This design comes from an exercise in tuning for small area, a short achievable clock period and few clock cycles on the open sky130 flow, not from production work. Where RTL was checked, it was by simulation tests only, not by an equivalence proof against the original. The series may have gaps, and a smaller design here may also do less where the tests do not look. The RTL of runs 2 and 5 was laid out without a check of its function.

<file path="flow/config.mk">
export PLATFORM = sky130hd
export DESIGN_NAME = processor
export DESIGN_NICKNAME = processor
export VERILOG_FILES = /design/flow/design.v
export SDC_FILE = /design/flow/constraint.sdc
export NUM_CORES = 8
export LEC_CHECK = 0
export CAP_MARGIN = 20
export CORE_MARGIN = 2
export CORE_UTILIZATION = 50
export PLACE_DENSITY = 0.6
export SLEW_MARGIN = 20
</file>
<file path="flow/constraint.sdc">
create_clock -name core_clock -period 12.5 [get_ports {clk}]
set_input_delay 2.5000 -clock core_clock [delete_from_list [all_inputs] [get_ports {clk}]]
set_output_delay 2.5000 -clock core_clock [all_outputs]
set_load 0.01 [all_outputs]
</file>
<file path="flow/design.v">
module alu(
  input wire [7:0] A, B,
  input wire [2:0] select,
  output wire [7:0] alu_out,
  output wire carry_out
);
  reg [7:0] temp_out;
  reg temp_carry;
  always @(*)
  begin
    temp_carry = 0;
    case (select)
      3'b000: {temp_carry, temp_out} = A + B;
      3'b001: temp_out = A - B;
      3'b010: temp_out = A * B;
      3'b011: temp_out = (B == 8'd0) ? 8'hff : A / B;
      3'b100: temp_out = A >> 1;
      default: temp_out = 8'b0000_0000;
    endcase
  end
  assign alu_out = temp_out;
  assign carry_out = temp_carry;
endmodule
module bus(
  input wire memory_enable, memory_load,
  input wire opcode_reg_load,
  input wire register_bank_enable, register_bank_load,
  input wire [7:0] memory_out,
  input wire [7:0] register_bank_out,
  output wire [7:0] memory_in,
  output wire [7:0] opcode_reg_in,
  output wire [7:0] register_bank_in
);
  wire [7:0] bus_driver;
  assign bus_driver = memory_enable ? memory_out : 
                      register_bank_enable ? register_bank_out :
                      8'b0;
  wire [7:0] bus = bus_driver;
  assign memory_in = memory_load ? bus : 8'b0;
  assign opcode_reg_in = opcode_reg_load ? bus : 8'b0;
  assign register_bank_in = register_bank_load ? bus : 8'b0;
endmodule
module register_8bit(
  input wire clk, reset,
  input wire load,
  input wire [7:0] reg_in,
  output wire [7:0] reg_out
);
  reg [7:0] reg_reg;
  wire [7:0] reg_next;
  always @(posedge clk, posedge reset)
    if (reset)
      reg_reg <= 8'h11;
    else
      reg_reg <= reg_next;
  assign reg_next = load ? reg_in : reg_reg;
  assign reg_out = reg_reg;
endmodule
module special_reg(
  input wire clk, reset,
  input wire load,
  input wire [7:0] reg_in,
  output wire [7:0] reg_out
);
  reg [7:0] reg_reg;
  wire [7:0] reg_next;
  always @(posedge clk, posedge reset)
    if (reset)
      reg_reg <= 8'h55;
    else
      reg_reg <= reg_next;
  assign reg_next = load ? reg_in : reg_reg;
  assign reg_out = reg_reg;
endmodule
module register_bank(
 input wire clk, reset,
 input wire acc_sel,
 input wire [1:0] alu_b_sel, bank_out_sel,
 input wire [3:0] destination_sel,
 input wire [2:0] source_sel, 
 input wire [7:0] bank_data_in,    
 input wire [7:0] acc_data_in,     
 output reg [7:0] bank_data_out,  
 output wire [7:0] alu_acc_out,         
 output reg [7:0] alu_B_out
);
  wire [7:0] a_out, b_out, c_out, d_out;
  wire [7:0] a_in, b_in, c_in, d_in;
  wire [7:0] source_a_in, source_b_in, source_c_in, source_d_in;
  wire [7:0] dest_a_out, dest_b_out, dest_c_out, dest_d_out;
  reg [7:0] source_out;
  wire load_a, load_b, load_c, load_d;
  special_reg register_a(
    .clk(clk), .reset(reset),
    .load(load_a),
    .reg_in(a_in),
    .reg_out(a_out)
  );
  register_8bit register_b(
    .clk(clk), .reset(reset),
    .load(load_b),
    .reg_in(b_in),
    .reg_out(b_out)
  );
  register_8bit register_c(
    .clk(clk), .reset(reset),
    .load(load_c),
    .reg_in(c_in),
    .reg_out(c_out)
  );
  register_8bit register_d(
    .clk(clk), .reset(reset),
    .load(load_d),
    .reg_in(d_in),
    .reg_out(d_out)
  );
  assign source_a_in = a_out;
  assign source_b_in = b_out;
  assign source_c_in = c_out;
  assign source_d_in = d_out;
  assign load_a = destination_sel[0];
  assign load_b = destination_sel[1];
  assign load_c = destination_sel[2];
  assign load_d = destination_sel[3];
  always @*
  begin
    case (source_sel)
      3'b000:
        source_out = source_a_in;
      3'b001:
        source_out = source_b_in;
      3'b010:
        source_out = source_c_in;
      3'b011:
        source_out = source_d_in;
      3'b100:
        source_out = bank_data_in;
      default:
        source_out = bank_data_in;
    endcase
  end
  assign a_in = acc_sel ? source_out : acc_data_in;
  assign b_in = source_out;
  assign c_in = source_out;
  assign d_in = source_out;
  always @*
  begin
    case (alu_b_sel)
      2'b01:
        alu_B_out = b_out;
      2'b10:
        alu_B_out = c_out;
      2'b11:
        alu_B_out = d_out;
      default:
        alu_B_out = 8'b0;
    endcase
    case (bank_out_sel)
      2'b00:
        bank_data_out = a_out;
      2'b01:
        bank_data_out = b_out;
      2'b10:
        bank_data_out = c_out;
      default:
        bank_data_out = d_out;
    endcase
  end
  assign alu_acc_out = a_out;
endmodule
module register_file(
  input wire clk, reset,
  input wire [7:0] in_data,
  input wire [7:0] address,
  input wire wr, rd,
  output wire [7:0] out_data
);
  reg [7:0] file [255:0];
  always @(posedge clk)
    if (wr)
      file[address] <= in_data;
  assign out_data = file[address];
endmodule
module move_decoder(
  input wire [7:0] opcode,
  output reg acc_sel,
  output reg [2:0] source_reg_sel,
  output reg [3:0] destination_reg_flag
);
  always @* begin
    source_reg_sel = 3'b000;
    acc_sel = 1'b0;
    destination_reg_flag = 4'b0000;
    case (opcode)
      8'h00:
      begin
        source_reg_sel = 3'b001;
        acc_sel = 1'b1;
        destination_reg_flag = 4'b0001;
      end
      8'h01:
      begin
        source_reg_sel = 3'b010;
        acc_sel = 1'b1;
        destination_reg_flag = 4'b0001;
      end
      8'h02:
      begin
        source_reg_sel = 3'b011;
        acc_sel = 1'b1;
        destination_reg_flag = 4'b0001;
      end
      8'h03:
      begin
        source_reg_sel = 3'b000;
        destination_reg_flag = 4'b0010;
      end
      8'h04:
      begin
        source_reg_sel = 3'b010;
        destination_reg_flag = 4'b0010;
      end
      8'h05:
      begin
        source_reg_sel = 3'b011;
        destination_reg_flag = 4'b0010;
      end
      8'h06:
      begin
        source_reg_sel = 3'b001;
        destination_reg_flag = 4'b0100;
      end
      8'h07:
      begin
        source_reg_sel = 3'b000;
        destination_reg_flag = 4'b0100;
      end
      8'h08:
      begin
        source_reg_sel = 3'b011;
        destination_reg_flag = 4'b0100;
      end
      8'h09:
      begin
        source_reg_sel = 3'b001;
        destination_reg_flag = 4'b1000;
      end
      8'h0a:
      begin
        source_reg_sel = 3'b010;
        destination_reg_flag = 4'b1000;
      end
      8'h0b:
      begin
        source_reg_sel = 3'b000;
        destination_reg_flag = 4'b1000;
      end
      default: ;
    endcase
  end
endmodule
module arithmetic_decoder(
  input wire [7:0] opcode,
  output reg [2:0] alu_sel,
  output reg acc_sel,
  output reg [1:0] alu_b_sel,
  output reg [3:0] destination_reg_flag
);
  always @* begin
    alu_sel = 3'b000;
    acc_sel = 1'b0;
    alu_b_sel = 2'b00;
    destination_reg_flag = 4'b0000;
    case (opcode)
      8'h0c:
      begin
        alu_sel = 3'b000;
        acc_sel = 1'b0;
        alu_b_sel = 2'b01;
        destination_reg_flag = 4'b0001;
      end
      8'h0d:
      begin
        alu_sel = 3'b000;
        acc_sel = 1'b0;
        alu_b_sel = 2'b10;
        destination_reg_flag = 4'b0001;
      end
      8'h0e:
      begin
        alu_sel = 3'b000;
        acc_sel = 1'b0;
        alu_b_sel = 2'b11;
        destination_reg_flag = 4'b0001;
      end
      8'h0f:
      begin
        alu_sel = 3'b001;
        acc_sel = 1'b0;
        alu_b_sel = 2'b01;
        destination_reg_flag = 4'b0001;
      end
      8'h10:
      begin
        alu_sel = 3'b001;
        acc_sel = 1'b0;
        alu_b_sel = 2'b10;
        destination_reg_flag = 4'b0001;
      end
      8'h11:
      begin
        alu_sel = 3'b001;
        acc_sel = 1'b0;
        alu_b_sel = 2'b11;
        destination_reg_flag = 4'b0001;
      end
      8'h12:
      begin
        alu_sel = 3'b010;
        acc_sel = 1'b0;
        alu_b_sel = 2'b01;
        destination_reg_flag = 4'b0001;
      end
      8'h13:
      begin
        alu_sel = 3'b010;
        acc_sel = 1'b0;
        alu_b_sel = 2'b10;
        destination_reg_flag = 4'b0001;
      end
      8'h14:
      begin
        alu_sel = 3'b010;
        acc_sel = 1'b0;
        alu_b_sel = 2'b11;
        destination_reg_flag = 4'b0001;
      end
      8'h15:
      begin
        alu_sel = 3'b011;
        acc_sel = 1'b0;
        alu_b_sel = 2'b01;
        destination_reg_flag = 4'b0001;
      end
      8'h16:
      begin
        alu_sel = 3'b011;
        acc_sel = 1'b0;
        alu_b_sel = 2'b10;
        destination_reg_flag = 4'b0001;
      end
      8'h17:
      begin
        alu_sel = 3'b011;
        acc_sel = 1'b0;
        alu_b_sel = 2'b11;
        destination_reg_flag = 4'b0001;
      end
      default: ;
    endcase
  end
endmodule
module memory_decoder(
  input wire [7:0] opcode,
  output reg [1:0] bank_out_sel,
  output reg [3:0] destination_reg_flag,
  output reg [1:0] state_control
);
  always @* begin
    bank_out_sel = 2'b00;
    destination_reg_flag = 4'b0000;
    state_control = 2'b00;
    case (opcode)
      8'h18:
      begin
        destination_reg_flag = 4'b0001;
        state_control = 2'b01;
      end
      8'h19:
      begin
        destination_reg_flag = 4'b0010;
        state_control = 2'b01;
      end
      8'h1a:
      begin
        destination_reg_flag = 4'b0100;
        state_control = 2'b01;
      end
      8'h1b:
      begin
        destination_reg_flag = 4'b1000;
        state_control = 2'b01;
      end
      8'h1c:
      begin
        bank_out_sel = 2'b00;
        state_control = 2'b10;
      end
      8'h1d:
      begin
        bank_out_sel = 2'b01;
        state_control = 2'b10;
      end
      8'h1e:
      begin
        bank_out_sel = 2'b10;
        state_control = 2'b10;
      end
      8'h1f:
      begin
        bank_out_sel = 2'b11;
        state_control = 2'b10;
      end
      default: ;
    endcase
  end
endmodule
module decoder(
  input wire [7:0] opcode,
  output reg [2:0] alu_sel,
  output reg acc_sel,
  output reg [1:0] alu_b_sel, bank_out_sel,
  output reg [2:0] source_reg_sel,
  output reg [3:0] destination_reg_flag,
  output reg [1:0] state_control
);
  wire acc_sel_move;
  wire [2:0] source_reg_sel_move;
  wire [3:0] destination_reg_flag_move;
  wire [2:0] alu_sel_arith;
  wire acc_sel_arith;
  wire [1:0] alu_b_sel_arith;
  wire [3:0] destination_reg_flag_arith;
  wire [1:0] bank_out_sel_memory;
  wire [3:0] destination_reg_flag_memory;
  wire [1:0] state_control_memory;
  move_decoder move_decoder_m(
    .opcode(opcode),
    .acc_sel(acc_sel_move),
    .source_reg_sel(source_reg_sel_move),
    .destination_reg_flag(destination_reg_flag_move)
  );
  arithmetic_decoder arithmetic_decoder_m(
    .opcode(opcode),
    .alu_sel(alu_sel_arith),
    .acc_sel(acc_sel_arith),
    .alu_b_sel(alu_b_sel_arith),
    .destination_reg_flag(destination_reg_flag_arith)
  );
  memory_decoder memory_decoder_m(
    .opcode(opcode),
    .bank_out_sel(bank_out_sel_memory),
    .destination_reg_flag(destination_reg_flag_memory),
    .state_control(state_control_memory)
  );
  always @* begin
    alu_sel = 3'b000;
    acc_sel = 1'b0;
    alu_b_sel = 2'b00; bank_out_sel = 2'b00;
    source_reg_sel = 3'b000;
    destination_reg_flag = 4'b0000;
    state_control = 2'b00;
    case ({(opcode >= 8'h00 && opcode <= 8'h0b), (opcode >= 8'h0c && opcode <= 8'h17), (opcode >= 8'h18 && opcode <= 8'h1f)})
      3'b100:   
      begin
        acc_sel = acc_sel_move;
        source_reg_sel = source_reg_sel_move;
        destination_reg_flag = destination_reg_flag_move;
      end
      3'b010:   
      begin
        alu_sel = alu_sel_arith;
        acc_sel = acc_sel_arith;
        alu_b_sel = alu_b_sel_arith;
        destination_reg_flag = destination_reg_flag_arith;
      end
      3'b001:
      begin
        bank_out_sel = bank_out_sel_memory;
        destination_reg_flag = destination_reg_flag_memory;
        state_control = state_control_memory;
      end
      default:   
        state_control = (opcode == 8'hff) ? 2'b11 : 2'b00;
    endcase
  end
endmodule
module controller(
  input wire clk, reset, op,
  input wire [7:0] opcode,
  output reg [2:0] alu_sel,
  output reg acc_sel,
  output reg [1:0] alu_b_sel, bank_out_sel,
  output reg [3:0] destination_reg_sel,
  output reg [2:0] source_reg_sel,
  output wire [7:0] bank_data_in,
  output reg memory_enable_bus, memory_load_bus,
  output reg opcode_reg_load_bus,
  output reg register_bank_enable_bus, register_bank_load_bus,
  output reg write,
  output reg [7:0] address,
  output wire done
);
  reg [7:0] opcode_reg, opcode_next;
  reg [7:0] pc_reg, pc_next;     
  reg [7:0] address_reg, address_next;   
  reg [3:0] state_reg, state_next;
  reg [7:0] source_reg, source_next;
  wire [2:0] alu_sel_decoder;
  wire acc_sel_decoder;
  wire [1:0] alu_b_sel_decoder, bank_out_sel_decoder;
  wire [2:0] source_reg_sel_decoder;
  wire [3:0] destination_reg_flag_decoder;
  wire [1:0] state_control;
  decoder decoder_module(
    .opcode(opcode_reg),
    .alu_sel(alu_sel_decoder),
    .acc_sel(acc_sel_decoder),
    .alu_b_sel(alu_b_sel_decoder), .bank_out_sel(bank_out_sel_decoder),
    .source_reg_sel(source_reg_sel_decoder),
    .destination_reg_flag(destination_reg_flag_decoder),
    .state_control(state_control)
  );
  always @(posedge clk, posedge reset)
    if (reset) 
    begin
      state_reg <= 4'b0000;
      pc_reg <= 8'b0;
      opcode_reg <= 8'b0;
      source_reg <= 8'b0;
      address_reg <= 8'b0;
    end
    else
    begin
      state_reg <= state_next;
      pc_reg <= pc_next;
      opcode_reg <= opcode_next;
      source_reg <= source_next;
      address_reg <= address_next;
    end
  always @* begin
    state_next = state_reg;
    pc_next = pc_reg;
    opcode_next = opcode_reg;
    source_next = source_reg;
    address_next = address_reg;
    alu_sel = alu_sel_decoder;
    acc_sel = acc_sel_decoder;
    alu_b_sel = alu_b_sel_decoder; bank_out_sel = bank_out_sel_decoder;
    source_reg_sel = source_reg_sel_decoder;
    destination_reg_sel = 4'b0;
    memory_enable_bus = 1'b0; memory_load_bus = 1'b0;
    opcode_reg_load_bus = 1'b0;
    register_bank_enable_bus = 1'b0; register_bank_load_bus = 1'b0;
    address = pc_reg;
    write = 1'b0;
    case (state_reg)
      4'b0000:
      begin
        if (op)
        begin
          state_next = 4'b0001;
          opcode_next = opcode;
          memory_enable_bus = 1'b1;
          opcode_reg_load_bus = 1'b1;
          pc_next = pc_reg + 1;
        end
      end
      4'b0001:
      begin
        state_next = 4'b0010;
      end
      4'b0010:
      begin
        case (state_control)
          2'b00:
          begin
            destination_reg_sel = destination_reg_flag_decoder;
            state_next = 4'b0000;
          end
          2'b01:
            state_next = 4'b0011;
          2'b10:
            state_next = 4'b0101;
          default:
            state_next = 4'b1000;
        endcase
      end
      4'b0011:
      begin
        memory_enable_bus = 1'b1;
        opcode_reg_load_bus = 1'b1;
        source_next = opcode;
        pc_next = pc_reg + 1;
        state_next = 4'b0100;
      end
      4'b0100:
      begin
        source_reg_sel = 3'b100;
        acc_sel = 1'b1;
        destination_reg_sel = destination_reg_flag_decoder;
        state_next = 4'b0000;
      end
      4'b0101:
      begin
        memory_enable_bus = 1'b1;
        opcode_reg_load_bus = 1'b1;
        address_next = opcode;
        pc_next = pc_reg + 1;
        state_next = 4'b0110;
      end
      4'b0110:
      begin
        address = address_reg;
        register_bank_enable_bus = 1'b1;
        memory_load_bus = 1'b1;
        state_next = 4'b0111;
      end
      4'b0111:
      begin
        address = address_reg;
        register_bank_enable_bus = 1'b1;
        memory_load_bus = 1'b1;
        write = 1'b1;
        state_next = 4'b0000;
      end
      4'b1000:
      begin
        if (!op)
          state_next = 4'b0000;
      end
      default:
        state_next = 4'b0000;
    endcase
  end
  assign bank_data_in = source_reg;
  assign done = (state_reg == 4'b1000);
endmodule
module processor(
  input wire clk, reset,
  input wire op,  
  input wire [7:0] in_data,
  input wire user_write_memory,
  input wire [7:0] user_address,
  output wire [7:0] out_data,  
  output wire done             
);
  wire [7:0] opcode_memory;
  wire [7:0] opcode;
  wire [7:0] address;
  wire [7:0] cu_address;
  wire [7:0] result;
  wire [7:0] result_memory;
  wire [7:0] register_bank_in;
  wire write;
  wire cu_write;
  wire [7:0] alu_out;    
  wire [7:0] alu_a;
  wire [7:0] alu_b;
  wire [2:0] alu_signals;
  wire acc_sel;
  wire [1:0] alu_b_sel, bank_out_sel;
  wire [3:0] destination_reg_sel;
  wire [2:0] source_reg_sel;
  wire memory_enable_bus, memory_load_bus;
  wire opcode_reg_load_bus;
  wire register_bank_enable_bus, register_bank_load_bus;
  wire [7:0] memory_input;
  assign address = (op) ? cu_address : user_address;
  assign write = (op) ? cu_write : user_write_memory;
  assign memory_input = (op) ? result_memory : in_data;
  alu alu_unit(
    .A(alu_a), .B(alu_b),
    .select(alu_signals),
    .alu_out(alu_out)
  );
  register_bank register_bank_unit(
    .clk(clk), .reset(reset),
    .acc_sel(acc_sel),
    .alu_b_sel(alu_b_sel), .bank_out_sel(bank_out_sel),
    .destination_sel(destination_reg_sel),
    .source_sel(source_reg_sel),
    .bank_data_in(register_bank_in),
    .acc_data_in(alu_out),
    .bank_data_out(result),
    .alu_acc_out(alu_a),
    .alu_B_out(alu_b)
  );
  bus bus_unit(
    .memory_enable(memory_enable_bus), .memory_load(memory_load_bus),
    .opcode_reg_load(opcode_reg_load_bus),
    .register_bank_enable(register_bank_enable_bus), .register_bank_load(register_bank_load_bus),
    .memory_out(opcode_memory),
    .memory_in(result_memory),
    .register_bank_out(result),
    .opcode_reg_in(opcode)
  );
  register_file memory_unit(
    .clk(clk), .reset(reset),
    .wr(write), .rd(1'b1),
    .address(address),
    .in_data(memory_input),
    .out_data(opcode_memory)
  );
  controller control_unit(
    .clk(clk), .reset(reset), .op(op),
    .opcode(opcode),
    .alu_sel(alu_signals),
    .acc_sel(acc_sel),
    .alu_b_sel(alu_b_sel), .bank_out_sel(bank_out_sel),
    .destination_reg_sel(destination_reg_sel),
    .source_reg_sel(source_reg_sel),
    .bank_data_in(register_bank_in),
    .memory_enable_bus(memory_enable_bus), .memory_load_bus(memory_load_bus),
    .opcode_reg_load_bus(opcode_reg_load_bus),
    .register_bank_enable_bus(register_bank_enable_bus), .register_bank_load_bus(register_bank_load_bus),
    .write(cu_write),
    .address(cu_address),
    .done(done)
  );
  assign out_data = opcode_memory;
endmodule
</file>
<file path="flow/run.sh">
#!/bin/bash
# synth_recipe.tcl (not shown) runs the flow's synth.tcl, then flattens the netlist and writes it again
# the make line also repeats each setting of config.mk as NAME=value (left out here)
make -C /OpenROAD-flow-scripts/flow DESIGN_CONFIG=/design/flow/config.mk WORK_HOME=/design/flow/orfs CLKGATE_MAP_FILE= SYNTH_SCRIPT=/design/flow/synth_recipe.tcl finish
</file>
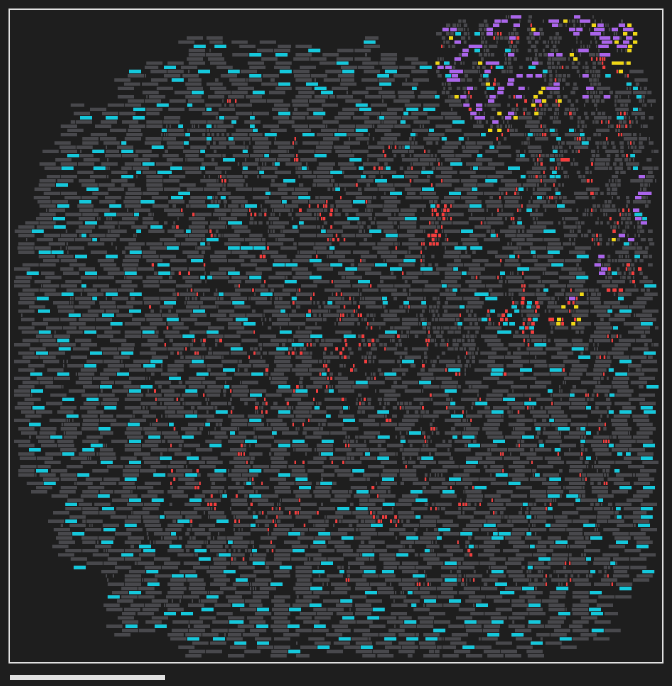
**Above:** run 1 (logic cells by family).
Scale bar: 100 um.
mux cells -> cyan  # cells 609, where all over the die
xor and xnor cells -> yellow  # cells 39
fa/ha/maj cells -> purple  # cells 90, where upper right
nand cells -> red  # cells 471

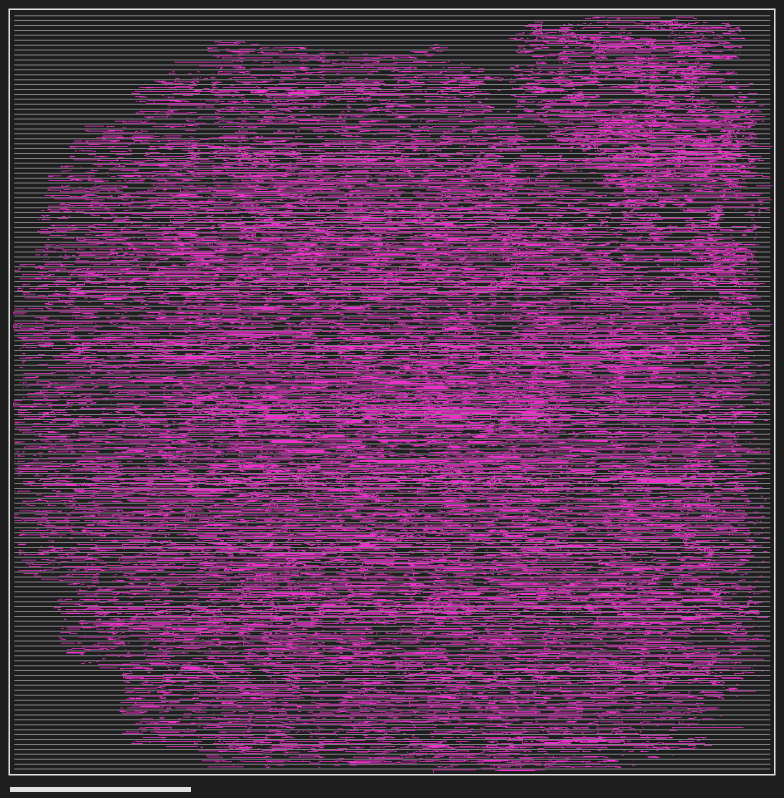
**Above:** run 1 (M1 wires).
Scale bar: 100 um. Supply wires on this layer in grey.
longest straight run = 164 um
wire length on this layer = 112 mm
nets with wire on the layer = 5,215
share of all routed wire = 38%
main direction = horizontal
met1 usage: 46.1%
number of vias after detailed routing: 52.2k
Routed Wire Length: 292,000 um

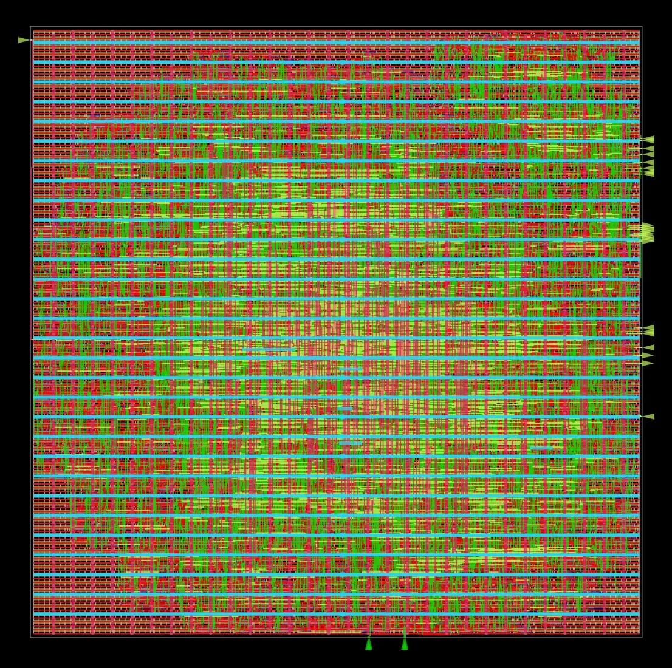
**Above:** run 1 (the whole layout, all layers).
floorplan die height: 422 um
Boundary Pins: 29

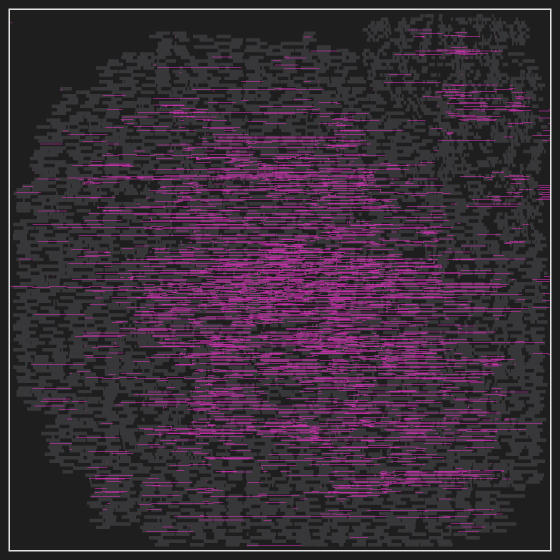
**Above:** run 1 (the metal 3 layer).
Cells faint in the background.
longest straight run = 167 um
main direction = horizontal
wire length on this layer = 37.4 mm
nets with wire on the layer = 806
share of all routed wire = 13%
met3 usage: 9.80%

==> results.sh, run 1 <==
export IMPL_synth_top_cells_by_area="edfxtp_1 70%, mux4_2 10%, mux2i_1 2.1%, nor2_1 1.9%, dfrtp_1 1.7%"
export IMPL_port_buffer_count=28
export IMPL_path_max_fanout=5
export IMPL_worst_setup_path_start_kind="flop"
export IMPL_multi_input_cells=2527
export IMPL_critical_path_n_buffers_inverters=12
export IMPL_synthArstFlopShare_pct=3.21
export IMPL_mostFrequentLayoutCell="edfxtp_1"
export IMPL_largest_register_ffs=2048
export IMPL_worst_hold_end="register_bank_unit.register_d.reg_reg[4]"
export IMPL_htree_levels=4
export IMPL_drv_slew=0
export IMPL_bufs_w_o_clock=341
export IMPL_timing_limited_maximum_frequency_mhz=81.4
export IMPL_cp_common_cell="buf_4"
export IMPL_area_share_nonclk_buffers_pct=2.90
export IMPL_final_antenna_net_count=0
export IMPL_clk_lat_worst_skew_ps=860
export IMPL_worstMarginPinSlew_ps=1290
export IMPL_min_path_cells=2
export IMPL_die_w_um=422
export IMPL_n_sequential_cell=2116
export IMPL_layout_clock_cell_area_share_pct=6.70
export IMPL_clock_pin_slew_on_the_worst_setup_and_hold_paths_ps=60
export IMPL_cts_hold_buffers_added=0
export IMPL_r2r_worst_path_cells=71
export IMPL_synth_top_area_cell="edfxtp_1"
export IMPL_ff2ff_setup_slack_ps=210
export IMPL_critPathMaxStageDelay_ps=440
export IMPL_core_area_um2=174000
export IMPL_timing_rr_end="register_bank_unit.register_a.reg_reg[0]"
export IMPL_postSynthAreaPerCell_um2=17.5
export IMPL_viasPerCell=6.71
export IMPL_post_place_ws_ps=-1250
export IMPL_synth_commonest_cells="2,048 x edfxtp_1, 438 x nor2_1, 398 x mux4_2, 300 x nand2_1, 180 x mux2i_1"
export IMPL_ff_latch_area_um2=63200
export IMPL_synth_edf_count=2048
export IMPL_filler_cell_count=13365
export IMPL_maxCapViolCount=0
export IMPL_netlist_instances=5003
export IMPL_setup_slack_ps=208
export IMPL_hold_path_startpoint="register_bank_unit.register_d.reg_reg[4]"
export IMPL_clock_skew_ps=34.9
export IMPL_yosys_cell_count_top_type="edfxtp_1"
export IMPL_final_instance_count_excl_fill=7782
export IMPL_hold_path_class="reg2reg"
export IMPL_drive_gt1_share_pct=21.4
export IMPL_grt_overflow=0
export IMPL_die_area_um2=178000
export IMPL_relSlewSlack_pct=12.8
export IMPL_tritoncts="yes"
export IMPL_status="timing/DRC/antenna clean"
export IMPL_grt_first_pass_wirelength_um=404000
export IMPL_multiInputGateArea_um2=23000
export IMPL_yosys_cell_types_count=89
Testbench counts for the RTL of run 1, summed over its fixed seeds: cycles 19,984.
-- run 1: worst max-delay path by stage --
stage | startpoint | to | slack, ps | cells past startpoint
6_report | control_unit.opcode_reg[1] | register_bank_unit.register_a.reg_reg[0] | 210 | 71
5_1_grt | control_unit.opcode_reg[0] | register_bank_unit.register_a.reg_reg[0] | -390 | 68
4_1_cts | control_unit.opcode_reg[0] | register_bank_unit.register_a.reg_reg[0] | 10 | 69
3_5_place_dp | control_unit.opcode_reg[0] | register_bank_unit.register_a.reg_reg[0] | -1250 | 65
3_3_place_gp | control_unit.opcode_reg[0] | register_bank_unit.register_a.reg_reg[0] | -1060 | 65
2_1_floorplan | op | memory_unit.file[0][0] | -3740 | 10
-- run 1: logic make-up (layout without fill, tap and decap cells) --
logic type | count (synthesis) | in the layout | synth area share [%]
mux | 609 | 609 | 12.9
fa+ha+maj | 90 | 90 | 1.40
other cells | 0 | 3 | 0
buf+inv | 360 | 811 | 2.02
simple gates | 1087 | 1087 | 5.60
flops | 2116 | 2116 | 72.4
compound gates | 702 | 702 | 5.36
xor+xnor | 39 | 39 | 0.407
-- run 1: routing by layer --
metal / part of all wire, % / GRT usage [%] / vias to the layer above
met5: 0.029 / 0 / -
met4: 5.4 / 14.6 / 10
met3: 13 / 9.80 / 704
met2: 43 / 47.2 / 3582
met1: 38 / 46.1 / 27238
li1: - / - / 20688
-- run 1: metrics by stage --
| stage | hold WS, ps | util, % | instance area [um^2] | TNS (ps) |
|---|---|---|---|---|
| 3_5_place_dp | 480 | 52.8 | 91700 | -1370 |
| 6_report | 503 | 56.9 | 98900 | 0 |
| 5_1_grt | 518 | 56.9 | 98900 | -390 |
| 2_1_floorplan | 458 | - | 87400 | -7653820 |
| 4_1_cts | 494 | 56.8 | 98700 | 0 |
| 3_3_place_gp | 478 | 52.8 | 91700 | -1060 |
-- run 1: tightest hold or removal path, delay by kind of cell (launching register included) --
kind | cells | cell delay, ps
buffers and inverters | 1 | 50
DFF | 1 | 380
muxes | 1 | 60
-- run 1: repair_timing --
item                       in CTS  in global routing
pin swaps                      25                 30
resized for setup              51                 23
buffers inserted               18                  5
setup endpoints to repair       2                  1
==> run 2: a larger rewrite; changed files in full <==
==> flow/design.v <==
module div8(input wire [7:0] a, input wire [7:0] d, output wire [7:0] q);
  wire [3:0] x1 = a[7:4];
  wire [7:0] ix = {x1, d[3:0]};
  localparam [255:0] TQ0 = 256'hff3f7f153f931f910fcf07cd03eb01e100f70075003b0019000f000500030001;
  localparam [255:0] TR0 = 256'h55d52a00d57d0a80f5750288fd5500a0ff5d0020ffd50008fff50000fffd0000;
  localparam [255:0] TQ1 = 256'h00f700f700750075003b003b00190019000f000f000500050003000300010001;
  localparam [255:0] TR1 = 256'h335199590ca00620f319f99100c00068ff31ff9100080000fff1fff900000000;
  localparam [255:0] TQ2 = 256'h000f000f000f000f000500050005000500030003000300030001000100010001;
  localparam [255:0] TR2 = 256'h0f018721c381e18100c0004000200000ff01ff81ffc1ffe10000000000000000;
  localparam [255:0] TQ3 = 256'h0003000300030003000300030003000300010001000100010001000100010001;
  localparam [255:0] TR3 = 256'h00018001c001e001f001f801fc01fe0100000000000000000000000000000000;
  wire [3:0] qh0 = {TQ3[ix], TQ2[ix], TQ1[ix], TQ0[ix]};
  wire [3:0] r10 = {TR3[ix], TR2[ix], TR1[ix], TR0[ix]};
  wire dhi = |d[7:4];
  wire [3:0] qh = dhi ? 4'd0 : qh0;
  wire [3:0] r1 = dhi ? x1 : r10;
  wire [9:0]  d3  = {2'b0, d} + {1'b0, d, 1'b0};
  wire [10:0] d5  = {3'b0, d} + {1'b0, d, 2'b0};
  wire [10:0] d7  = {d, 3'b0} - {3'b0, d};
  wire [11:0] d9  = {1'b0, d, 3'b0} + {4'b0, d};
  wire [11:0] d11 = {1'b0, d, 3'b0} + {2'b0, d3};
  wire [11:0] d13 = {1'b0, d, 3'b0} + {1'b0, d5};
  wire [11:0] d15 = {d, 4'b0} - {4'b0, d};
  wire [11:0] m1  = {4'b0, d};
  wire [11:0] m2  = {3'b0, d, 1'b0};
  wire [11:0] m3  = {2'b0, d3};
  wire [11:0] m4  = {2'b0, d, 2'b0};
  wire [11:0] m5  = {1'b0, d5};
  wire [11:0] m6  = {1'b0, d3, 1'b0};
  wire [11:0] m7  = {1'b0, d7};
  wire [11:0] m8  = {1'b0, d, 3'b0};
  wire [11:0] m9  = d9;
  wire [11:0] m10 = {d5, 1'b0};
  wire [11:0] m11 = d11;
  wire [11:0] m12 = {d3, 2'b0};
  wire [11:0] m13 = d13;
  wire [11:0] m14 = {d7, 1'b0};
  wire [11:0] m15 = d15;
  wire [7:0] x2 = {r1, a[3:0]};
  wire [15:1] t;
  assign t[1]  = (m1[11:8]  == 4'd0) && (m1[7:0]  <= x2);
  assign t[2]  = (m2[11:8]  == 4'd0) && (m2[7:0]  <= x2);
  assign t[3]  = (m3[11:8]  == 4'd0) && (m3[7:0]  <= x2);
  assign t[4]  = (m4[11:8]  == 4'd0) && (m4[7:0]  <= x2);
  assign t[5]  = (m5[11:8]  == 4'd0) && (m5[7:0]  <= x2);
  assign t[6]  = (m6[11:8]  == 4'd0) && (m6[7:0]  <= x2);
  assign t[7]  = (m7[11:8]  == 4'd0) && (m7[7:0]  <= x2);
  assign t[8]  = (m8[11:8]  == 4'd0) && (m8[7:0]  <= x2);
  assign t[9]  = (m9[11:8]  == 4'd0) && (m9[7:0]  <= x2);
  assign t[10] = (m10[11:8] == 4'd0) && (m10[7:0] <= x2);
  assign t[11] = (m11[11:8] == 4'd0) && (m11[7:0] <= x2);
  assign t[12] = (m12[11:8] == 4'd0) && (m12[7:0] <= x2);
  assign t[13] = (m13[11:8] == 4'd0) && (m13[7:0] <= x2);
  assign t[14] = (m14[11:8] == 4'd0) && (m14[7:0] <= x2);
  assign t[15] = (m15[11:8] == 4'd0) && (m15[7:0] <= x2);
  wire [3:0] ql;
  assign ql[3] = t[8];
  assign ql[2] = t[4] & ~t[8] | t[12];
  assign ql[1] = t[2] & ~t[4] | t[6] & ~t[8] | t[10] & ~t[12] | t[14];
  assign ql[0] = t[1] & ~t[2] | t[3] & ~t[4] | t[5] & ~t[6] | t[7] & ~t[8]
               | t[9] & ~t[10] | t[11] & ~t[12] | t[13] & ~t[14] | t[15];
  assign q = {qh, ql};
endmodule
module execute(
  input wire [7:0] ra, rb, rc, rd,
  input wire [23:0] w,               
  input wire [3:0] u1a, u1b,
  input wire [1:0] u1op,
  input wire [3:0] u2a, u2b,
  input wire u2sub,
  input wire [3:0] ta, tb, tc, td, s0t, s1t,
  output wire [7:0] na, nb, nc, nd, s0d, s1d
);
  localparam [3:0] T_U1 = 4'd7, T_U2 = 4'd8;
  function [7:0] early;
    input [3:0] t;
    input [7:0] a, b, c, d;
    input [23:0] w;
    begin
      case (t[2:0])
        3'd0: early = a;
        3'd1: early = b;
        3'd2: early = c;
        3'd3: early = d;
        3'd4: early = w[7:0];
        3'd5: early = w[15:8];
        default: early = w[23:16];
      endcase
    end
  endfunction
  wire [7:0] x1a = early(u1a, ra, rb, rc, rd, w);
  wire [7:0] x1b = early(u1b, ra, rb, rc, rd, w);
  wire [7:0] q;
  div8 divider(.a(x1a), .d(x1b), .q(q));
  reg [7:0] u1;
  always @* begin
    case (u1op)
      2'd0: u1 = x1a + x1b;
      2'd1: u1 = x1a - x1b;
      2'd2: u1 = x1a * x1b;
      default: u1 = q;
    endcase
  end
  wire [7:0] x2a = (u2a == T_U1) ? u1 : early(u2a, ra, rb, rc, rd, w);
  wire [7:0] x2b = (u2b == T_U1) ? u1 : early(u2b, ra, rb, rc, rd, w);
  wire [7:0] u2 = u2sub ? x2a - x2b : x2a + x2b;
  function [7:0] pick;
    input [3:0] t;
    input [7:0] e, r1, r2;
    begin
      pick = (t == T_U2) ? r2 : (t == T_U1) ? r1 : e;
    end
  endfunction
  assign na = pick(ta, early(ta, ra, rb, rc, rd, w), u1, u2);
  assign nb = pick(tb, early(tb, ra, rb, rc, rd, w), u1, u2);
  assign nc = pick(tc, early(tc, ra, rb, rc, rd, w), u1, u2);
  assign nd = pick(td, early(td, ra, rb, rc, rd, w), u1, u2);
  assign s0d = pick(s0t, early(s0t, ra, rb, rc, rd, w), u1, u2);
  assign s1d = pick(s1t, early(s1t, ra, rb, rc, rd, w), u1, u2);
endmodule
module membank(
  input wire clk,
  input wire we,
  input wire [4:0] wrow,
  input wire [7:0] wdata,
  input wire [4:0] rrow,
  output wire [7:0] rdata
);
  reg [7:0] mem [0:31];
  always @(posedge clk)
    if (we)
      mem[wrow] <= wdata;
  assign rdata = mem[rrow];
endmodule
module group_decoder(
  input wire [63:0] win_all,      
  input wire [4:0] row_lo,        
  input wire [4:0] row_hi,        
  output wire [3:0] len,          
  output wire [8:1] len_oh,       
  output wire halt,
  output wire [3:0] u1a, u1b,     
  output wire [1:0] u1op,         
  output wire [3:0] u2a, u2b,     
  output wire u2sub,
  output wire [3:0] ta, tb, tc, td,  
  output wire [23:0] imm,         
  output wire s0v, s1v,           
  output wire [7:0] s0a, s1a,
  output wire [3:0] s0t, s1t
);
  localparam [3:0] T_U1 = 4'd7, T_U2 = 4'd8;
  wire [7:0] win [0:8];
  genvar j;
  generate for (j = 0; j < 8; j = j + 1) begin: wb
    assign win[j] = win_all[8*j +: 8];
  end endgenerate
  assign win[8] = 8'd0;
  wire [7:0] len2, is_mov, is_alu, is_as, is_mvi, is_st, is_halt;
  wire [1:0] mdst [0:7];
  wire [1:0] msrc [0:7];
  wire [1:0] asrc [0:7];
  wire [1:0] aop  [0:7];
  generate for (j = 0; j < 8; j = j + 1) begin: dc
    wire [7:0] o = win[j];
    assign len2[j]   = (o[7:3] == 5'b00011);
    assign is_mov[j] = (o <= 8'h0b);
    assign is_alu[j] = (o >= 8'h0c) && (o <= 8'h17);
    assign is_as[j]  = (o >= 8'h0c) && (o <= 8'h11);
    assign is_mvi[j] = (o[7:2] == 6'b000110);
    assign is_st[j]  = (o[7:2] == 6'b000111);
    assign is_halt[j] = (o == 8'hff);
    reg [1:0] d, s, as, ao;
    always @* begin
      case (o[3:0])
        4'h0: begin d = 2'd0; s = 2'd1; end
        4'h1: begin d = 2'd0; s = 2'd2; end
        4'h2: begin d = 2'd0; s = 2'd3; end
        4'h3: begin d = 2'd1; s = 2'd0; end
        4'h4: begin d = 2'd1; s = 2'd2; end
        4'h5: begin d = 2'd1; s = 2'd3; end
        4'h6: begin d = 2'd2; s = 2'd1; end
        4'h7: begin d = 2'd2; s = 2'd0; end
        4'h8: begin d = 2'd2; s = 2'd3; end
        4'h9: begin d = 2'd3; s = 2'd1; end
        4'ha: begin d = 2'd3; s = 2'd2; end
        default: begin d = 2'd3; s = 2'd0; end
      endcase
      case (o[4:0])
        5'h0c, 5'h0f, 5'h12, 5'h15: as = 2'd1;
        5'h0d, 5'h10, 5'h13, 5'h16: as = 2'd2;
        default: as = 2'd3;
      endcase
      ao = (o <= 8'h0e) ? 2'd0 : (o <= 8'h11) ? 2'd1 : (o <= 8'h14) ? 2'd2 : 2'd3;
    end
    assign mdst[j] = d;
    assign msrc[j] = s;
    assign asrc[j] = as;
    assign aop[j]  = ao;
  end endgenerate
  wire [7:0] st;
  assign st[0] = 1'b1;
  generate for (j = 1; j < 8; j = j + 1) begin: sc
    assign st[j] = ~(st[j-1] & len2[j-1]);
  end endgenerate
  wire [7:0] alu_s = st & is_alu;
  wire [7:0] st_s  = st & is_st;
  wire [7:0] mvi_s = st & is_mvi;
  wire [7:0] alu_ge1, alu_ge2, st_ge1, st_ge2, mvi_ge1, mvi_ge2, mvi_ge3;
  assign alu_ge1[0] = 1'b0; assign alu_ge2[0] = 1'b0;
  assign st_ge1[0]  = 1'b0; assign st_ge2[0]  = 1'b0;
  assign mvi_ge1[0] = 1'b0; assign mvi_ge2[0] = 1'b0; assign mvi_ge3[0] = 1'b0;
  generate for (j = 1; j < 8; j = j + 1) begin: cnt
    assign alu_ge1[j] = alu_ge1[j-1] | alu_s[j-1];
    assign alu_ge2[j] = alu_ge2[j-1] | (alu_ge1[j-1] & alu_s[j-1]);
    assign st_ge1[j]  = st_ge1[j-1] | st_s[j-1];
    assign st_ge2[j]  = st_ge2[j-1] | (st_ge1[j-1] & st_s[j-1]);
    assign mvi_ge1[j] = mvi_ge1[j-1] | mvi_s[j-1];
    assign mvi_ge2[j] = mvi_ge2[j-1] | (mvi_ge1[j-1] & mvi_s[j-1]);
    assign mvi_ge3[j] = mvi_ge3[j-1] | (mvi_ge2[j-1] & mvi_s[j-1]);
  end endgenerate
  wire [7:0] smc;
  generate for (j = 0; j < 8; j = j + 1) begin: sm
    assign smc[j] = (win[j+1][7:3] == row_lo) | (win[j+1][7:3] == row_hi);
  end endgenerate
  wire [7:0] bank_clash;
  generate for (j = 0; j < 8; j = j + 1) begin: bc
    if (j < 2) begin: n
      assign bank_clash[j] = 1'b0;
    end else begin: y
      wire [j-1:0] hit;
      genvar q;
      for (q = 0; q < j - 1; q = q + 1) begin: hq
        assign hit[q] = st_s[q] & (win[q+1][2:0] == win[j+1][2:0]);
      end
      assign hit[j-1] = 1'b0;
      assign bank_clash[j] = |hit;
    end
  end endgenerate
  wire [7:0] cb, ca;
  generate for (j = 0; j < 8; j = j + 1) begin: cut
    wire fits = (j < 7) ? 1'b1 : ~len2[j];
    assign cb[j] = st[j] & (~fits
                   | (is_alu[j] & (alu_ge2[j] | (alu_ge1[j] & ~is_as[j])))
                   | (is_st[j] & (st_ge2[j] | bank_clash[j]))
                   | (is_mvi[j] & mvi_ge3[j]));
    assign ca[j] = st[j] & (is_halt[j] | (is_st[j] & smc[j]));
  end endgenerate
  wire [8:1] bnd;
  generate for (j = 1; j <= 8; j = j + 1) begin: bd
    wire b_cb = (j < 8) ? cb[(j < 8) ? j : 0] : 1'b1;
    wire b_c1 = ca[j-1] & ~len2[j-1];
    wire b_c2 = (j >= 2) ? (ca[(j >= 2) ? j-2 : 0] & len2[(j >= 2) ? j-2 : 0]) : 1'b0;
    assign bnd[j] = b_cb | b_c1 | b_c2;
  end endgenerate
  wire [8:1] prior;    
  assign prior[1] = 1'b0;
  generate for (j = 2; j <= 8; j = j + 1) begin: bf
    assign prior[j] = prior[j-1] | bnd[j-1];
  end endgenerate
  assign len_oh = bnd & ~prior;
  assign len = len_oh[1] ? 4'd1 : len_oh[2] ? 4'd2 : len_oh[3] ? 4'd3 : len_oh[4] ? 4'd4 :
               len_oh[5] ? 4'd5 : len_oh[6] ? 4'd6 : len_oh[7] ? 4'd7 : 4'd8;
  wire [7:0] inc;
  generate for (j = 0; j < 8; j = j + 1) begin: ic
    assign inc[j] = st[j] & ~prior[j+1];
  end endgenerate
  wire [15:0] t [0:8];
  wire [3:0] srct [0:7];
  assign t[0] = {4'd3, 4'd2, 4'd1, 4'd0};
  generate for (j = 0; j < 8; j = j + 1) begin: tg
    wire [3:0] tcur [0:3];
    assign tcur[0] = t[j][3:0];
    assign tcur[1] = t[j][7:4];
    assign tcur[2] = t[j][11:8];
    assign tcur[3] = t[j][15:12];
    wire [1:0] ss = is_mov[j] ? msrc[j] : is_alu[j] ? asrc[j] : win[j][1:0];
    assign srct[j] = tcur[ss];
    wire [3:0] nv = is_mov[j] ? srct[j] :
                    is_mvi[j] ? (mvi_ge2[j] ? 4'd6 : mvi_ge1[j] ? 4'd5 : 4'd4) :
                    (alu_ge1[j] ? T_U2 : T_U1);
    wire wr = st[j] & (is_mov[j] | is_mvi[j] | is_alu[j]);
    wire [1:0] wd = is_mov[j] ? mdst[j] : is_mvi[j] ? win[j][1:0] : 2'd0;
    wire [3:0] tn [0:3];
    genvar r;
    for (r = 0; r < 4; r = r + 1) begin: rg
      assign tn[r] = (wr && wd == r) ? nv : tcur[r];
    end
    assign t[j+1] = {tn[3], tn[2], tn[1], tn[0]};
  end endgenerate
  reg [15:0] tend;
  integer k;
  always @* begin
    tend = 16'd0;
    for (k = 1; k <= 8; k = k + 1)
      tend = tend | ({16{len_oh[k]}} & t[k]);
  end
  assign ta = tend[3:0];
  assign tb = tend[7:4];
  assign tc = tend[11:8];
  assign td = tend[15:12];
  wire [7:0] first_alu  = alu_s & ~alu_ge1;
  wire [7:0] second_alu = alu_s & alu_ge1 & ~alu_ge2;
  wire [7:0] first_st   = st_s & ~st_ge1;
  wire [7:0] second_st  = st_s & st_ge1 & ~st_ge2;
  wire [7:0] mvi0 = mvi_s & ~mvi_ge1;
  wire [7:0] mvi1 = mvi_s & mvi_ge1 & ~mvi_ge2;
  wire [7:0] mvi2 = mvi_s & mvi_ge2 & ~mvi_ge3;
  reg [3:0] r_u1a, r_u1b, r_u2a, r_u2b, r_s0t, r_s1t;
  reg [1:0] r_u1op;
  reg       r_u2sub, r_s0v, r_s1v, r_halt;
  reg [7:0] r_s0a, r_s1a;
  reg [23:0] r_imm;
  integer i;
  always @* begin
    r_u1a = 4'd0; r_u1b = 4'd0; r_u2a = 4'd0; r_u2b = 4'd0;
    r_s0t = 4'd0; r_s1t = 4'd0; r_u1op = 2'd0; r_u2sub = 1'b0;
    r_s0v = 1'b0; r_s1v = 1'b0; r_halt = 1'b0;
    r_s0a = 8'd0; r_s1a = 8'd0; r_imm = 24'd0;
    for (i = 0; i < 8; i = i + 1) begin
      if (first_alu[i]) begin
        r_u1a = r_u1a | t[i][3:0];
        r_u1b = r_u1b | srct[i];
        r_u1op = r_u1op | aop[i];
      end
      if (second_alu[i]) begin
        r_u2a = r_u2a | t[i][3:0];
        r_u2b = r_u2b | srct[i];
        r_u2sub = r_u2sub | (aop[i] == 2'd1);
      end
      if (first_st[i]) begin
        r_s0t = r_s0t | srct[i];
        r_s0a = r_s0a | win[i+1];
        r_s0v = r_s0v | inc[i];
      end
      if (second_st[i]) begin
        r_s1t = r_s1t | srct[i];
        r_s1a = r_s1a | win[i+1];
        r_s1v = r_s1v | inc[i];
      end
      if (mvi0[i]) r_imm[7:0]   = r_imm[7:0]   | win[i+1];
      if (mvi1[i]) r_imm[15:8]  = r_imm[15:8]  | win[i+1];
      if (mvi2[i]) r_imm[23:16] = r_imm[23:16] | win[i+1];
      if (is_halt[i] & inc[i]) r_halt = 1'b1;
    end
  end
  assign u1a = r_u1a; assign u1b = r_u1b; assign u1op = r_u1op;
  assign u2a = r_u2a; assign u2b = r_u2b; assign u2sub = r_u2sub;
  assign s0t = r_s0t; assign s1t = r_s1t;
  assign s0v = r_s0v; assign s1v = r_s1v;
  assign s0a = r_s0a; assign s1a = r_s1a;
  assign imm = r_imm;
  assign halt = r_halt;
endmodule
module processor(
  input wire clk, reset,
  input wire op,  
  input wire [7:0] in_data,
  input wire user_write_memory,
  input wire [7:0] user_address,
  output wire [7:0] out_data,  
  output wire done             
);
  reg [7:0] reg_a, reg_b, reg_c, reg_d;
  reg [7:0] pc;
  reg [4:0] row_hi;       
  reg       f_halted;     
  reg       done_r;
  reg        g_valid;
  reg        g_halt;
  reg [23:0] g_imm;       
  reg [3:0]  g_u1a, g_u1b;
  reg [1:0]  g_u1op;
  reg [3:0]  g_u2a, g_u2b;
  reg        g_u2sub;
  reg [3:0]  g_ta, g_tb, g_tc, g_td;
  reg        g_s0v, g_s1v;
  reg [7:0]  g_s0a, g_s1a;
  reg [3:0]  g_s0t, g_s1t;
  wire [7:0] a_new, b_new, c_new, d_new, s0d, s1d;
  execute ex(
    .ra(reg_a), .rb(reg_b), .rc(reg_c), .rd(reg_d), .w(g_imm),
    .u1a(g_u1a), .u1b(g_u1b), .u1op(g_u1op),
    .u2a(g_u2a), .u2b(g_u2b), .u2sub(g_u2sub),
    .ta(g_ta), .tb(g_tb), .tc(g_tc), .td(g_td), .s0t(g_s0t), .s1t(g_s1t),
    .na(a_new), .nb(b_new), .nc(c_new), .nd(d_new), .s0d(s0d), .s1d(s1d)
  );
  wire [2:0] pcl = pc[2:0];
  wire [7:0] cw0 = {8{g_valid & g_s0v}} & (8'd1 << g_s0a[2:0]);
  wire [7:0] cw1 = {8{g_valid & g_s1v}} & (8'd1 << g_s1a[2:0]);
  wire [7:0] uwb = {8{~op & user_write_memory}} & (8'd1 << user_address[2:0]);
  wire [63:0] banks_all;
  genvar b;
  generate for (b = 0; b < 8; b = b + 1) begin: bk
    wire [4:0] rrow = op ? ((pcl > b) ? row_hi : pc[7:3]) : user_address[7:3];
    wire       we   = cw0[b] | cw1[b] | uwb[b];
    wire [4:0] wrow = cw0[b] ? g_s0a[7:3] : cw1[b] ? g_s1a[7:3] : user_address[7:3];
    wire [7:0] wdat = cw0[b] ? s0d : cw1[b] ? s1d : in_data;
    membank m(.clk(clk), .we(we), .wrow(wrow), .wdata(wdat), .rrow(rrow),
              .rdata(banks_all[8*b +: 8]));
  end endgenerate
  assign out_data = banks_all[{user_address[2:0], 3'b000} +: 8];
  wire [127:0] banks_2x = {banks_all, banks_all};
  wire [63:0] win_all = banks_2x[{pcl, 3'b000} +: 64];
  wire [3:0] f_len;
  wire [8:1] f_len_oh;
  wire [23:0] f_imm;
  wire       f_halt;
  wire [3:0] f_u1a, f_u1b, f_u2a, f_u2b;
  wire [1:0] f_u1op;
  wire       f_u2sub;
  wire [3:0] f_ta, f_tb, f_tc, f_td;
  wire       f_s0v, f_s1v;
  wire [7:0] f_s0a, f_s1a;
  wire [3:0] f_s0t, f_s1t;
  group_decoder dec(
    .win_all(win_all), .row_lo(pc[7:3]), .row_hi(row_hi),
    .len(f_len), .len_oh(f_len_oh), .halt(f_halt), .imm(f_imm),
    .u1a(f_u1a), .u1b(f_u1b), .u1op(f_u1op),
    .u2a(f_u2a), .u2b(f_u2b), .u2sub(f_u2sub),
    .ta(f_ta), .tb(f_tb), .tc(f_tc), .td(f_td),
    .s0v(f_s0v), .s1v(f_s1v), .s0a(f_s0a), .s1a(f_s1a), .s0t(f_s0t), .s1t(f_s1t)
  );
  wire hz0 = g_s0v & ((g_s0a[7:3] == pc[7:3]) | (g_s0a[7:3] == row_hi));
  wire hz1 = g_s1v & ((g_s1a[7:3] == pc[7:3]) | (g_s1a[7:3] == row_hi));
  wire f_go = op & ~f_halted & ~done_r & ~(g_valid & (hz0 | hz1));
  wire [3:0] pcl_sum = {1'b0, pcl} + f_len;
  wire       f_carry = pcl_sum[3];
  wire [7:0] pc_next = {f_carry ? row_hi : pc[7:3], pcl_sum[2:0]};
  wire [4:0] row_hi_next = f_carry ? row_hi + 5'd1 : row_hi;
  always @(posedge clk, posedge reset)
    if (reset) begin
      reg_a <= 8'h55; reg_b <= 8'h11; reg_c <= 8'h11; reg_d <= 8'h11;
      pc <= 8'd0; row_hi <= 5'd1;
      f_halted <= 1'b0; done_r <= 1'b0;
      g_valid <= 1'b0;
    end else begin
      if (g_valid) begin
        reg_a <= a_new; reg_b <= b_new; reg_c <= c_new; reg_d <= d_new;
      end
      if (f_go) begin
        pc <= pc_next;
        row_hi <= row_hi_next;
      end
      g_valid <= f_go;
      if (!op) begin
        f_halted <= 1'b0;
        done_r <= 1'b0;
      end else begin
        if (f_go && f_halt) f_halted <= 1'b1;
        if (g_valid && g_halt) done_r <= 1'b1;
      end
    end
  always @(posedge clk) begin
    g_halt <= f_halt;
    g_imm <= f_imm;
    g_u1a <= f_u1a; g_u1b <= f_u1b; g_u1op <= f_u1op;
    g_u2a <= f_u2a; g_u2b <= f_u2b; g_u2sub <= f_u2sub;
    g_ta <= f_ta; g_tb <= f_tb; g_tc <= f_tc; g_td <= f_td;
    g_s0v <= f_s0v; g_s0a <= f_s0a; g_s0t <= f_s0t;
    g_s1v <= f_s1v; g_s1a <= f_s1a; g_s1t <= f_s1t;
  end
  assign done = done_r;
endmodule
==> flow/config.mk <==
export PLATFORM = sky130hd
export DESIGN_NAME = processor
export DESIGN_NICKNAME = processor
export VERILOG_FILES = /design/flow/design.v
export SDC_FILE = /design/flow/constraint.sdc
export NUM_CORES = 8
export LEC_CHECK = 0
export CAP_MARGIN = 20
export CORE_MARGIN = 2
export CORE_UTILIZATION = 50
export PLACE_DENSITY = 0.6
export SETUP_SLACK_MARGIN = 4
export SLEW_MARGIN = 20
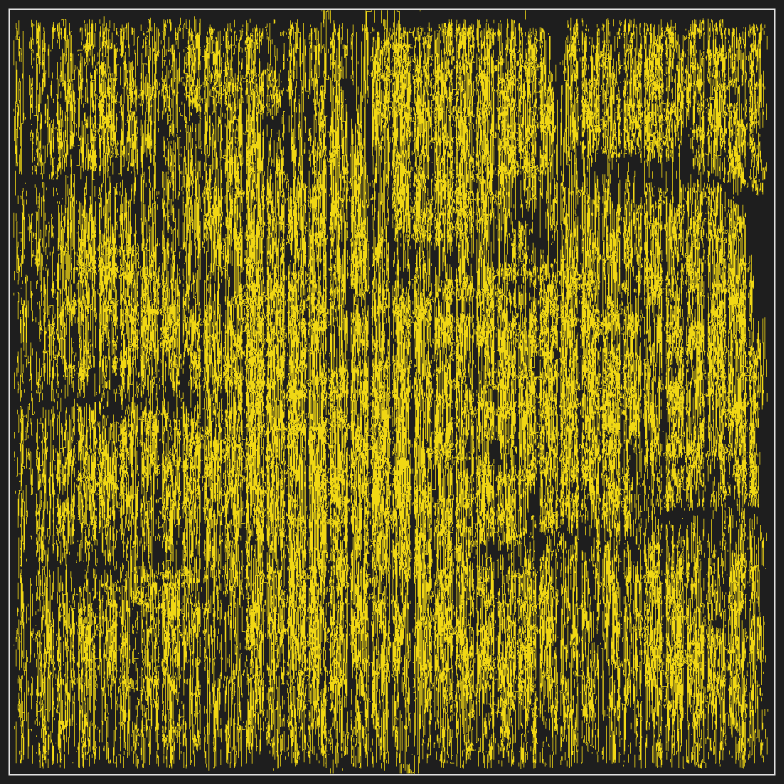
**Above:** run 2 (M2 wires).
longest straight run = 145 um
nets with wire on the layer = 10,194
met2 global-route usage: 59.2%
number of vias after detailed routing: 104k
Routed Wire Length: 516,000 um

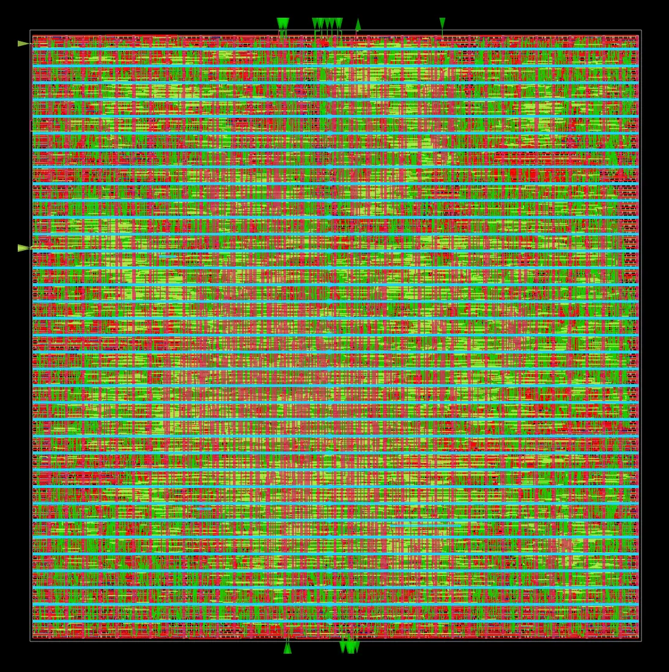
**Above:** run 2 (the whole layout, all layers).
Post-Layout Cell Count: 15.0k
Die X: 494 um
full die area: 244,000 um^2
floorplan die height: 494 um

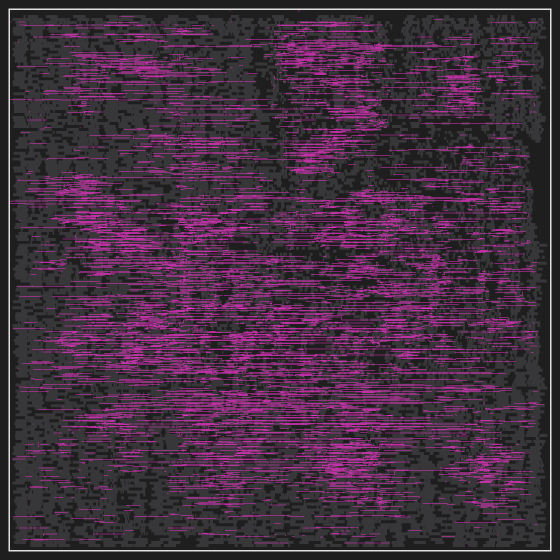
**Above:** run 2 (the metal 3 layer).
Cells faint in the background.
met3 usage: 10.5%

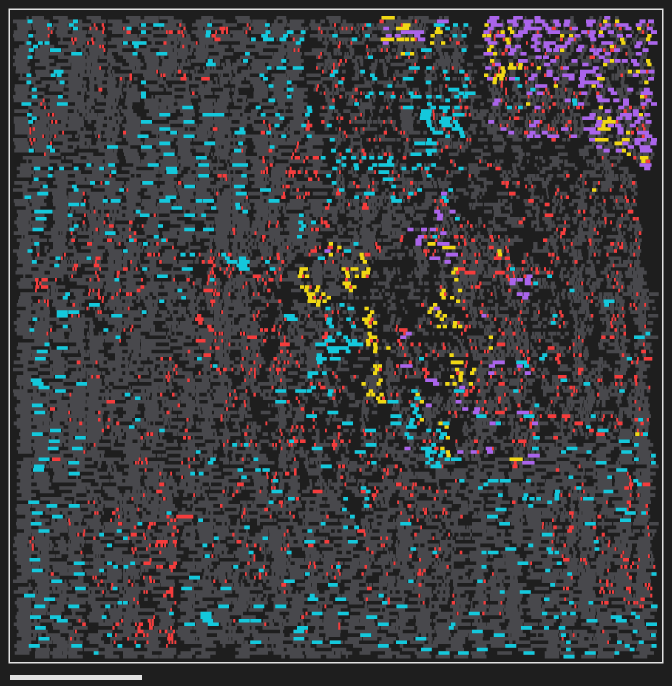
**Above:** run 2 (logic cells by family).
Scale bar: 100 um.
mux cells -> cyan  # cells 728, where all over the die
xor and xnor cells -> yellow  # cells 204
nand cells -> red  # cells 1,688, where all over the die
fa/ha/maj cells -> purple  # cells 267
most common cell after layout, fill and taps aside: edfxtp_1
multi-input gate share of total cell area: 38.8%

==> results.sh, run 2 <==
export IMPL_core_area_um2=238000
export IMPL_filler_cell_count=18505
export IMPL_clk_lat_worst_skew_ps=950
export IMPL_clock_pin_slew_on_the_worst_setup_and_hold_paths_ps=70
export IMPL_placement_cell_area_um2=129000
export IMPL_synth_top_cells_by_area="edfxtp_1 51%, mux4_2 4.1%, mux2i_1 3.6%, nand2_1 3.6%, nor2_1 2.9%"
export IMPL_grt_overflow=0
export IMPL_viasPerCell=6.96
export IMPL_path_max_fanout=7
export IMPL_critPathMaxStageDelay_ps=550
export IMPL_status="timing/DRC/antenna clean"
export IMPL_synth_top_area_cell="edfxtp_1"
export IMPL_io_pin_count=29
export IMPL_multiInputGateArea_um2=58900
export IMPL_yosys_cell_types_count=144
export IMPL_tritoncts="yes"
export IMPL_cts_hold_buffers_added=0
export IMPL_netlist_instances=10550
export IMPL_postSynthAreaPerCell_um2=11.4
export IMPL_worst_setup_path_start_kind="input pin"
export IMPL_yosys_cell_count_top_type="edfxtp_1"
export IMPL_finalCoreUtilization_pct=63.6
export IMPL_relSlewSlack_pct=14.6
export IMPL_port_buffer_count=28
export IMPL_drive_gt1_share_pct=28.2
export IMPL_largest_register_ffs=2048
export IMPL_synthArstFlopShare_pct=2.20
export IMPL_timing_limited_maximum_frequency_mhz=99.1
export IMPL_worstMarginPinSlew_ps=1270
export IMPL_design_area_um2=152000
export IMPL_grt_first_pass_wirelength_um=719000
export IMPL_maxCapViolCount=0
[run 2: cell families after synthesis]
group | Yosys count | synth area share [%]
AO/OA/AOI/OAI | 2924 | 17.3
buffers and inverters | 945 | 3.55
XOR/XNOR | 204 | 1.49
multiplexers | 728 | 8.42
other | 1 | 0.00312
adder cells (fa/ha/maj) | 267 | 2.90
AND/OR/NAND/NOR | 3301 | 12.7
flip-flops | 2180 | 53.6
[run 2: path summary, 6_finish.rpt]
kind	startpoint	endpoint	slack (ps)	cells after the start
worst max-delay path	op	g_ta[0]	2410	39
worst min-delay path	g_halt	done_r	480	2
worst max register to register	pc[0]	g_ta[0]	2630	37
worst min register to register	g_halt	done_r	480	2
max in group asynchronous	reset	pc[0]	9690	3
min in group asynchronous	reset	reg_b[7]	2160	3
[run 2: worst reg2reg max path, delay by kind of cell, from the launching register on]
kind / cells / cell delay, ps
fa+ha+maj: 1 / 150
mux: 2 / 630
simple gates: 4 / 1290
flops: 1 / 870
buf+inv: 10 / 1790
compound gates: 20 / 5080
[run 2: area by class of cell]
cell class	count	area share (%)
Antenna cell	12	0.0198
Clock buffer	265	3.77
Clock inverter	135	1.02
Inverter	227	0.599
Multi-Input combinational cell	7453	38.8
Sequential cell	2180	42.5
Tap cell	3167	2.61
Timing Repair Buffer	1546	10.6
[run 2: what timing repair did]
action / CTS / global route
resized for setup: 1172 / 524
pin swaps: 325 / 243
setup buffers: 496 / 159
endpoints found under the setup margin: 2180 / 2137
cloned: 61 / 33
[run 2: metrics by stage]
stage	worst slack [ps]	hold slack, ps	setup TNS (ps)
4_1_cts	2640	485	0
5_1_grt	2350	515	0
3_5_place_dp	-340	473	-5750
6_report	2410	480	0
3_3_place_gp	-667	465	-11290
2_1_floorplan	2750	447	0
[run 2: routing by layer]
layer,vias to the layer above,wire (um),GRT usage [%]
li1,43264,-,-
met1,51619,197000,55.9
met2,7723,220000,59.2
met3,1633,65800,10.5
met4,6,33600,21.3
met5,-,77,0.157
==> run 3: a larger rewrite; changed files in full <==
==> flow/design.v <==
module div8(input wire [7:0] a, input wire [7:0] d, output wire [7:0] q);
  wire [3:0] x1 = a[7:4];
  wire [7:0] ix = {x1, d[3:0]};
  localparam [255:0] TQ0 = 256'hff3f7f153f931f910fcf07cd03eb01e100f70075003b0019000f000500030001;
  localparam [255:0] TR0 = 256'h55d52a00d57d0a80f5750288fd5500a0ff5d0020ffd50008fff50000fffd0000;
  localparam [255:0] TQ1 = 256'h00f700f700750075003b003b00190019000f000f000500050003000300010001;
  localparam [255:0] TR1 = 256'h335199590ca00620f319f99100c00068ff31ff9100080000fff1fff900000000;
  localparam [255:0] TQ2 = 256'h000f000f000f000f000500050005000500030003000300030001000100010001;
  localparam [255:0] TR2 = 256'h0f018721c381e18100c0004000200000ff01ff81ffc1ffe10000000000000000;
  localparam [255:0] TQ3 = 256'h0003000300030003000300030003000300010001000100010001000100010001;
  localparam [255:0] TR3 = 256'h00018001c001e001f001f801fc01fe0100000000000000000000000000000000;
  wire [3:0] qh0 = {TQ3[ix], TQ2[ix], TQ1[ix], TQ0[ix]};
  wire [3:0] r10 = {TR3[ix], TR2[ix], TR1[ix], TR0[ix]};
  wire dhi = |d[7:4];
  wire [3:0] qh = dhi ? 4'd0 : qh0;
  wire [3:0] r1 = dhi ? x1 : r10;
  wire [9:0]  d3  = {2'b0, d} + {1'b0, d, 1'b0};
  wire [10:0] d5  = {3'b0, d} + {1'b0, d, 2'b0};
  wire [10:0] d7  = {d, 3'b0} - {3'b0, d};
  wire [11:0] d9  = {1'b0, d, 3'b0} + {4'b0, d};
  wire [11:0] d11 = {1'b0, d, 3'b0} + {2'b0, d3};
  wire [11:0] d13 = {1'b0, d, 3'b0} + {1'b0, d5};
  wire [11:0] d15 = {d, 4'b0} - {4'b0, d};
  wire [11:0] m1  = {4'b0, d};
  wire [11:0] m2  = {3'b0, d, 1'b0};
  wire [11:0] m3  = {2'b0, d3};
  wire [11:0] m4  = {2'b0, d, 2'b0};
  wire [11:0] m5  = {1'b0, d5};
  wire [11:0] m6  = {1'b0, d3, 1'b0};
  wire [11:0] m7  = {1'b0, d7};
  wire [11:0] m8  = {1'b0, d, 3'b0};
  wire [11:0] m9  = d9;
  wire [11:0] m10 = {d5, 1'b0};
  wire [11:0] m11 = d11;
  wire [11:0] m12 = {d3, 2'b0};
  wire [11:0] m13 = d13;
  wire [11:0] m14 = {d7, 1'b0};
  wire [11:0] m15 = d15;
  wire [7:0] x2 = {r1, a[3:0]};
  wire [15:1] t;
  assign t[1]  = (m1[11:8]  == 4'd0) && (m1[7:0]  <= x2);
  assign t[2]  = (m2[11:8]  == 4'd0) && (m2[7:0]  <= x2);
  assign t[3]  = (m3[11:8]  == 4'd0) && (m3[7:0]  <= x2);
  assign t[4]  = (m4[11:8]  == 4'd0) && (m4[7:0]  <= x2);
  assign t[5]  = (m5[11:8]  == 4'd0) && (m5[7:0]  <= x2);
  assign t[6]  = (m6[11:8]  == 4'd0) && (m6[7:0]  <= x2);
  assign t[7]  = (m7[11:8]  == 4'd0) && (m7[7:0]  <= x2);
  assign t[8]  = (m8[11:8]  == 4'd0) && (m8[7:0]  <= x2);
  assign t[9]  = (m9[11:8]  == 4'd0) && (m9[7:0]  <= x2);
  assign t[10] = (m10[11:8] == 4'd0) && (m10[7:0] <= x2);
  assign t[11] = (m11[11:8] == 4'd0) && (m11[7:0] <= x2);
  assign t[12] = (m12[11:8] == 4'd0) && (m12[7:0] <= x2);
  assign t[13] = (m13[11:8] == 4'd0) && (m13[7:0] <= x2);
  assign t[14] = (m14[11:8] == 4'd0) && (m14[7:0] <= x2);
  assign t[15] = (m15[11:8] == 4'd0) && (m15[7:0] <= x2);
  wire [3:0] ql;
  assign ql[3] = t[8];
  assign ql[2] = t[4] & ~t[8] | t[12];
  assign ql[1] = t[2] & ~t[4] | t[6] & ~t[8] | t[10] & ~t[12] | t[14];
  assign ql[0] = t[1] & ~t[2] | t[3] & ~t[4] | t[5] & ~t[6] | t[7] & ~t[8]
               | t[9] & ~t[10] | t[11] & ~t[12] | t[13] & ~t[14] | t[15];
  assign q = {qh, ql};
endmodule
module execute(
  input wire [7:0] ra, rb, rc, rd,
  input wire [23:0] w,               
  input wire [3:0] u1a, u1b,
  input wire [1:0] u1op,
  input wire [3:0] u2a, u2b,
  input wire u2sub,
  input wire [3:0] ta, tb, tc, td, s0t, s1t,
  output wire [7:0] na, nb, nc, nd, s0d, s1d
);
  localparam [3:0] T_U1 = 4'd7, T_U2 = 4'd8;
  function [7:0] early;
    input [3:0] t;
    input [7:0] a, b, c, d;
    input [23:0] w;
    begin
      case (t[2:0])
        3'd0: early = a;
        3'd1: early = b;
        3'd2: early = c;
        3'd3: early = d;
        3'd4: early = w[7:0];
        3'd5: early = w[15:8];
        default: early = w[23:16];
      endcase
    end
  endfunction
  wire [7:0] x1a = early(u1a, ra, rb, rc, rd, w);
  wire [7:0] x1b = early(u1b, ra, rb, rc, rd, w);
  wire [7:0] dv = u1b[1] ? (u1b[0] ? rd : rc) : rb;
  wire [7:0] q;
  div8 divider(.a(ra), .d(dv), .q(q));
  reg [7:0] u1;
  always @* begin
    case (u1op)
      2'd0: u1 = x1a + x1b;
      2'd1: u1 = x1a - x1b;
      2'd2: u1 = x1a * x1b;
      default: u1 = q;
    endcase
  end
  wire [7:0] x2a = (u2a == T_U1) ? u1 : early(u2a, ra, rb, rc, rd, w);
  wire [7:0] x2b = (u2b == T_U1) ? u1 : early(u2b, ra, rb, rc, rd, w);
  wire [7:0] u2 = u2sub ? x2a - x2b : x2a + x2b;
  function [7:0] pick;
    input [3:0] t;
    input [7:0] e, r1, r2;
    begin
      pick = (t == T_U2) ? r2 : (t == T_U1) ? r1 : e;
    end
  endfunction
  assign na = pick(ta, early(ta, ra, rb, rc, rd, w), u1, u2);
  assign nb = pick(tb, early(tb, ra, rb, rc, rd, w), u1, u2);
  assign nc = pick(tc, early(tc, ra, rb, rc, rd, w), u1, u2);
  assign nd = pick(td, early(td, ra, rb, rc, rd, w), u1, u2);
  assign s0d = pick(s0t, early(s0t, ra, rb, rc, rd, w), u1, u2);
  assign s1d = pick(s1t, early(s1t, ra, rb, rc, rd, w), u1, u2);
endmodule
module membank(
  input wire clk,
  input wire we,
  input wire [4:0] wrow,
  input wire [7:0] wdata,
  input wire [4:0] rrow,
  output wire [7:0] rdata
);
  reg [7:0] mem [0:31];
  always @(posedge clk)
    if (we)
      mem[wrow] <= wdata;
  assign rdata = mem[rrow];
endmodule
module group_decoder(
  input wire [63:0] win_all,      
  input wire [4:0] row_lo,        
  input wire [4:0] row_hi,        
  output wire [8:1] len_oh,       
  output wire halt,
  output wire [3:0] u1a, u1b,     
  output wire [1:0] u1op,         
  output wire [3:0] u2a, u2b,     
  output wire u2sub,
  output wire [3:0] ta, tb, tc, td,  
  output wire [23:0] imm,         
  output wire s0v, s1v,           
  output wire [7:0] s0a, s1a,
  output wire [3:0] s0t, s1t
);
  localparam [3:0] T_U1 = 4'd7, T_U2 = 4'd8;
  wire [7:0] win [0:8];
  genvar j, r, k;
  generate for (j = 0; j < 8; j = j + 1) begin: wb
    assign win[j] = win_all[8*j +: 8];
  end endgenerate
  assign win[8] = 8'd0;
  wire [7:0] len2, is_mov, is_alu, is_as, is_mvi, is_st, is_halt, is_div;
  wire [3:0] wr [0:7];    
  wire [3:0] rd [0:7];    
  wire [1:0] aop [0:7];
  generate for (j = 0; j < 8; j = j + 1) begin: dc
    wire [7:0] o = win[j];
    assign len2[j]    = (o[7:3] == 5'b00011);
    assign is_mov[j]  = (o <= 8'h0b);
    assign is_alu[j]  = (o >= 8'h0c) && (o <= 8'h17);
    assign is_as[j]   = (o >= 8'h0c) && (o <= 8'h11);
    assign is_div[j]  = (o >= 8'h15) && (o <= 8'h17);
    assign is_mvi[j]  = (o[7:2] == 6'b000110);
    assign is_st[j]   = (o[7:2] == 6'b000111);
    assign is_halt[j] = (o == 8'hff);
    reg [3:0] w, s;
    always @* begin
      w = 4'b0000; s = 4'b0000;
      if (o <= 8'h0b) begin
        case (o[3:0])
          4'h0: begin w = 4'b0001; s = 4'b0010; end
          4'h1: begin w = 4'b0001; s = 4'b0100; end
          4'h2: begin w = 4'b0001; s = 4'b1000; end
          4'h3: begin w = 4'b0010; s = 4'b0001; end
          4'h4: begin w = 4'b0010; s = 4'b0100; end
          4'h5: begin w = 4'b0010; s = 4'b1000; end
          4'h6: begin w = 4'b0100; s = 4'b0010; end
          4'h7: begin w = 4'b0100; s = 4'b0001; end
          4'h8: begin w = 4'b0100; s = 4'b1000; end
          4'h9: begin w = 4'b1000; s = 4'b0010; end
          4'ha: begin w = 4'b1000; s = 4'b0100; end
          default: begin w = 4'b1000; s = 4'b0001; end
        endcase
      end else if (o <= 8'h17) begin
        w = 4'b0001;
        case (o[4:0])
          5'h0c, 5'h0f, 5'h12, 5'h15: s = 4'b0010;
          5'h0d, 5'h10, 5'h13, 5'h16: s = 4'b0100;
          default: s = 4'b1000;
        endcase
      end else if (o[7:2] == 6'b000110) begin
        w = 4'b0001 << o[1:0];
      end else if (o[7:2] == 6'b000111) begin
        s = 4'b0001 << o[1:0];
      end
    end
    assign wr[j] = w;
    assign rd[j] = s;
    assign aop[j] = (o <= 8'h0e) ? 2'd0 : (o <= 8'h11) ? 2'd1 : (o <= 8'h14) ? 2'd2 : 2'd3;
  end endgenerate
  wire [7:0] st;
  assign st[0] = 1'b1;
  generate for (j = 1; j < 8; j = j + 1) begin: sc
    assign st[j] = ~(st[j-1] & len2[j-1]);
  end endgenerate
  wire [7:0] alu_s = st & is_alu;
  wire [7:0] st_s  = st & is_st;
  wire [7:0] mvi_s = st & is_mvi;
  wire [7:0] alu_ge1, alu_ge2, st_ge1, st_ge2, mvi_ge1, mvi_ge2, mvi_ge3;
  wire [3:0] wb4 [0:7];
  assign alu_ge1[0] = 1'b0; assign alu_ge2[0] = 1'b0;
  assign st_ge1[0]  = 1'b0; assign st_ge2[0]  = 1'b0;
  assign mvi_ge1[0] = 1'b0; assign mvi_ge2[0] = 1'b0; assign mvi_ge3[0] = 1'b0;
  assign wb4[0] = 4'b0000;
  generate for (j = 1; j < 8; j = j + 1) begin: cnt
    assign alu_ge1[j] = alu_ge1[j-1] | alu_s[j-1];
    assign alu_ge2[j] = alu_ge2[j-1] | (alu_ge1[j-1] & alu_s[j-1]);
    assign st_ge1[j]  = st_ge1[j-1] | st_s[j-1];
    assign st_ge2[j]  = st_ge2[j-1] | (st_ge1[j-1] & st_s[j-1]);
    assign mvi_ge1[j] = mvi_ge1[j-1] | mvi_s[j-1];
    assign mvi_ge2[j] = mvi_ge2[j-1] | (mvi_ge1[j-1] & mvi_s[j-1]);
    assign mvi_ge3[j] = mvi_ge3[j-1] | (mvi_ge2[j-1] & mvi_s[j-1]);
    assign wb4[j] = wb4[j-1] | ({4{st[j-1]}} & wr[j-1]);
  end endgenerate
  wire [7:0] smc;
  generate for (j = 0; j < 8; j = j + 1) begin: sm
    assign smc[j] = (win[j+1][7:3] == row_lo) | (win[j+1][7:3] == row_hi);
  end endgenerate
  wire [7:0] bank_clash;
  generate for (j = 0; j < 8; j = j + 1) begin: bc
    if (j < 2) begin: n
      assign bank_clash[j] = 1'b0;
    end else begin: y
      wire [j-2:0] hit;
      for (k = 0; k < j - 1; k = k + 1) begin: hq
        assign hit[k] = st_s[k] & (win[k+1][2:0] == win[j+1][2:0]);
      end
      assign bank_clash[j] = |hit;
    end
  end endgenerate
  wire [7:0] cb, ca;
  generate for (j = 0; j < 8; j = j + 1) begin: cut
    wire nofit = (j == 7) & len2[j];
    wire div_late = is_div[j] & (wb4[j][0] | |(wb4[j] & rd[j]));
    assign cb[j] = st[j] & (nofit
                   | (is_alu[j] & (alu_ge2[j] | (alu_ge1[j] & ~is_as[j]) | div_late))
                   | (is_st[j] & (st_ge2[j] | bank_clash[j]))
                   | (is_mvi[j] & mvi_ge3[j]));
    assign ca[j] = st[j] & (is_halt[j] | (is_st[j] & smc[j]));
  end endgenerate
  wire [8:1] bnd;
  generate for (j = 1; j <= 8; j = j + 1) begin: bd
    wire b_cb = (j < 8) ? cb[(j < 8) ? j : 0] : 1'b1;
    wire b_c1 = ca[j-1] & ~len2[j-1];
    wire b_c2 = (j >= 2) ? (ca[(j >= 2) ? j-2 : 0] & len2[(j >= 2) ? j-2 : 0]) : 1'b0;
    assign bnd[j] = b_cb | b_c1 | b_c2;
  end endgenerate
  wire [8:1] prior;    
  assign prior[1] = 1'b0;
  generate for (j = 2; j <= 8; j = j + 1) begin: bf
    assign prior[j] = prior[j-1] | bnd[j-1];
  end endgenerate
  assign len_oh = bnd & ~prior;
  wire [7:0] inc;
  generate for (j = 0; j < 8; j = j + 1) begin: ic
    assign inc[j] = st[j] & ~prior[j+1];
  end endgenerate
  wire [3:0] t [0:8][0:3];
  wire [3:0] srct [0:7];
  generate for (r = 0; r < 4; r = r + 1) begin: t0
    assign t[0][r] = r;
  end endgenerate
  generate for (j = 0; j < 8; j = j + 1) begin: tg
    assign srct[j] = ({4{rd[j][0]}} & t[j][0]) | ({4{rd[j][1]}} & t[j][1])
                   | ({4{rd[j][2]}} & t[j][2]) | ({4{rd[j][3]}} & t[j][3]);
    wire [3:0] cv = is_mvi[j] ? (mvi_ge2[j] ? 4'd6 : mvi_ge1[j] ? 4'd5 : 4'd4)
                              : (alu_ge1[j] ? T_U2 : T_U1);
    for (r = 0; r < 4; r = r + 1) begin: rg
      wire w  = st[j] & wr[j][r];
      wire wm = w & is_mov[j];
      wire wc = w & ~is_mov[j];
      assign t[j+1][r] = ({4{~w}} & t[j][r]) | ({4{wm}} & srct[j]) | ({4{wc}} & cv);
    end
  end endgenerate
  reg [3:0] tend [0:3];
  integer i, m;
  always @* begin
    for (m = 0; m < 4; m = m + 1) begin
      tend[m] = 4'd0;
      for (i = 1; i <= 8; i = i + 1)
        tend[m] = tend[m] | ({4{len_oh[i]}} & t[i][m]);
    end
  end
  assign ta = tend[0];
  assign tb = tend[1];
  assign tc = tend[2];
  assign td = tend[3];
  wire [7:0] first_alu  = alu_s & ~alu_ge1;
  wire [7:0] second_alu = alu_s & alu_ge1 & ~alu_ge2;
  wire [7:0] first_st   = st_s & ~st_ge1;
  wire [7:0] second_st  = st_s & st_ge1 & ~st_ge2;
  wire [7:0] mvi0 = mvi_s & ~mvi_ge1;
  wire [7:0] mvi1 = mvi_s & mvi_ge1 & ~mvi_ge2;
  wire [7:0] mvi2 = mvi_s & mvi_ge2 & ~mvi_ge3;
  reg [3:0] r_u1a, r_u1b, r_u2a, r_u2b, r_s0t, r_s1t;
  reg [1:0] r_u1op;
  reg       r_u2sub, r_s0v, r_s1v, r_halt;
  reg [7:0] r_s0a, r_s1a;
  reg [23:0] r_imm;
  always @* begin
    r_u1a = 4'd0; r_u1b = 4'd0; r_u2a = 4'd0; r_u2b = 4'd0;
    r_s0t = 4'd0; r_s1t = 4'd0; r_u1op = 2'd0; r_u2sub = 1'b0;
    r_s0v = 1'b0; r_s1v = 1'b0; r_halt = 1'b0;
    r_s0a = 8'd0; r_s1a = 8'd0; r_imm = 24'd0;
    for (i = 0; i < 8; i = i + 1) begin
      r_u1a = r_u1a | ({4{first_alu[i]}} & t[i][0]);
      r_u1b = r_u1b | ({4{first_alu[i]}} & srct[i]);
      r_u1op = r_u1op | ({2{first_alu[i]}} & aop[i]);
      r_u2a = r_u2a | ({4{second_alu[i]}} & t[i][0]);
      r_u2b = r_u2b | ({4{second_alu[i]}} & srct[i]);
      r_u2sub = r_u2sub | (second_alu[i] & aop[i][0]);
      r_s0t = r_s0t | ({4{first_st[i]}} & srct[i]);
      r_s0a = r_s0a | ({8{first_st[i]}} & win[i+1]);
      r_s0v = r_s0v | (first_st[i] & inc[i]);
      r_s1t = r_s1t | ({4{second_st[i]}} & srct[i]);
      r_s1a = r_s1a | ({8{second_st[i]}} & win[i+1]);
      r_s1v = r_s1v | (second_st[i] & inc[i]);
      r_imm[7:0]   = r_imm[7:0]   | ({8{mvi0[i]}} & win[i+1]);
      r_imm[15:8]  = r_imm[15:8]  | ({8{mvi1[i]}} & win[i+1]);
      r_imm[23:16] = r_imm[23:16] | ({8{mvi2[i]}} & win[i+1]);
      r_halt = r_halt | (is_halt[i] & inc[i]);
    end
  end
  assign u1a = r_u1a; assign u1b = r_u1b; assign u1op = r_u1op;
  assign u2a = r_u2a; assign u2b = r_u2b; assign u2sub = r_u2sub;
  assign s0t = r_s0t; assign s1t = r_s1t;
  assign s0v = r_s0v; assign s1v = r_s1v;
  assign s0a = r_s0a; assign s1a = r_s1a;
  assign imm = r_imm;
  assign halt = r_halt;
endmodule
module processor(
  input wire clk, reset,
  input wire op,  
  input wire [7:0] in_data,
  input wire user_write_memory,
  input wire [7:0] user_address,
  output wire [7:0] out_data,  
  output wire done             
);
  reg [7:0] reg_a, reg_b, reg_c, reg_d;
  reg [7:0] pc;
  reg       f_halted;     
  reg       done_r;
  reg [63:0] rb0, rb1;
  reg [7:0]  rv0, rv1;    
  reg        g_valid;
  reg        g_halt;
  reg [23:0] g_imm;       
  reg [3:0]  g_u1a, g_u1b;
  reg [1:0]  g_u1op;
  reg [3:0]  g_u2a, g_u2b;
  reg        g_u2sub;
  reg [3:0]  g_ta, g_tb, g_tc, g_td;
  reg        g_s0v, g_s1v;
  reg [7:0]  g_s0a, g_s1a;
  reg [3:0]  g_s0t, g_s1t;
  wire [4:0] row0 = pc[7:3];
  wire [4:0] row1 = row0 + 5'd1;
  wire [4:0] row2 = row0 + 5'd2;
  wire [7:0] a_new, b_new, c_new, d_new, s0d, s1d;
  execute ex(
    .ra(reg_a), .rb(reg_b), .rc(reg_c), .rd(reg_d), .w(g_imm),
    .u1a(g_u1a), .u1b(g_u1b), .u1op(g_u1op),
    .u2a(g_u2a), .u2b(g_u2b), .u2sub(g_u2sub),
    .ta(g_ta), .tb(g_tb), .tc(g_tc), .td(g_td), .s0t(g_s0t), .s1t(g_s1t),
    .na(a_new), .nb(b_new), .nc(c_new), .nd(d_new), .s0d(s0d), .s1d(s1d)
  );
  wire all0 = &rv0;
  wire all1 = &rv1;
  wire [4:0] frow = ~all0 ? row0 : ~all1 ? row1 : row2;
  wire [4:0] rrow = op ? frow : user_address[7:3];
  wire [7:0] cw0 = {8{g_valid & g_s0v}} & (8'd1 << g_s0a[2:0]);
  wire [7:0] cw1 = {8{g_valid & g_s1v}} & (8'd1 << g_s1a[2:0]);
  wire [7:0] uwb = {8{~op & user_write_memory}} & (8'd1 << user_address[2:0]);
  wire [63:0] bank_row;
  genvar b;
  generate for (b = 0; b < 8; b = b + 1) begin: bk
    wire       we   = cw0[b] | cw1[b] | uwb[b];
    wire [4:0] wrow = cw0[b] ? g_s0a[7:3] : cw1[b] ? g_s1a[7:3] : user_address[7:3];
    wire [7:0] wdat = cw0[b] ? s0d : cw1[b] ? s1d : in_data;
    membank m(.clk(clk), .we(we), .wrow(wrow), .wdata(wdat), .rrow(rrow),
              .rdata(bank_row[8*b +: 8]));
  end endgenerate
  assign out_data = bank_row[{user_address[2:0], 3'b000} +: 8];
  wire [2:0] pcl = pc[2:0];
  wire [127:0] rbuf = {rb1, rb0};
  wire [63:0] win_all = rbuf[{pcl, 3'b000} +: 64];
  wire [8:1] f_len_oh;
  wire [23:0] f_imm;
  wire       f_halt;
  wire [3:0] f_u1a, f_u1b, f_u2a, f_u2b;
  wire [1:0] f_u1op;
  wire       f_u2sub;
  wire [3:0] f_ta, f_tb, f_tc, f_td;
  wire       f_s0v, f_s1v;
  wire [7:0] f_s0a, f_s1a;
  wire [3:0] f_s0t, f_s1t;
  group_decoder dec(
    .win_all(win_all), .row_lo(row0), .row_hi(row1),
    .len_oh(f_len_oh), .halt(f_halt), .imm(f_imm),
    .u1a(f_u1a), .u1b(f_u1b), .u1op(f_u1op),
    .u2a(f_u2a), .u2b(f_u2b), .u2sub(f_u2sub),
    .ta(f_ta), .tb(f_tb), .tc(f_tc), .td(f_td),
    .s0v(f_s0v), .s1v(f_s1v), .s0a(f_s0a), .s1a(f_s1a), .s0t(f_s0t), .s1t(f_s1t)
  );
  wire hz0 = g_s0v & ((g_s0a[7:3] == row0) | (g_s0a[7:3] == row1) | (g_s0a[7:3] == row2));
  wire hz1 = g_s1v & ((g_s1a[7:3] == row0) | (g_s1a[7:3] == row1) | (g_s1a[7:3] == row2));
  wire hz = g_valid & (hz0 | hz1);
  wire f_run = op & ~f_halted & ~done_r;
  wire f_go = f_run & all0 & all1 & ~hz;
  wire f_load = f_run & ~(all0 & all1) & ~hz;    
  reg [3:0] pcl_sum;
  integer k;
  always @* begin
    pcl_sum = 4'd0;
    for (k = 1; k <= 8; k = k + 1)
      pcl_sum = pcl_sum | ({4{f_len_oh[k]}} & ({1'b0, pcl} + k));
  end
  wire f_carry = pcl_sum[3];
  wire [7:0] snoop0 = {8{uwb != 8'd0 && user_address[7:3] == row0}} & uwb;
  wire [7:0] snoop1 = {8{uwb != 8'd0 && user_address[7:3] == row1}} & uwb;
  always @(posedge clk, posedge reset)
    if (reset) begin
      reg_a <= 8'h55; reg_b <= 8'h11; reg_c <= 8'h11; reg_d <= 8'h11;
      pc <= 8'd0;
      f_halted <= 1'b0; done_r <= 1'b0;
      g_valid <= 1'b0;
      rv0 <= 8'd0; rv1 <= 8'd0;
    end else begin
      if (g_valid) begin
        reg_a <= a_new; reg_b <= b_new; reg_c <= c_new; reg_d <= d_new;
      end
      if (f_go) pc <= {f_carry ? row1 : row0, pcl_sum[2:0]};
      g_valid <= f_go;
      if (!op) begin
        f_halted <= 1'b0;
        done_r <= 1'b0;
      end else begin
        if (f_go && f_halt) f_halted <= 1'b1;
        if (g_valid && g_halt) done_r <= 1'b1;
      end
      if (hz) begin
        rv0 <= 8'd0; rv1 <= 8'd0;
      end else if (f_go && f_carry) begin
        rv0 <= rv1; rv1 <= 8'hff;
      end else if (f_load) begin
        if (!all0) rv0 <= 8'hff;
        else rv1 <= 8'hff;
      end else begin
        rv0 <= rv0 | snoop0;
        rv1 <= rv1 | snoop1;
      end
    end
  genvar y;
  generate for (y = 0; y < 8; y = y + 1) begin: rbb
    always @(posedge clk) begin
      if (f_go && f_carry) begin
        rb0[8*y +: 8] <= rb1[8*y +: 8];
        rb1[8*y +: 8] <= bank_row[8*y +: 8];
      end else if (f_load) begin
        if (!all0) rb0[8*y +: 8] <= bank_row[8*y +: 8];
        else rb1[8*y +: 8] <= bank_row[8*y +: 8];
      end else begin
        if (snoop0[y]) rb0[8*y +: 8] <= in_data;
        if (snoop1[y]) rb1[8*y +: 8] <= in_data;
      end
    end
  end endgenerate
  always @(posedge clk) begin
    g_halt <= f_halt;
    g_imm <= f_imm;
    g_u1a <= f_u1a; g_u1b <= f_u1b; g_u1op <= f_u1op;
    g_u2a <= f_u2a; g_u2b <= f_u2b; g_u2sub <= f_u2sub;
    g_ta <= f_ta; g_tb <= f_tb; g_tc <= f_tc; g_td <= f_td;
    g_s0v <= f_s0v; g_s0a <= f_s0a; g_s0t <= f_s0t;
    g_s1v <= f_s1v; g_s1a <= f_s1a; g_s1t <= f_s1t;
  end
  assign done = done_r;
endmodule
==> flow/config.mk <==
export PLATFORM = sky130hd
export DESIGN_NAME = processor
export DESIGN_NICKNAME = processor
export VERILOG_FILES = /design/flow/design.v
export SDC_FILE = /design/flow/constraint.sdc
export NUM_CORES = 8
export LEC_CHECK = 0
export CAP_MARGIN = 20
export CORE_MARGIN = 2
export CORE_UTILIZATION = 50
export PLACE_DENSITY = 0.6
export SETUP_SLACK_MARGIN = 5
export SLEW_MARGIN = 20
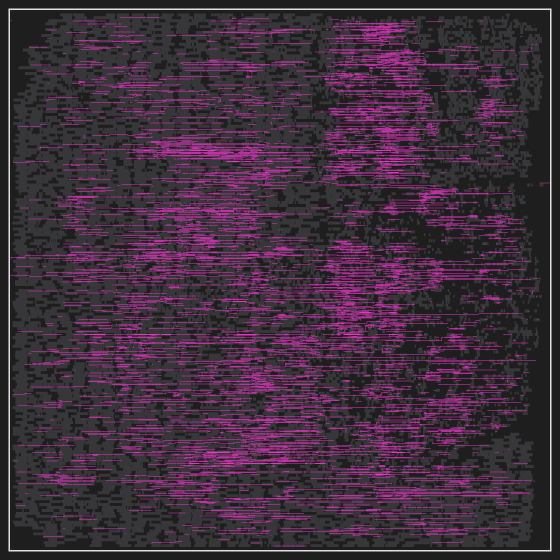
**Above:** run 3 (the metal 3 layer).
Cells faint in the background.
Routed Wire Length: 503,000 um
number of vias after detailed routing: 97.8k
met3 usage: 8.29%

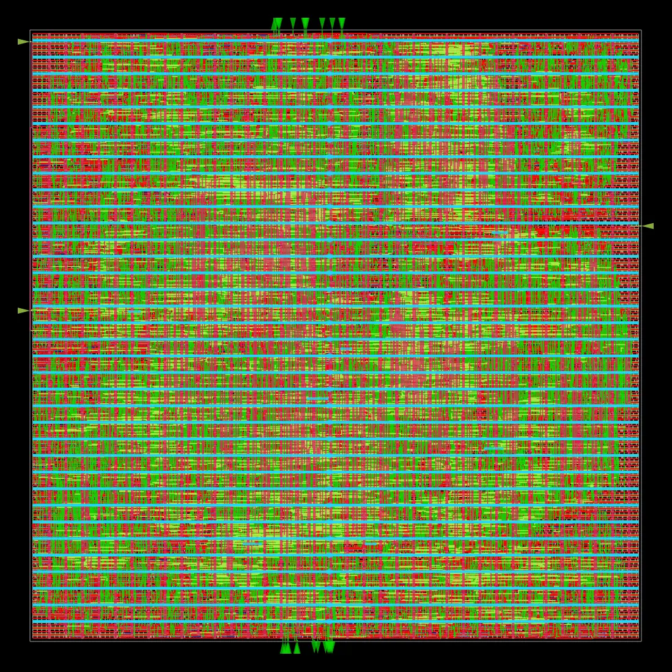
**Above:** run 3 (the whole layout, all layers).
Cell Rows: 182
Post-Layout Cell Count: 13.9k
final standard cell area without fillers: 149,000 um^2
Final Util: 60.6%
full die area: 251,000 um^2

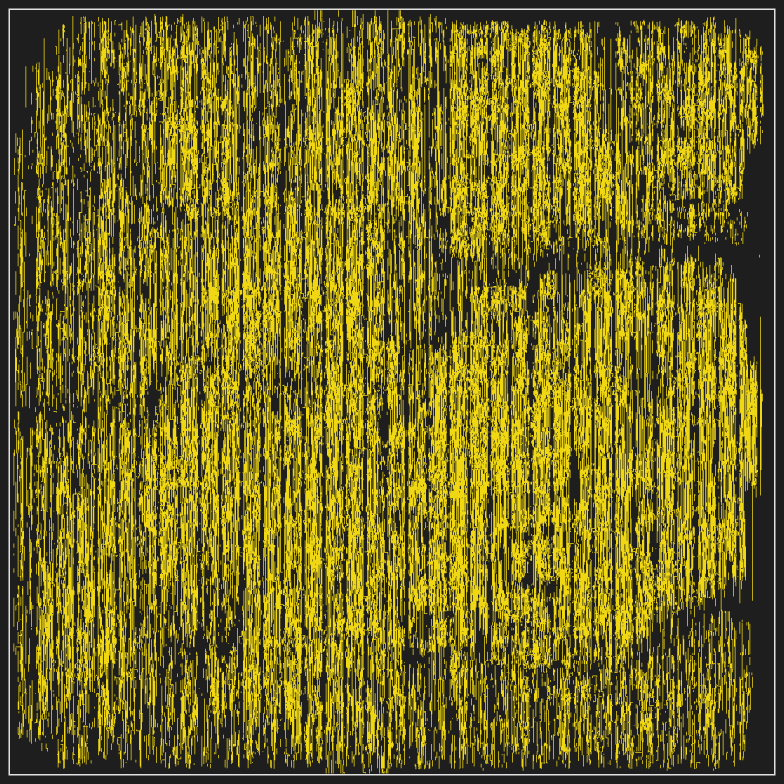
**Above:** run 3 (M2 wires).
main direction = vertical
longest straight run = 128 um
wire length on this layer = 220 mm

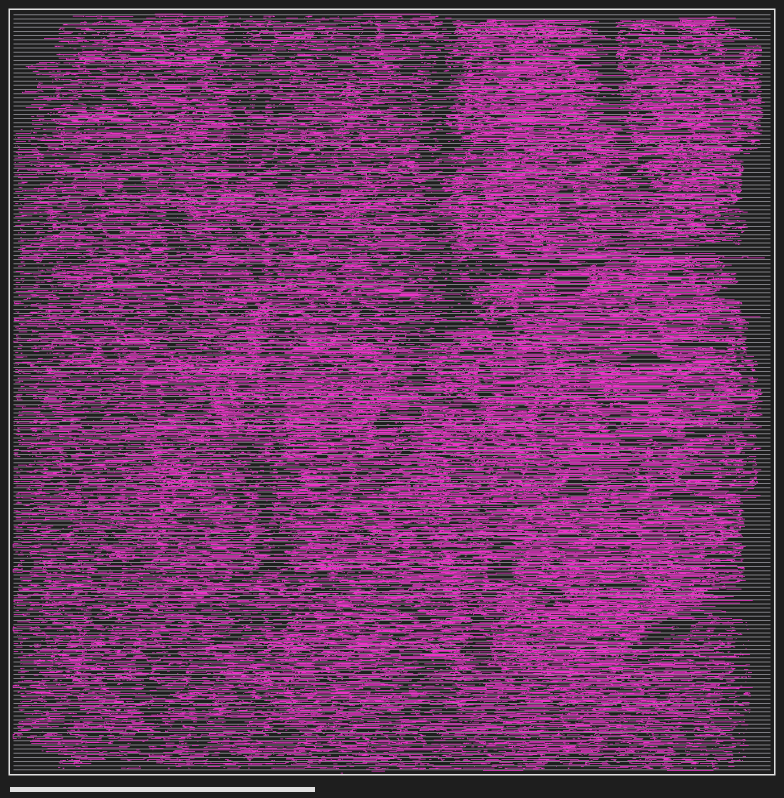
**Above:** run 3 (M1 wires).
Scale bar: 200 um. Supply wires on this layer in grey.
met1 usage: 53.4%

==> results.sh, run 3 <==
export IMPL_largest_register_ffs=2048
export IMPL_mostFrequentLayoutCell="edfxtp_1"
export IMPL_fin_tns_setup_ps=0
export IMPL_drv_slew=0
export IMPL_min_path_cells=1
export IMPL_multiInputGateArea_um2=56700
export IMPL_status="timing/DRC/antenna clean"
export IMPL_post_place_ws_ps=1510
export IMPL_viasPerCell=7.06
export IMPL_filler_cell_count=18983
export IMPL_die_w_um=501
export IMPL_die_h_um=501
export IMPL_htree_levels=4
export IMPL_worst_setup_path_start_kind="flop"
export IMPL_maxCapViolCount=0
export IMPL_synth_commonest_cells="2,176 x edfxtp_1, 1,117 x nand2_1, 852 x nor2_1, 632 x mux4_2, 531 x a21oi_1"
export IMPL_path_max_fanout=9
export IMPL_drive_gt1_share_pct=25.4
export IMPL_synth_top_cells_by_area="edfxtp_1 53%, mux4_2 12%, nand2_1 3.4%, nor2_1 2.6%, ha_1 2.4%"
export IMPL_netlist_instances=9882
export IMPL_r2r_worst_path_cells=51
export IMPL_hold_path_class="reg2reg"
export IMPL_clock_skew_ps=127
export IMPL_cts_hold_buffers_added=0
export IMPL_port_buffer_count=28
export IMPL_postSynthAreaPerCell_um2=12.5
Testbench counts for the RTL of run 3, summed over its fixed seeds: cycles 1,471.
==> run 3: worst paths after layout <==
path	startpoint	slack, ps	end
worst max-delay path	reg_b[0]	3810	bk[2].m.mem[19][7]
worst min-delay path	rv1[6]	500	rv1[6]
worst max register to register	reg_b[0]	3810	bk[2].m.mem[19][7]
worst min register to register	rv1[6]	500	rv1[6]
max in group asynchronous	reset	9400	pc[5]
min in group asynchronous	reset	2260	pc[0]
==> run 3: area by class of cell <==
type                       instances  share of cell area (%)
multi-input combinational       6747                    38.1
timing repair inverter             1                 0.00336
clock inverter                   154                    1.05
clock buffer                     277                    4.00
antenna                           16                  0.0269
inverter                         184                   0.507
sequential                      2319                    46.0
timing repair buffer             935                    7.63
tap                             3220                    2.70
==> run 3: routing by layer <==
| metal | global-route usage (%) | wire, um | vias to the layer above |
|---|---|---|---|
| met3 | 8.29 | 56100 | 1456 |
| met2 | 58.1 | 220000 | 6817 |
| met1 | 53.4 | 189000 | 49537 |
| li1 | - | - | 39993 |
| met4 | 23.1 | 37500 | 14 |
| met5 | 0 | 77 | - |
==> run 3: critical path: cells and delay by family, from the launching register on <==
kind / cells / cell delay, ps
DFF: 1 / 660
AOI/OAI and AO/OA: 22 / 3460
xor gates and xnor gates: 2 / 280
and+or+nand+nor: 5 / 430
muxes: 3 / 960
buffers and inverters: 15 / 1920
adders and majority gates: 4 / 840
==> run 3: kinds of logic (layout without fill, tap and decap cells) <==
logic type | after synthesis | count (layout) | share of synthesized area (%)
multiplexers | 937 | 939 | 14.1
buffers and inverters | 859 | 1551 | 2.75
adder cells (fa/ha/maj) | 256 | 256 | 2.71
AO/OA/AOI/OAI | 2359 | 2397 | 12.9
XOR/XNOR | 225 | 225 | 1.60
other | 1 | 18 | 0.00304
AND/OR/NAND/NOR | 2926 | 2928 | 10.5
flip-flops | 2319 | 2319 | 55.5
==> run 3: metrics by stage <==
stage,std cells,hold WS [ps]
final,13853,495
after global placement,12866,475
after CTS,13706,499
after detailed placement,12867,484
after global routing,13848,516
after floorplan,9883,464
==> run 3: what timing repair did <==
item	CTS	global route
gates cloned	99	18
pin swaps	151	119
endpoints found under the setup margin	2408	2378
setup buffers	309	109
gates resized for setup	837	271
==> run 4: changes to the inputs <==
--- a/flow/config.mk
+++ b/flow/config.mk
@@ -10,4 +10,4 @@
 export CORE_UTILIZATION = 50
 export PLACE_DENSITY = 0.6
-export SETUP_SLACK_MARGIN = 5
+export SETUP_SLACK_MARGIN = 4
 export SLEW_MARGIN = 20
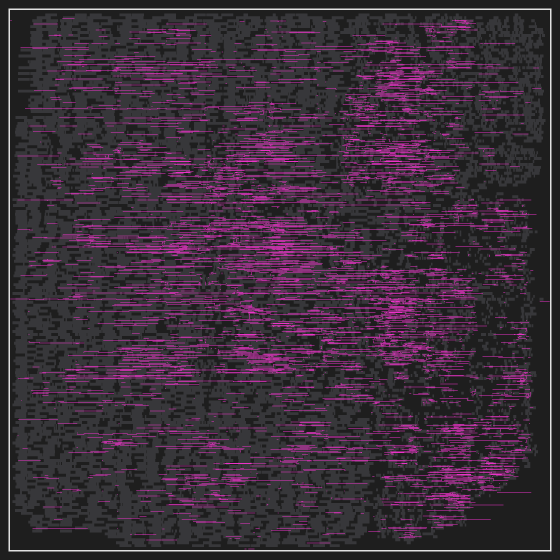
**Above:** run 4 (the metal 3 layer).
Cells faint in the background.
met3 usage: 6.64%
Routed Wire Length: 468,000 um
number of vias after detailed routing: 93.7k

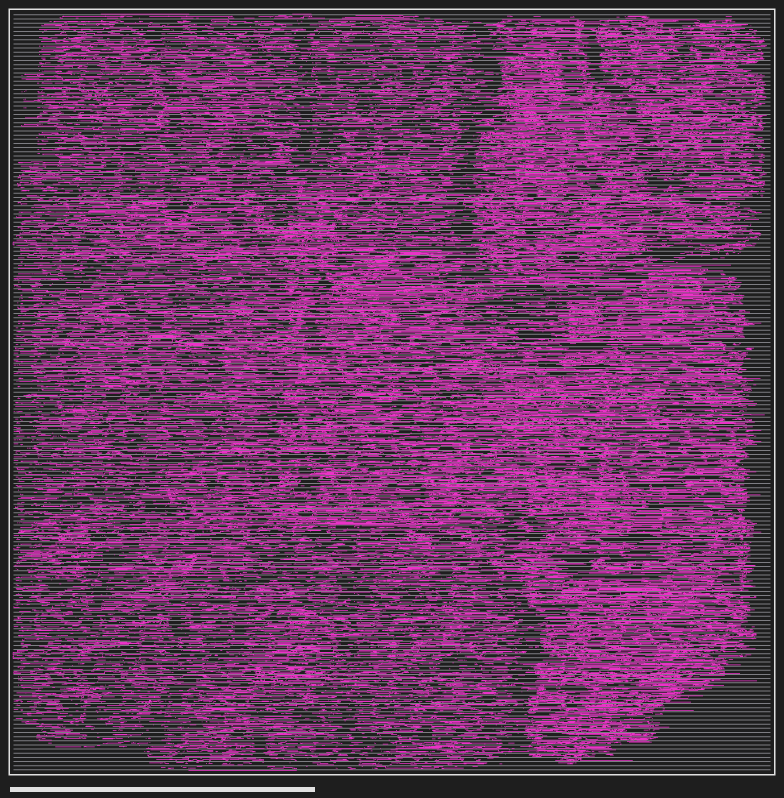
**Above:** run 4 (M1 wires).
Scale bar: 200 um. Supply wires on this layer in grey.
met1 usage: 48.2%

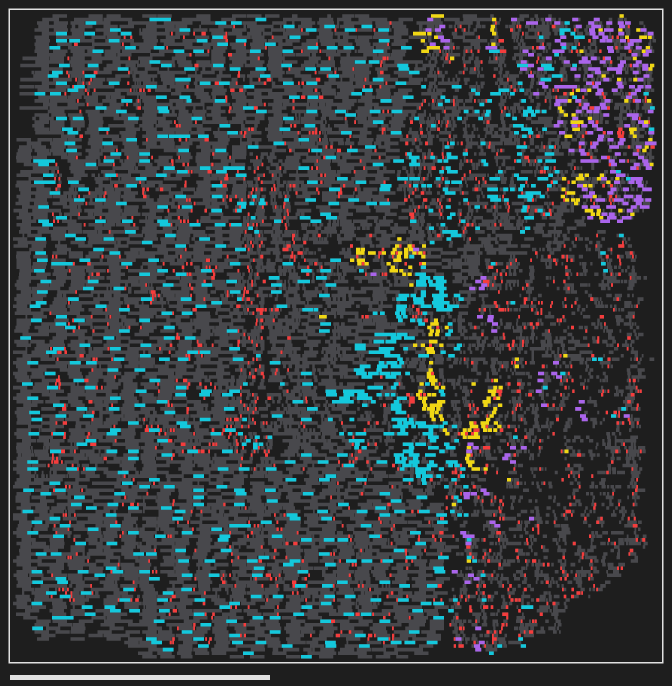
**Above:** run 4 (logic cells by family).
Scale bar: 200 um.
Post-Layout Cell Count: 13.5k
multi-input gate share of total cell area: 38.4%

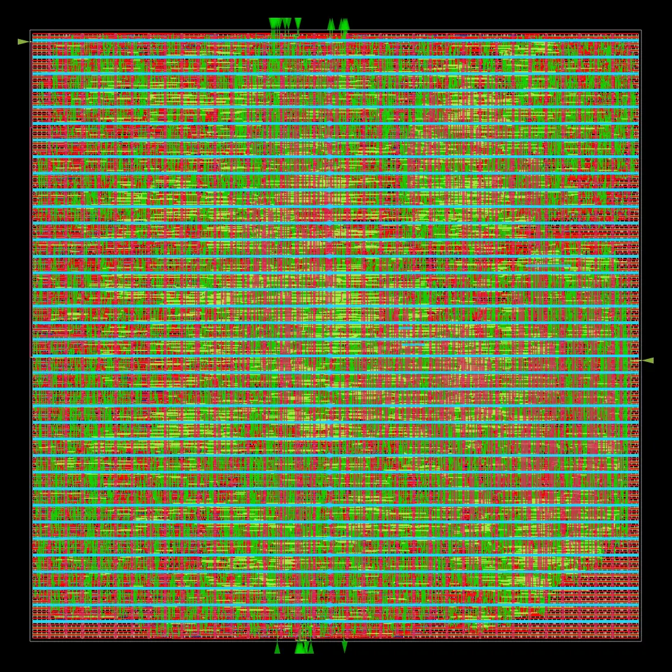
**Above:** run 4 (the whole layout, all layers).
Final Util: 57.8%
Die X: 501 um
floorplan die height: 501 um
final standard cell area without fillers: 142,000 um^2

==> results.sh, run 4 <==
export IMPL_path_max_fanout=8
export IMPL_viasPerCell=6.93
export IMPL_netlist_instances=9882
export IMPL_core_area_um2=246000
export IMPL_mostFrequentLayoutCell="edfxtp_1"
export IMPL_synthArstFlopShare_pct=2.54
export IMPL_port_buffer_count=28
export IMPL_final_antenna_net_count=0
export IMPL_grt_first_pass_wirelength_um=664000
export IMPL_filler_cell_count=19483
export IMPL_worstMarginPinSlew_ps=1410
export IMPL_maxCapViolCount=0
export IMPL_tritoncts="yes"
export IMPL_clock_pin_slew_on_the_worst_setup_and_hold_paths_ps=60
export IMPL_clk_lat_worst_skew_ps=910
export IMPL_cts_hold_buffers_added=0
export IMPL_worst_setup_path_start_kind="flop"
export IMPL_status="timing/DRC/antenna clean"
export IMPL_synth_commonest_cells="2,176 x edfxtp_1, 1,117 x nand2_1, 852 x nor2_1, 632 x mux4_2, 531 x a21oi_1"
export IMPL_timing_limited_maximum_frequency_mhz=115
export IMPL_critical_path_n_buffers_inverters=8
export IMPL_critPathMaxStageDelay_ps=670
export IMPL_synth_top_area_cell="edfxtp_1"
export IMPL_grt_overflow=0
export IMPL_placement_rows=182
## run 4: repair_timing
action,4_1_cts,5_1_grt
resized for setup,408,169
buffers inserted,90,52
pin swaps,66,24
endpoints found under the setup margin,2402,1868
gates cloned,29,17
## run 4: worst paths after layout
| check | cells past startpoint | startpoint | slack [ps] | end |
|---|---|---|---|---|
| max in group asynchronous | 3 | reset | 9470 | reg_b[3] |
| worst max register to register | 41 | reg_d[0] | 3820 | bk[3].m.mem[23][7] |
| worst max-delay path | 41 | reg_d[0] | 3820 | bk[3].m.mem[23][7] |
| worst min register to register | 1 | rv1[2] | 500 | rv1[2] |
| worst min-delay path | 1 | rv1[2] | 500 | rv1[2] |
| min in group asynchronous | 3 | reset | 2250 | pc[2] |
## run 4: logic make-up (layout without fill, tap and decap cells)
group / after synthesis / after routing / share of synthesized area, %
and+or+nand+nor: 2926 / 2926 / 10.5
muxes: 937 / 939 / 14.1
AOI/OAI and AO/OA: 2359 / 2373 / 12.9
other: 1 / 16 / 0.00304
buffers and inverters: 859 / 1235 / 2.75
adders and majority gates: 256 / 256 / 2.71
DFF: 2319 / 2319 / 55.5
xor gates and xnor gates: 225 / 225 / 1.60
## run 4: cell type report
| cell class | instances | area (um^2) | area share (%) |
|---|---|---|---|
| flip-flops and latches | 2319 | 68500 | 48.3 |
| repair buffers | 635 | 6790 | 4.78 |
| clock inverters | 158 | 1610 | 1.13 |
| inverters | 184 | 728 | 0.513 |
| clock buffers | 258 | 5730 | 4.04 |
| well taps | 3220 | 4030 | 2.84 |
| diodes | 14 | 35.0 | 0.0247 |
| multi-input cells | 6721 | 54600 | 38.4 |
## run 4: per-stage QoR
stage | cell area [um^2] | setup slack (ps) | std cells | hold slack, ps
after floorplan | 124000 | 4040 | 9883 | 464
after global placement | 129000 | 1160 | 12887 | 476
after detailed placement | 129000 | 1580 | 12889 | 485
after CTS | 140000 | 3890 | 13424 | 499
after global routing | 142000 | 3460 | 13503 | 520
final | 142000 | 3820 | 13509 | 500
## run 4: per-layer routing
layer	share of wire [%]	up-vias	GRT usage, %
met3	9.6	1420	6.64
met2	46	6009	56.7
met4	7.4	6	22.4
met1	37	47004	48.2
li1	-	39225	-
met5	0.013	-	0
==> run 5: changes to the inputs <==
--- a/flow/design.v
+++ b/flow/design.v
@@ -68,5 +68,5 @@
   input wire [1:0] u1op,
   input wire [3:0] u2a, u2b,
-  input wire u2sub,
+  input wire u2sub, u2mul,
   input wire [3:0] ta, tb, tc, td, s0t, s1t,
   output wire [7:0] na, nb, nc, nd, s0d, s1d
@@ -94,16 +94,20 @@
   wire [7:0] q;
   div8 divider(.a(ra), .d(dv), .q(q));
-  reg [7:0] u1;
+  reg [7:0] u1m;
   always @* begin
-    case (u1op)
-      2'd0: u1 = x1a + x1b;
-      2'd1: u1 = x1a - x1b;
-      2'd2: u1 = x1a * x1b;
-      default: u1 = q;
+    case (u1op[1:0])
+      2'd0: u1m = x1a + x1b;
+      2'd1: u1m = x1a - x1b;
+      default: u1m = x1a * x1b;
     endcase
   end
-  wire [7:0] x2a = (u2a == T_U1) ? u1 : early(u2a, ra, rb, rc, rd, w);
-  wire [7:0] x2b = (u2b == T_U1) ? u1 : early(u2b, ra, rb, rc, rd, w);
-  wire [7:0] u2 = u2sub ? x2a - x2b : x2a + x2b;
+  wire [7:0] u1 = (u1op == 2'd3) ? q : u1m;
+  wire [7:0] e2a = early(u2a, ra, rb, rc, rd, w);
+  wire [7:0] e2b = early(u2b, ra, rb, rc, rd, w);
+  wire [7:0] x2a = (u2a == T_U1) ? u1 : e2a;
+  wire [7:0] x2b = (u2b == T_U1) ? u1 : e2b;
+  wire [7:0] m2a = (u2a == T_U1) ? u1m : e2a;
+  wire [7:0] m2b = (u2b == T_U1) ? u1m : e2b;
+  wire [7:0] u2 = u2mul ? m2a * m2b : u2sub ? x2a - x2b : x2a + x2b;
   function [7:0] pick;
     input [3:0] t;
@@ -143,5 +147,5 @@
   output wire [1:0] u1op,         
   output wire [3:0] u2a, u2b,     
-  output wire u2sub,
+  output wire u2sub, u2mul,
   output wire [3:0] ta, tb, tc, td,  
   output wire [23:0] imm,         
@@ -157,5 +161,5 @@
   end endgenerate
   assign win[8] = 8'd0;
-  wire [7:0] len2, is_mov, is_alu, is_as, is_mvi, is_st, is_halt, is_div;
+  wire [7:0] len2, is_mov, is_alu, is_as, is_mul, is_mvi, is_st, is_halt, is_div;
   wire [3:0] wr [0:7];    
   wire [3:0] rd [0:7];    
@@ -167,4 +171,5 @@
     assign is_alu[j]  = (o >= 8'h0c) && (o <= 8'h17);
     assign is_as[j]   = (o >= 8'h0c) && (o <= 8'h11);
+    assign is_mul[j]  = (o >= 8'h12) && (o <= 8'h14);
     assign is_div[j]  = (o >= 8'h15) && (o <= 8'h17);
     assign is_mvi[j]  = (o[7:2] == 6'b000110);
@@ -214,9 +219,10 @@
   wire [7:0] st_s  = st & is_st;
   wire [7:0] mvi_s = st & is_mvi;
-  wire [7:0] alu_ge1, alu_ge2, st_ge1, st_ge2, mvi_ge1, mvi_ge2, mvi_ge3;
+  wire [7:0] alu_ge1, alu_ge2, st_ge1, st_ge2, mvi_ge1, mvi_ge2, mvi_ge3, div_ge1;
   wire [3:0] wb4 [0:7];
   assign alu_ge1[0] = 1'b0; assign alu_ge2[0] = 1'b0;
   assign st_ge1[0]  = 1'b0; assign st_ge2[0]  = 1'b0;
   assign mvi_ge1[0] = 1'b0; assign mvi_ge2[0] = 1'b0; assign mvi_ge3[0] = 1'b0;
+  assign div_ge1[0] = 1'b0;
   assign wb4[0] = 4'b0000;
   generate for (j = 1; j < 8; j = j + 1) begin: cnt
@@ -228,6 +234,12 @@
     assign mvi_ge2[j] = mvi_ge2[j-1] | (mvi_ge1[j-1] & mvi_s[j-1]);
     assign mvi_ge3[j] = mvi_ge3[j-1] | (mvi_ge2[j-1] & mvi_s[j-1]);
+    assign div_ge1[j] = div_ge1[j-1] | (alu_s[j-1] & is_div[j-1]);
     assign wb4[j] = wb4[j-1] | ({4{st[j-1]}} & wr[j-1]);
   end endgenerate
+  wire [3:0] w2 [0:7];
+  assign w2[0] = 4'b0000;
+  generate for (j = 1; j < 8; j = j + 1) begin: w2c
+    assign w2[j] = w2[j-1] | ({4{st[j-1] & (alu_ge2[j-1] | (alu_ge1[j-1] & alu_s[j-1]))}} & wr[j-1]);
+  end endgenerate
   wire [7:0] smc;
   generate for (j = 0; j < 8; j = j + 1) begin: sm
@@ -251,5 +263,7 @@
     wire div_late = is_div[j] & (wb4[j][0] | |(wb4[j] & rd[j]));
     assign cb[j] = st[j] & (nofit
-                   | (is_alu[j] & (alu_ge2[j] | (alu_ge1[j] & ~is_as[j]) | div_late))
+                   | (is_st[j] & |(w2[j] & rd[j]))
+                   | (is_alu[j] & (alu_ge2[j] | div_late
+                                   | (alu_ge1[j] & (is_div[j] | (is_mul[j] & div_ge1[j])))))
                    | (is_st[j] & (st_ge2[j] | bank_clash[j]))
                    | (is_mvi[j] & mvi_ge3[j]));
@@ -312,10 +326,10 @@
   reg [3:0] r_u1a, r_u1b, r_u2a, r_u2b, r_s0t, r_s1t;
   reg [1:0] r_u1op;
-  reg       r_u2sub, r_s0v, r_s1v, r_halt;
+  reg       r_u2sub, r_u2mul, r_s0v, r_s1v, r_halt;
   reg [7:0] r_s0a, r_s1a;
   reg [23:0] r_imm;
   always @* begin
     r_u1a = 4'd0; r_u1b = 4'd0; r_u2a = 4'd0; r_u2b = 4'd0;
-    r_s0t = 4'd0; r_s1t = 4'd0; r_u1op = 2'd0; r_u2sub = 1'b0;
+    r_s0t = 4'd0; r_s1t = 4'd0; r_u1op = 2'd0; r_u2sub = 1'b0; r_u2mul = 1'b0;
     r_s0v = 1'b0; r_s1v = 1'b0; r_halt = 1'b0;
     r_s0a = 8'd0; r_s1a = 8'd0; r_imm = 24'd0;
@@ -326,5 +340,6 @@
       r_u2a = r_u2a | ({4{second_alu[i]}} & t[i][0]);
       r_u2b = r_u2b | ({4{second_alu[i]}} & srct[i]);
-      r_u2sub = r_u2sub | (second_alu[i] & aop[i][0]);
+      r_u2sub = r_u2sub | (second_alu[i] & (aop[i] == 2'd1));
+      r_u2mul = r_u2mul | (second_alu[i] & (aop[i] == 2'd2));
       r_s0t = r_s0t | ({4{first_st[i]}} & srct[i]);
       r_s0a = r_s0a | ({8{first_st[i]}} & win[i+1]);
@@ -340,5 +355,5 @@
   end
   assign u1a = r_u1a; assign u1b = r_u1b; assign u1op = r_u1op;
-  assign u2a = r_u2a; assign u2b = r_u2b; assign u2sub = r_u2sub;
+  assign u2a = r_u2a; assign u2b = r_u2b; assign u2sub = r_u2sub; assign u2mul = r_u2mul;
   assign s0t = r_s0t; assign s1t = r_s1t;
   assign s0v = r_s0v; assign s1v = r_s1v;
@@ -368,5 +383,5 @@
   reg [1:0]  g_u1op;
   reg [3:0]  g_u2a, g_u2b;
-  reg        g_u2sub;
+  reg        g_u2sub, g_u2mul;
   reg [3:0]  g_ta, g_tb, g_tc, g_td;
   reg        g_s0v, g_s1v;
@@ -380,5 +395,5 @@
     .ra(reg_a), .rb(reg_b), .rc(reg_c), .rd(reg_d), .w(g_imm),
     .u1a(g_u1a), .u1b(g_u1b), .u1op(g_u1op),
-    .u2a(g_u2a), .u2b(g_u2b), .u2sub(g_u2sub),
+    .u2a(g_u2a), .u2b(g_u2b), .u2sub(g_u2sub), .u2mul(g_u2mul),
     .ta(g_ta), .tb(g_tb), .tc(g_tc), .td(g_td), .s0t(g_s0t), .s1t(g_s1t),
     .na(a_new), .nb(b_new), .nc(c_new), .nd(d_new), .s0d(s0d), .s1d(s1d)
@@ -409,5 +424,5 @@
   wire [3:0] f_u1a, f_u1b, f_u2a, f_u2b;
   wire [1:0] f_u1op;
-  wire       f_u2sub;
+  wire       f_u2sub, f_u2mul;
   wire [3:0] f_ta, f_tb, f_tc, f_td;
   wire       f_s0v, f_s1v;
@@ -418,5 +433,5 @@
     .len_oh(f_len_oh), .halt(f_halt), .imm(f_imm),
     .u1a(f_u1a), .u1b(f_u1b), .u1op(f_u1op),
-    .u2a(f_u2a), .u2b(f_u2b), .u2sub(f_u2sub),
+    .u2a(f_u2a), .u2b(f_u2b), .u2sub(f_u2sub), .u2mul(f_u2mul),
     .ta(f_ta), .tb(f_tb), .tc(f_tc), .td(f_td),
     .s0v(f_s0v), .s1v(f_s1v), .s0a(f_s0a), .s1a(f_s1a), .s0t(f_s0t), .s1t(f_s1t)
@@ -489,5 +504,5 @@
     g_imm <= f_imm;
     g_u1a <= f_u1a; g_u1b <= f_u1b; g_u1op <= f_u1op;
-    g_u2a <= f_u2a; g_u2b <= f_u2b; g_u2sub <= f_u2sub;
+    g_u2a <= f_u2a; g_u2b <= f_u2b; g_u2sub <= f_u2sub; g_u2mul <= f_u2mul;
     g_ta <= f_ta; g_tb <= f_tb; g_tc <= f_tc; g_td <= f_td;
     g_s0v <= f_s0v; g_s0a <= f_s0a; g_s0t <= f_s0t;
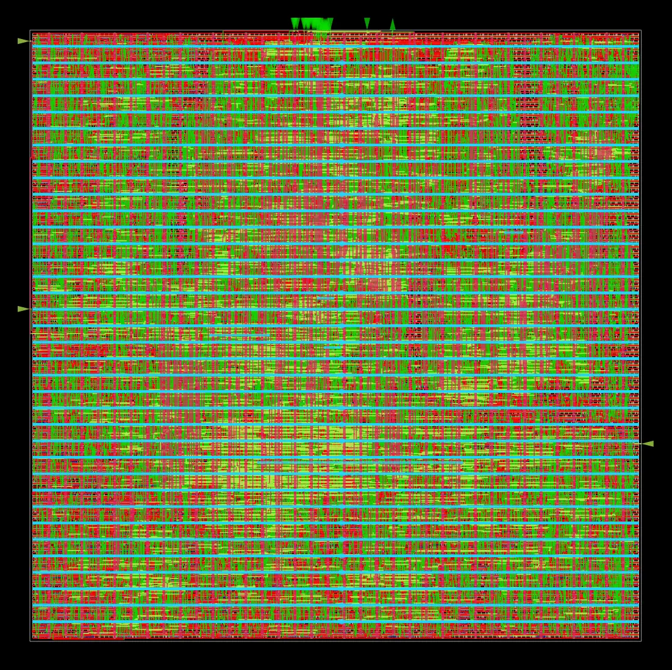
**Above:** run 5 (the whole layout, all layers).
Post-Layout Cell Count: 14.2k
Final Util: 59.0%
Cell Rows: 184
Routed Wire Length: 494,000 um

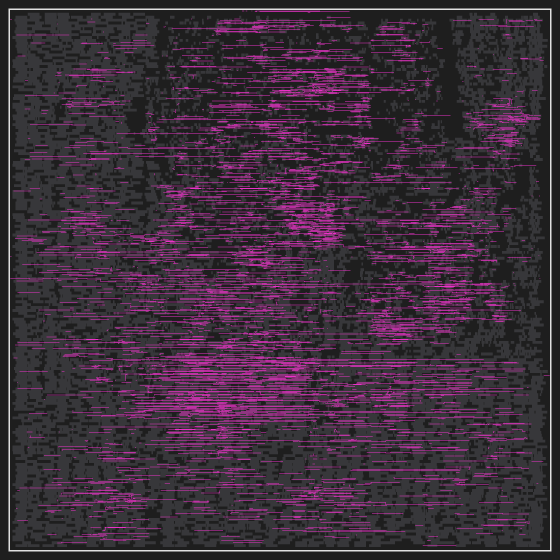
**Above:** run 5 (the metal 3 layer).
Cells faint in the background.
longest straight run = 186 um
wire length on this layer = 49.4 mm
main direction = horizontal
nets with wire on the layer = 1,673
number of vias after detailed routing: 97.6k
met3 usage: 7.59%

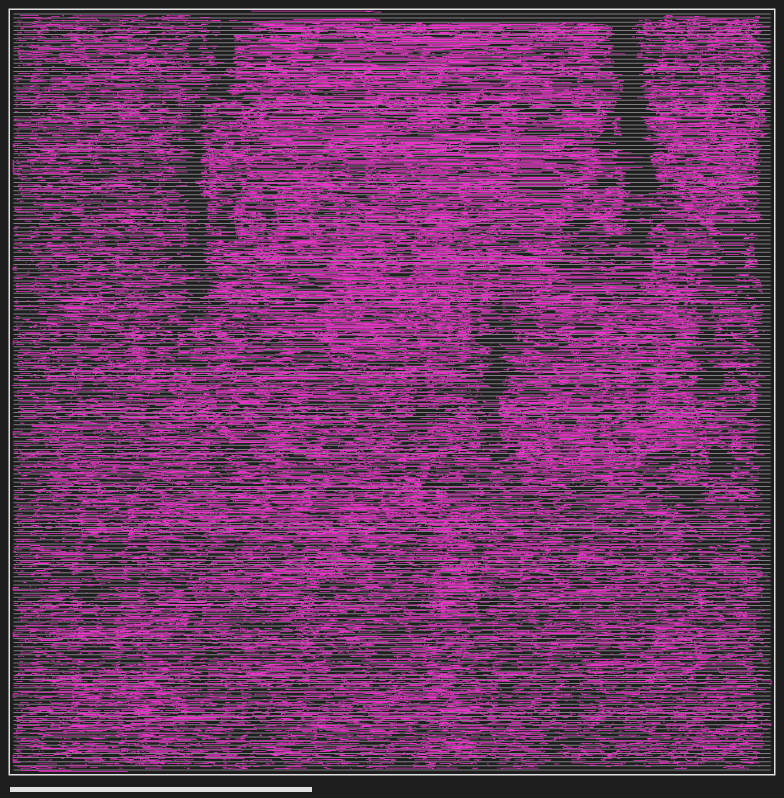
**Above:** run 5 (M1 wires).
Scale bar: 200 um. Supply wires on this layer in grey.
met1 usage: 50.9%

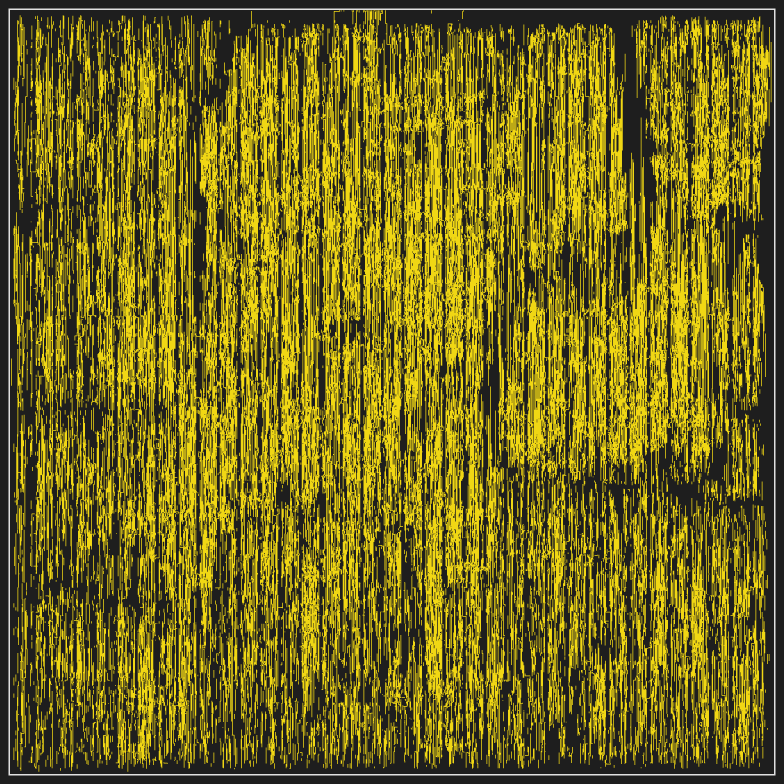
**Above:** run 5 (M2 wires).
share of all routed wire = 45%
longest straight run = 141 um
wire length on this layer = 222 mm
main direction = vertical
met2 global-route usage: 57.1%

==> results.sh, run 5 <==
export IMPL_gpl_final_weighted_congestion=1.03
export IMPL_largest_registers="bk.m.mem (2048), rb0 (64), rb1 (64)"
export IMPL_yosys_cell_count_top_type="edfxtp_1"
export IMPL_viasPerCell=6.89
export IMPL_grt_overflow=0
export IMPL_core_area_um2=251000
export IMPL_synthArstFlopShare_pct=2.54
export IMPL_drt_first_iter_violations=13704
export IMPL_finalHoldViolCount=0
export IMPL_maxCapViolCount=0
export IMPL_worst_path_max_delay_cell="dfxtp_1"
export IMPL_synth_commonest_cells="2,176 x edfxtp_1, 1,260 x nand2_1, 817 x nor2_1, 630 x mux4_2, 545 x a21oi_1"
export IMPL_synth_top_area_cell="edfxtp_1"
export IMPL_tritoncts="yes"
export IMPL_area_share_of_the_largest_cell_type_after_synthesis_pct=51.9
export IMPL_timing_critical_path_to_type="flop"
export IMPL_die_w_um=506
export IMPL_io_pin_count=29
export IMPL_port_buffer_count=28
export IMPL_netlist_instances=10222
export IMPL_path_max_fanout=32
export IMPL_relSlewSlack_pct=15.8
export IMPL_finalCritPeriodShare_pct=71.3
export IMPL_worst_setup_path_start_kind="flop"
export IMPL_mostFrequentLayoutCell="edfxtp_1"
export IMPL_synth_top_cells_by_area="edfxtp_1 52%, mux4_2 11%, nand2_1 3.8%, ha_1 2.5%, nor2_1 2.4%"
export IMPL_timing_limited_maximum_frequency_mhz=112
export IMPL_report_final_setup_viol=0
export IMPL_status="timing/DRC/antenna clean"
export IMPL_clock_pin_slew_on_the_worst_setup_and_hold_paths_ps=60
export IMPL_clock_skew_ps=152
export IMPL_grt_first_pass_wirelength_um=697000
export IMPL_cp_required_ps=13080
export IMPL_drtPass1Iterations=10
export IMPL_setup_repair_after_global_routing_missed_its_margin="true"
export IMPL_htree_levels=4
export IMPL_synth_seq_cells=2320
export IMPL_die_h_um=506
export IMPL_design_final_nets=10905
export IMPL_worstMarginPinSlew_ps=1260
export IMPL_yosys_warnings=5
export IMPL_timing_critical_path_max_delay_family="adder cells"
export IMPL_drv_slew=0
export IMPL_final_antenna_net_count=0
export IMPL_initial_core_util_pct=50.2
export IMPL_yosys_cell_types_count=126
export IMPL_synth_edf_count=2176
export IMPL_clk_lat_worst_skew_ps=950
export IMPL_critical_path_n_buffers_inverters=10
export IMPL_die_area_um2=256000
export IMPL_vias_in_the_first_global_route=93906
export IMPL_hold_path_class="reg2reg"
export IMPL_postSynthAreaPerCell_um2=12.3
export IMPL_largest_register_ffs=2048
export IMPL_fin_tns_setup_ps=0
export IMPL_critPathMaxStageDelay_ps=730
export IMPL_drive_gt1_share_pct=23.9
-- run 5: repair_timing --
action,in CTS,in global routing
setup endpoints to repair,2398,2086
hold endpoints to repair,0,0
hold buffers,0,0
gates cloned,39,8
gates resized for setup,584,241
setup buffers,195,103
pin swaps,65,99
-- run 5: cell families after synthesis --
group | after synthesis | synth area share (%)
simple gates | 3115 | 11.0
compound gates | 2337 | 12.5
flops | 2320 | 54.4
mux | 1012 | 14.5
buf+inv | 916 | 2.90
fa+ha+maj | 284 | 3.00
xor+xnor | 237 | 1.68
other cells | 1 | 0.00298
-- run 5: path summary, 6_finish.rpt --
path,from,cells after the start,end,slack [ps]
hold / removal,rv1[3],1,rv1[3],490
hold reg to reg,rv1[3],1,rv1[3],490
max in group asynchronous,reset,3,pc[2],9340
setup reg to reg,g_imm[11],37,bk[6].m.mem[31][7],3590
min in group asynchronous,reset,3,reg_b[5],2250
setup / recovery,g_imm[11],37,bk[6].m.mem[31][7],3590
-- run 5: stage by stage --
stage	hold slack [ps]	setup slack (ps)	std cells	cell area, um^2
2_1_floorplan	464	4010	10223	126000
3_3_place_gp	473	1190	13365	132000
3_5_place_dp	479	1460	13370	132000
4_1_cts	493	3590	14036	146000
5_1_grt	502	3270	14164	148000
6_report	490	3590	14167	148000
-- run 5: worst register-to-register path, delay by kind of cell, from the launching register on --
family                   cells  cell delay [ps]
buffers and inverters       10             1120
flip-flops                   1              730
XOR/XNOR                     7             1100
AND/OR/NAND/NOR              2              320
AO/OA/AOI/OAI                6              900
multiplexers                 3              650
adder cells (fa/ha/maj)      9             3850
-- run 5: cell type report --
cell class	count	area, um^2
diodes	17	42.5
clock buffers	277	5960
clock inverters	155	1840
fillers	19931	103000
inverters	201	790
multi-input cells	6998	57400
flip-flops and latches	2320	68600
well taps	3348	4190
repair buffers	850	9060
repair inverters	1	5.00
-- run 5: per-layer routing --
layer	GRT usage, %	vias up	wire length, um
met5	0	-	253
li1	-	40641	-
met3	7.59	1290	49400
met4	21.5	10	33000
met2	57.1	6050	222000
met1	50.9	49571	190000

==> afterwards: timing with drivers on the ports <==
How much do the figures lean on ideal ports? The routed layouts below were timed once more, with nothing changed but the port constraints. Step 1 sets driving cells, clkbuf_16 on the clock port and buf_2 on the other inputs (assumed; they add their load-dependent delay and slew). Step 2 adds t to the input delays and takes it off the output delays; t is the mean of the earliest and latest rising clock arrival at the registers after step 1. Input paths then give back, and output paths get back, about the clock's delay inside the block. Three values: ideal, step 1, step 2; two values: the first two.
run | t (ns) | setup slack, ns | worst setup path at the end
run 1 | 0.925 | 0.208 / 0.208 / 0.208 | register to register
run 2 | 0.985 | 2.407 / 2.434 / 1.449 | input to register
run 3 | 0.984 | 3.806 / 3.806 / 3.806 | register to register
run 4 | 0.972 | 3.818 / 3.818 / 3.818 | register to register
run 5 | 0.976 | 3.585 / 3.585 / 3.585 | register to register
After both steps setup and hold are still met in every run listed. For run 2, which loses most, drivers alone change the setup slack by +0.027 ns; drivers and shift together by -0.958 ns.
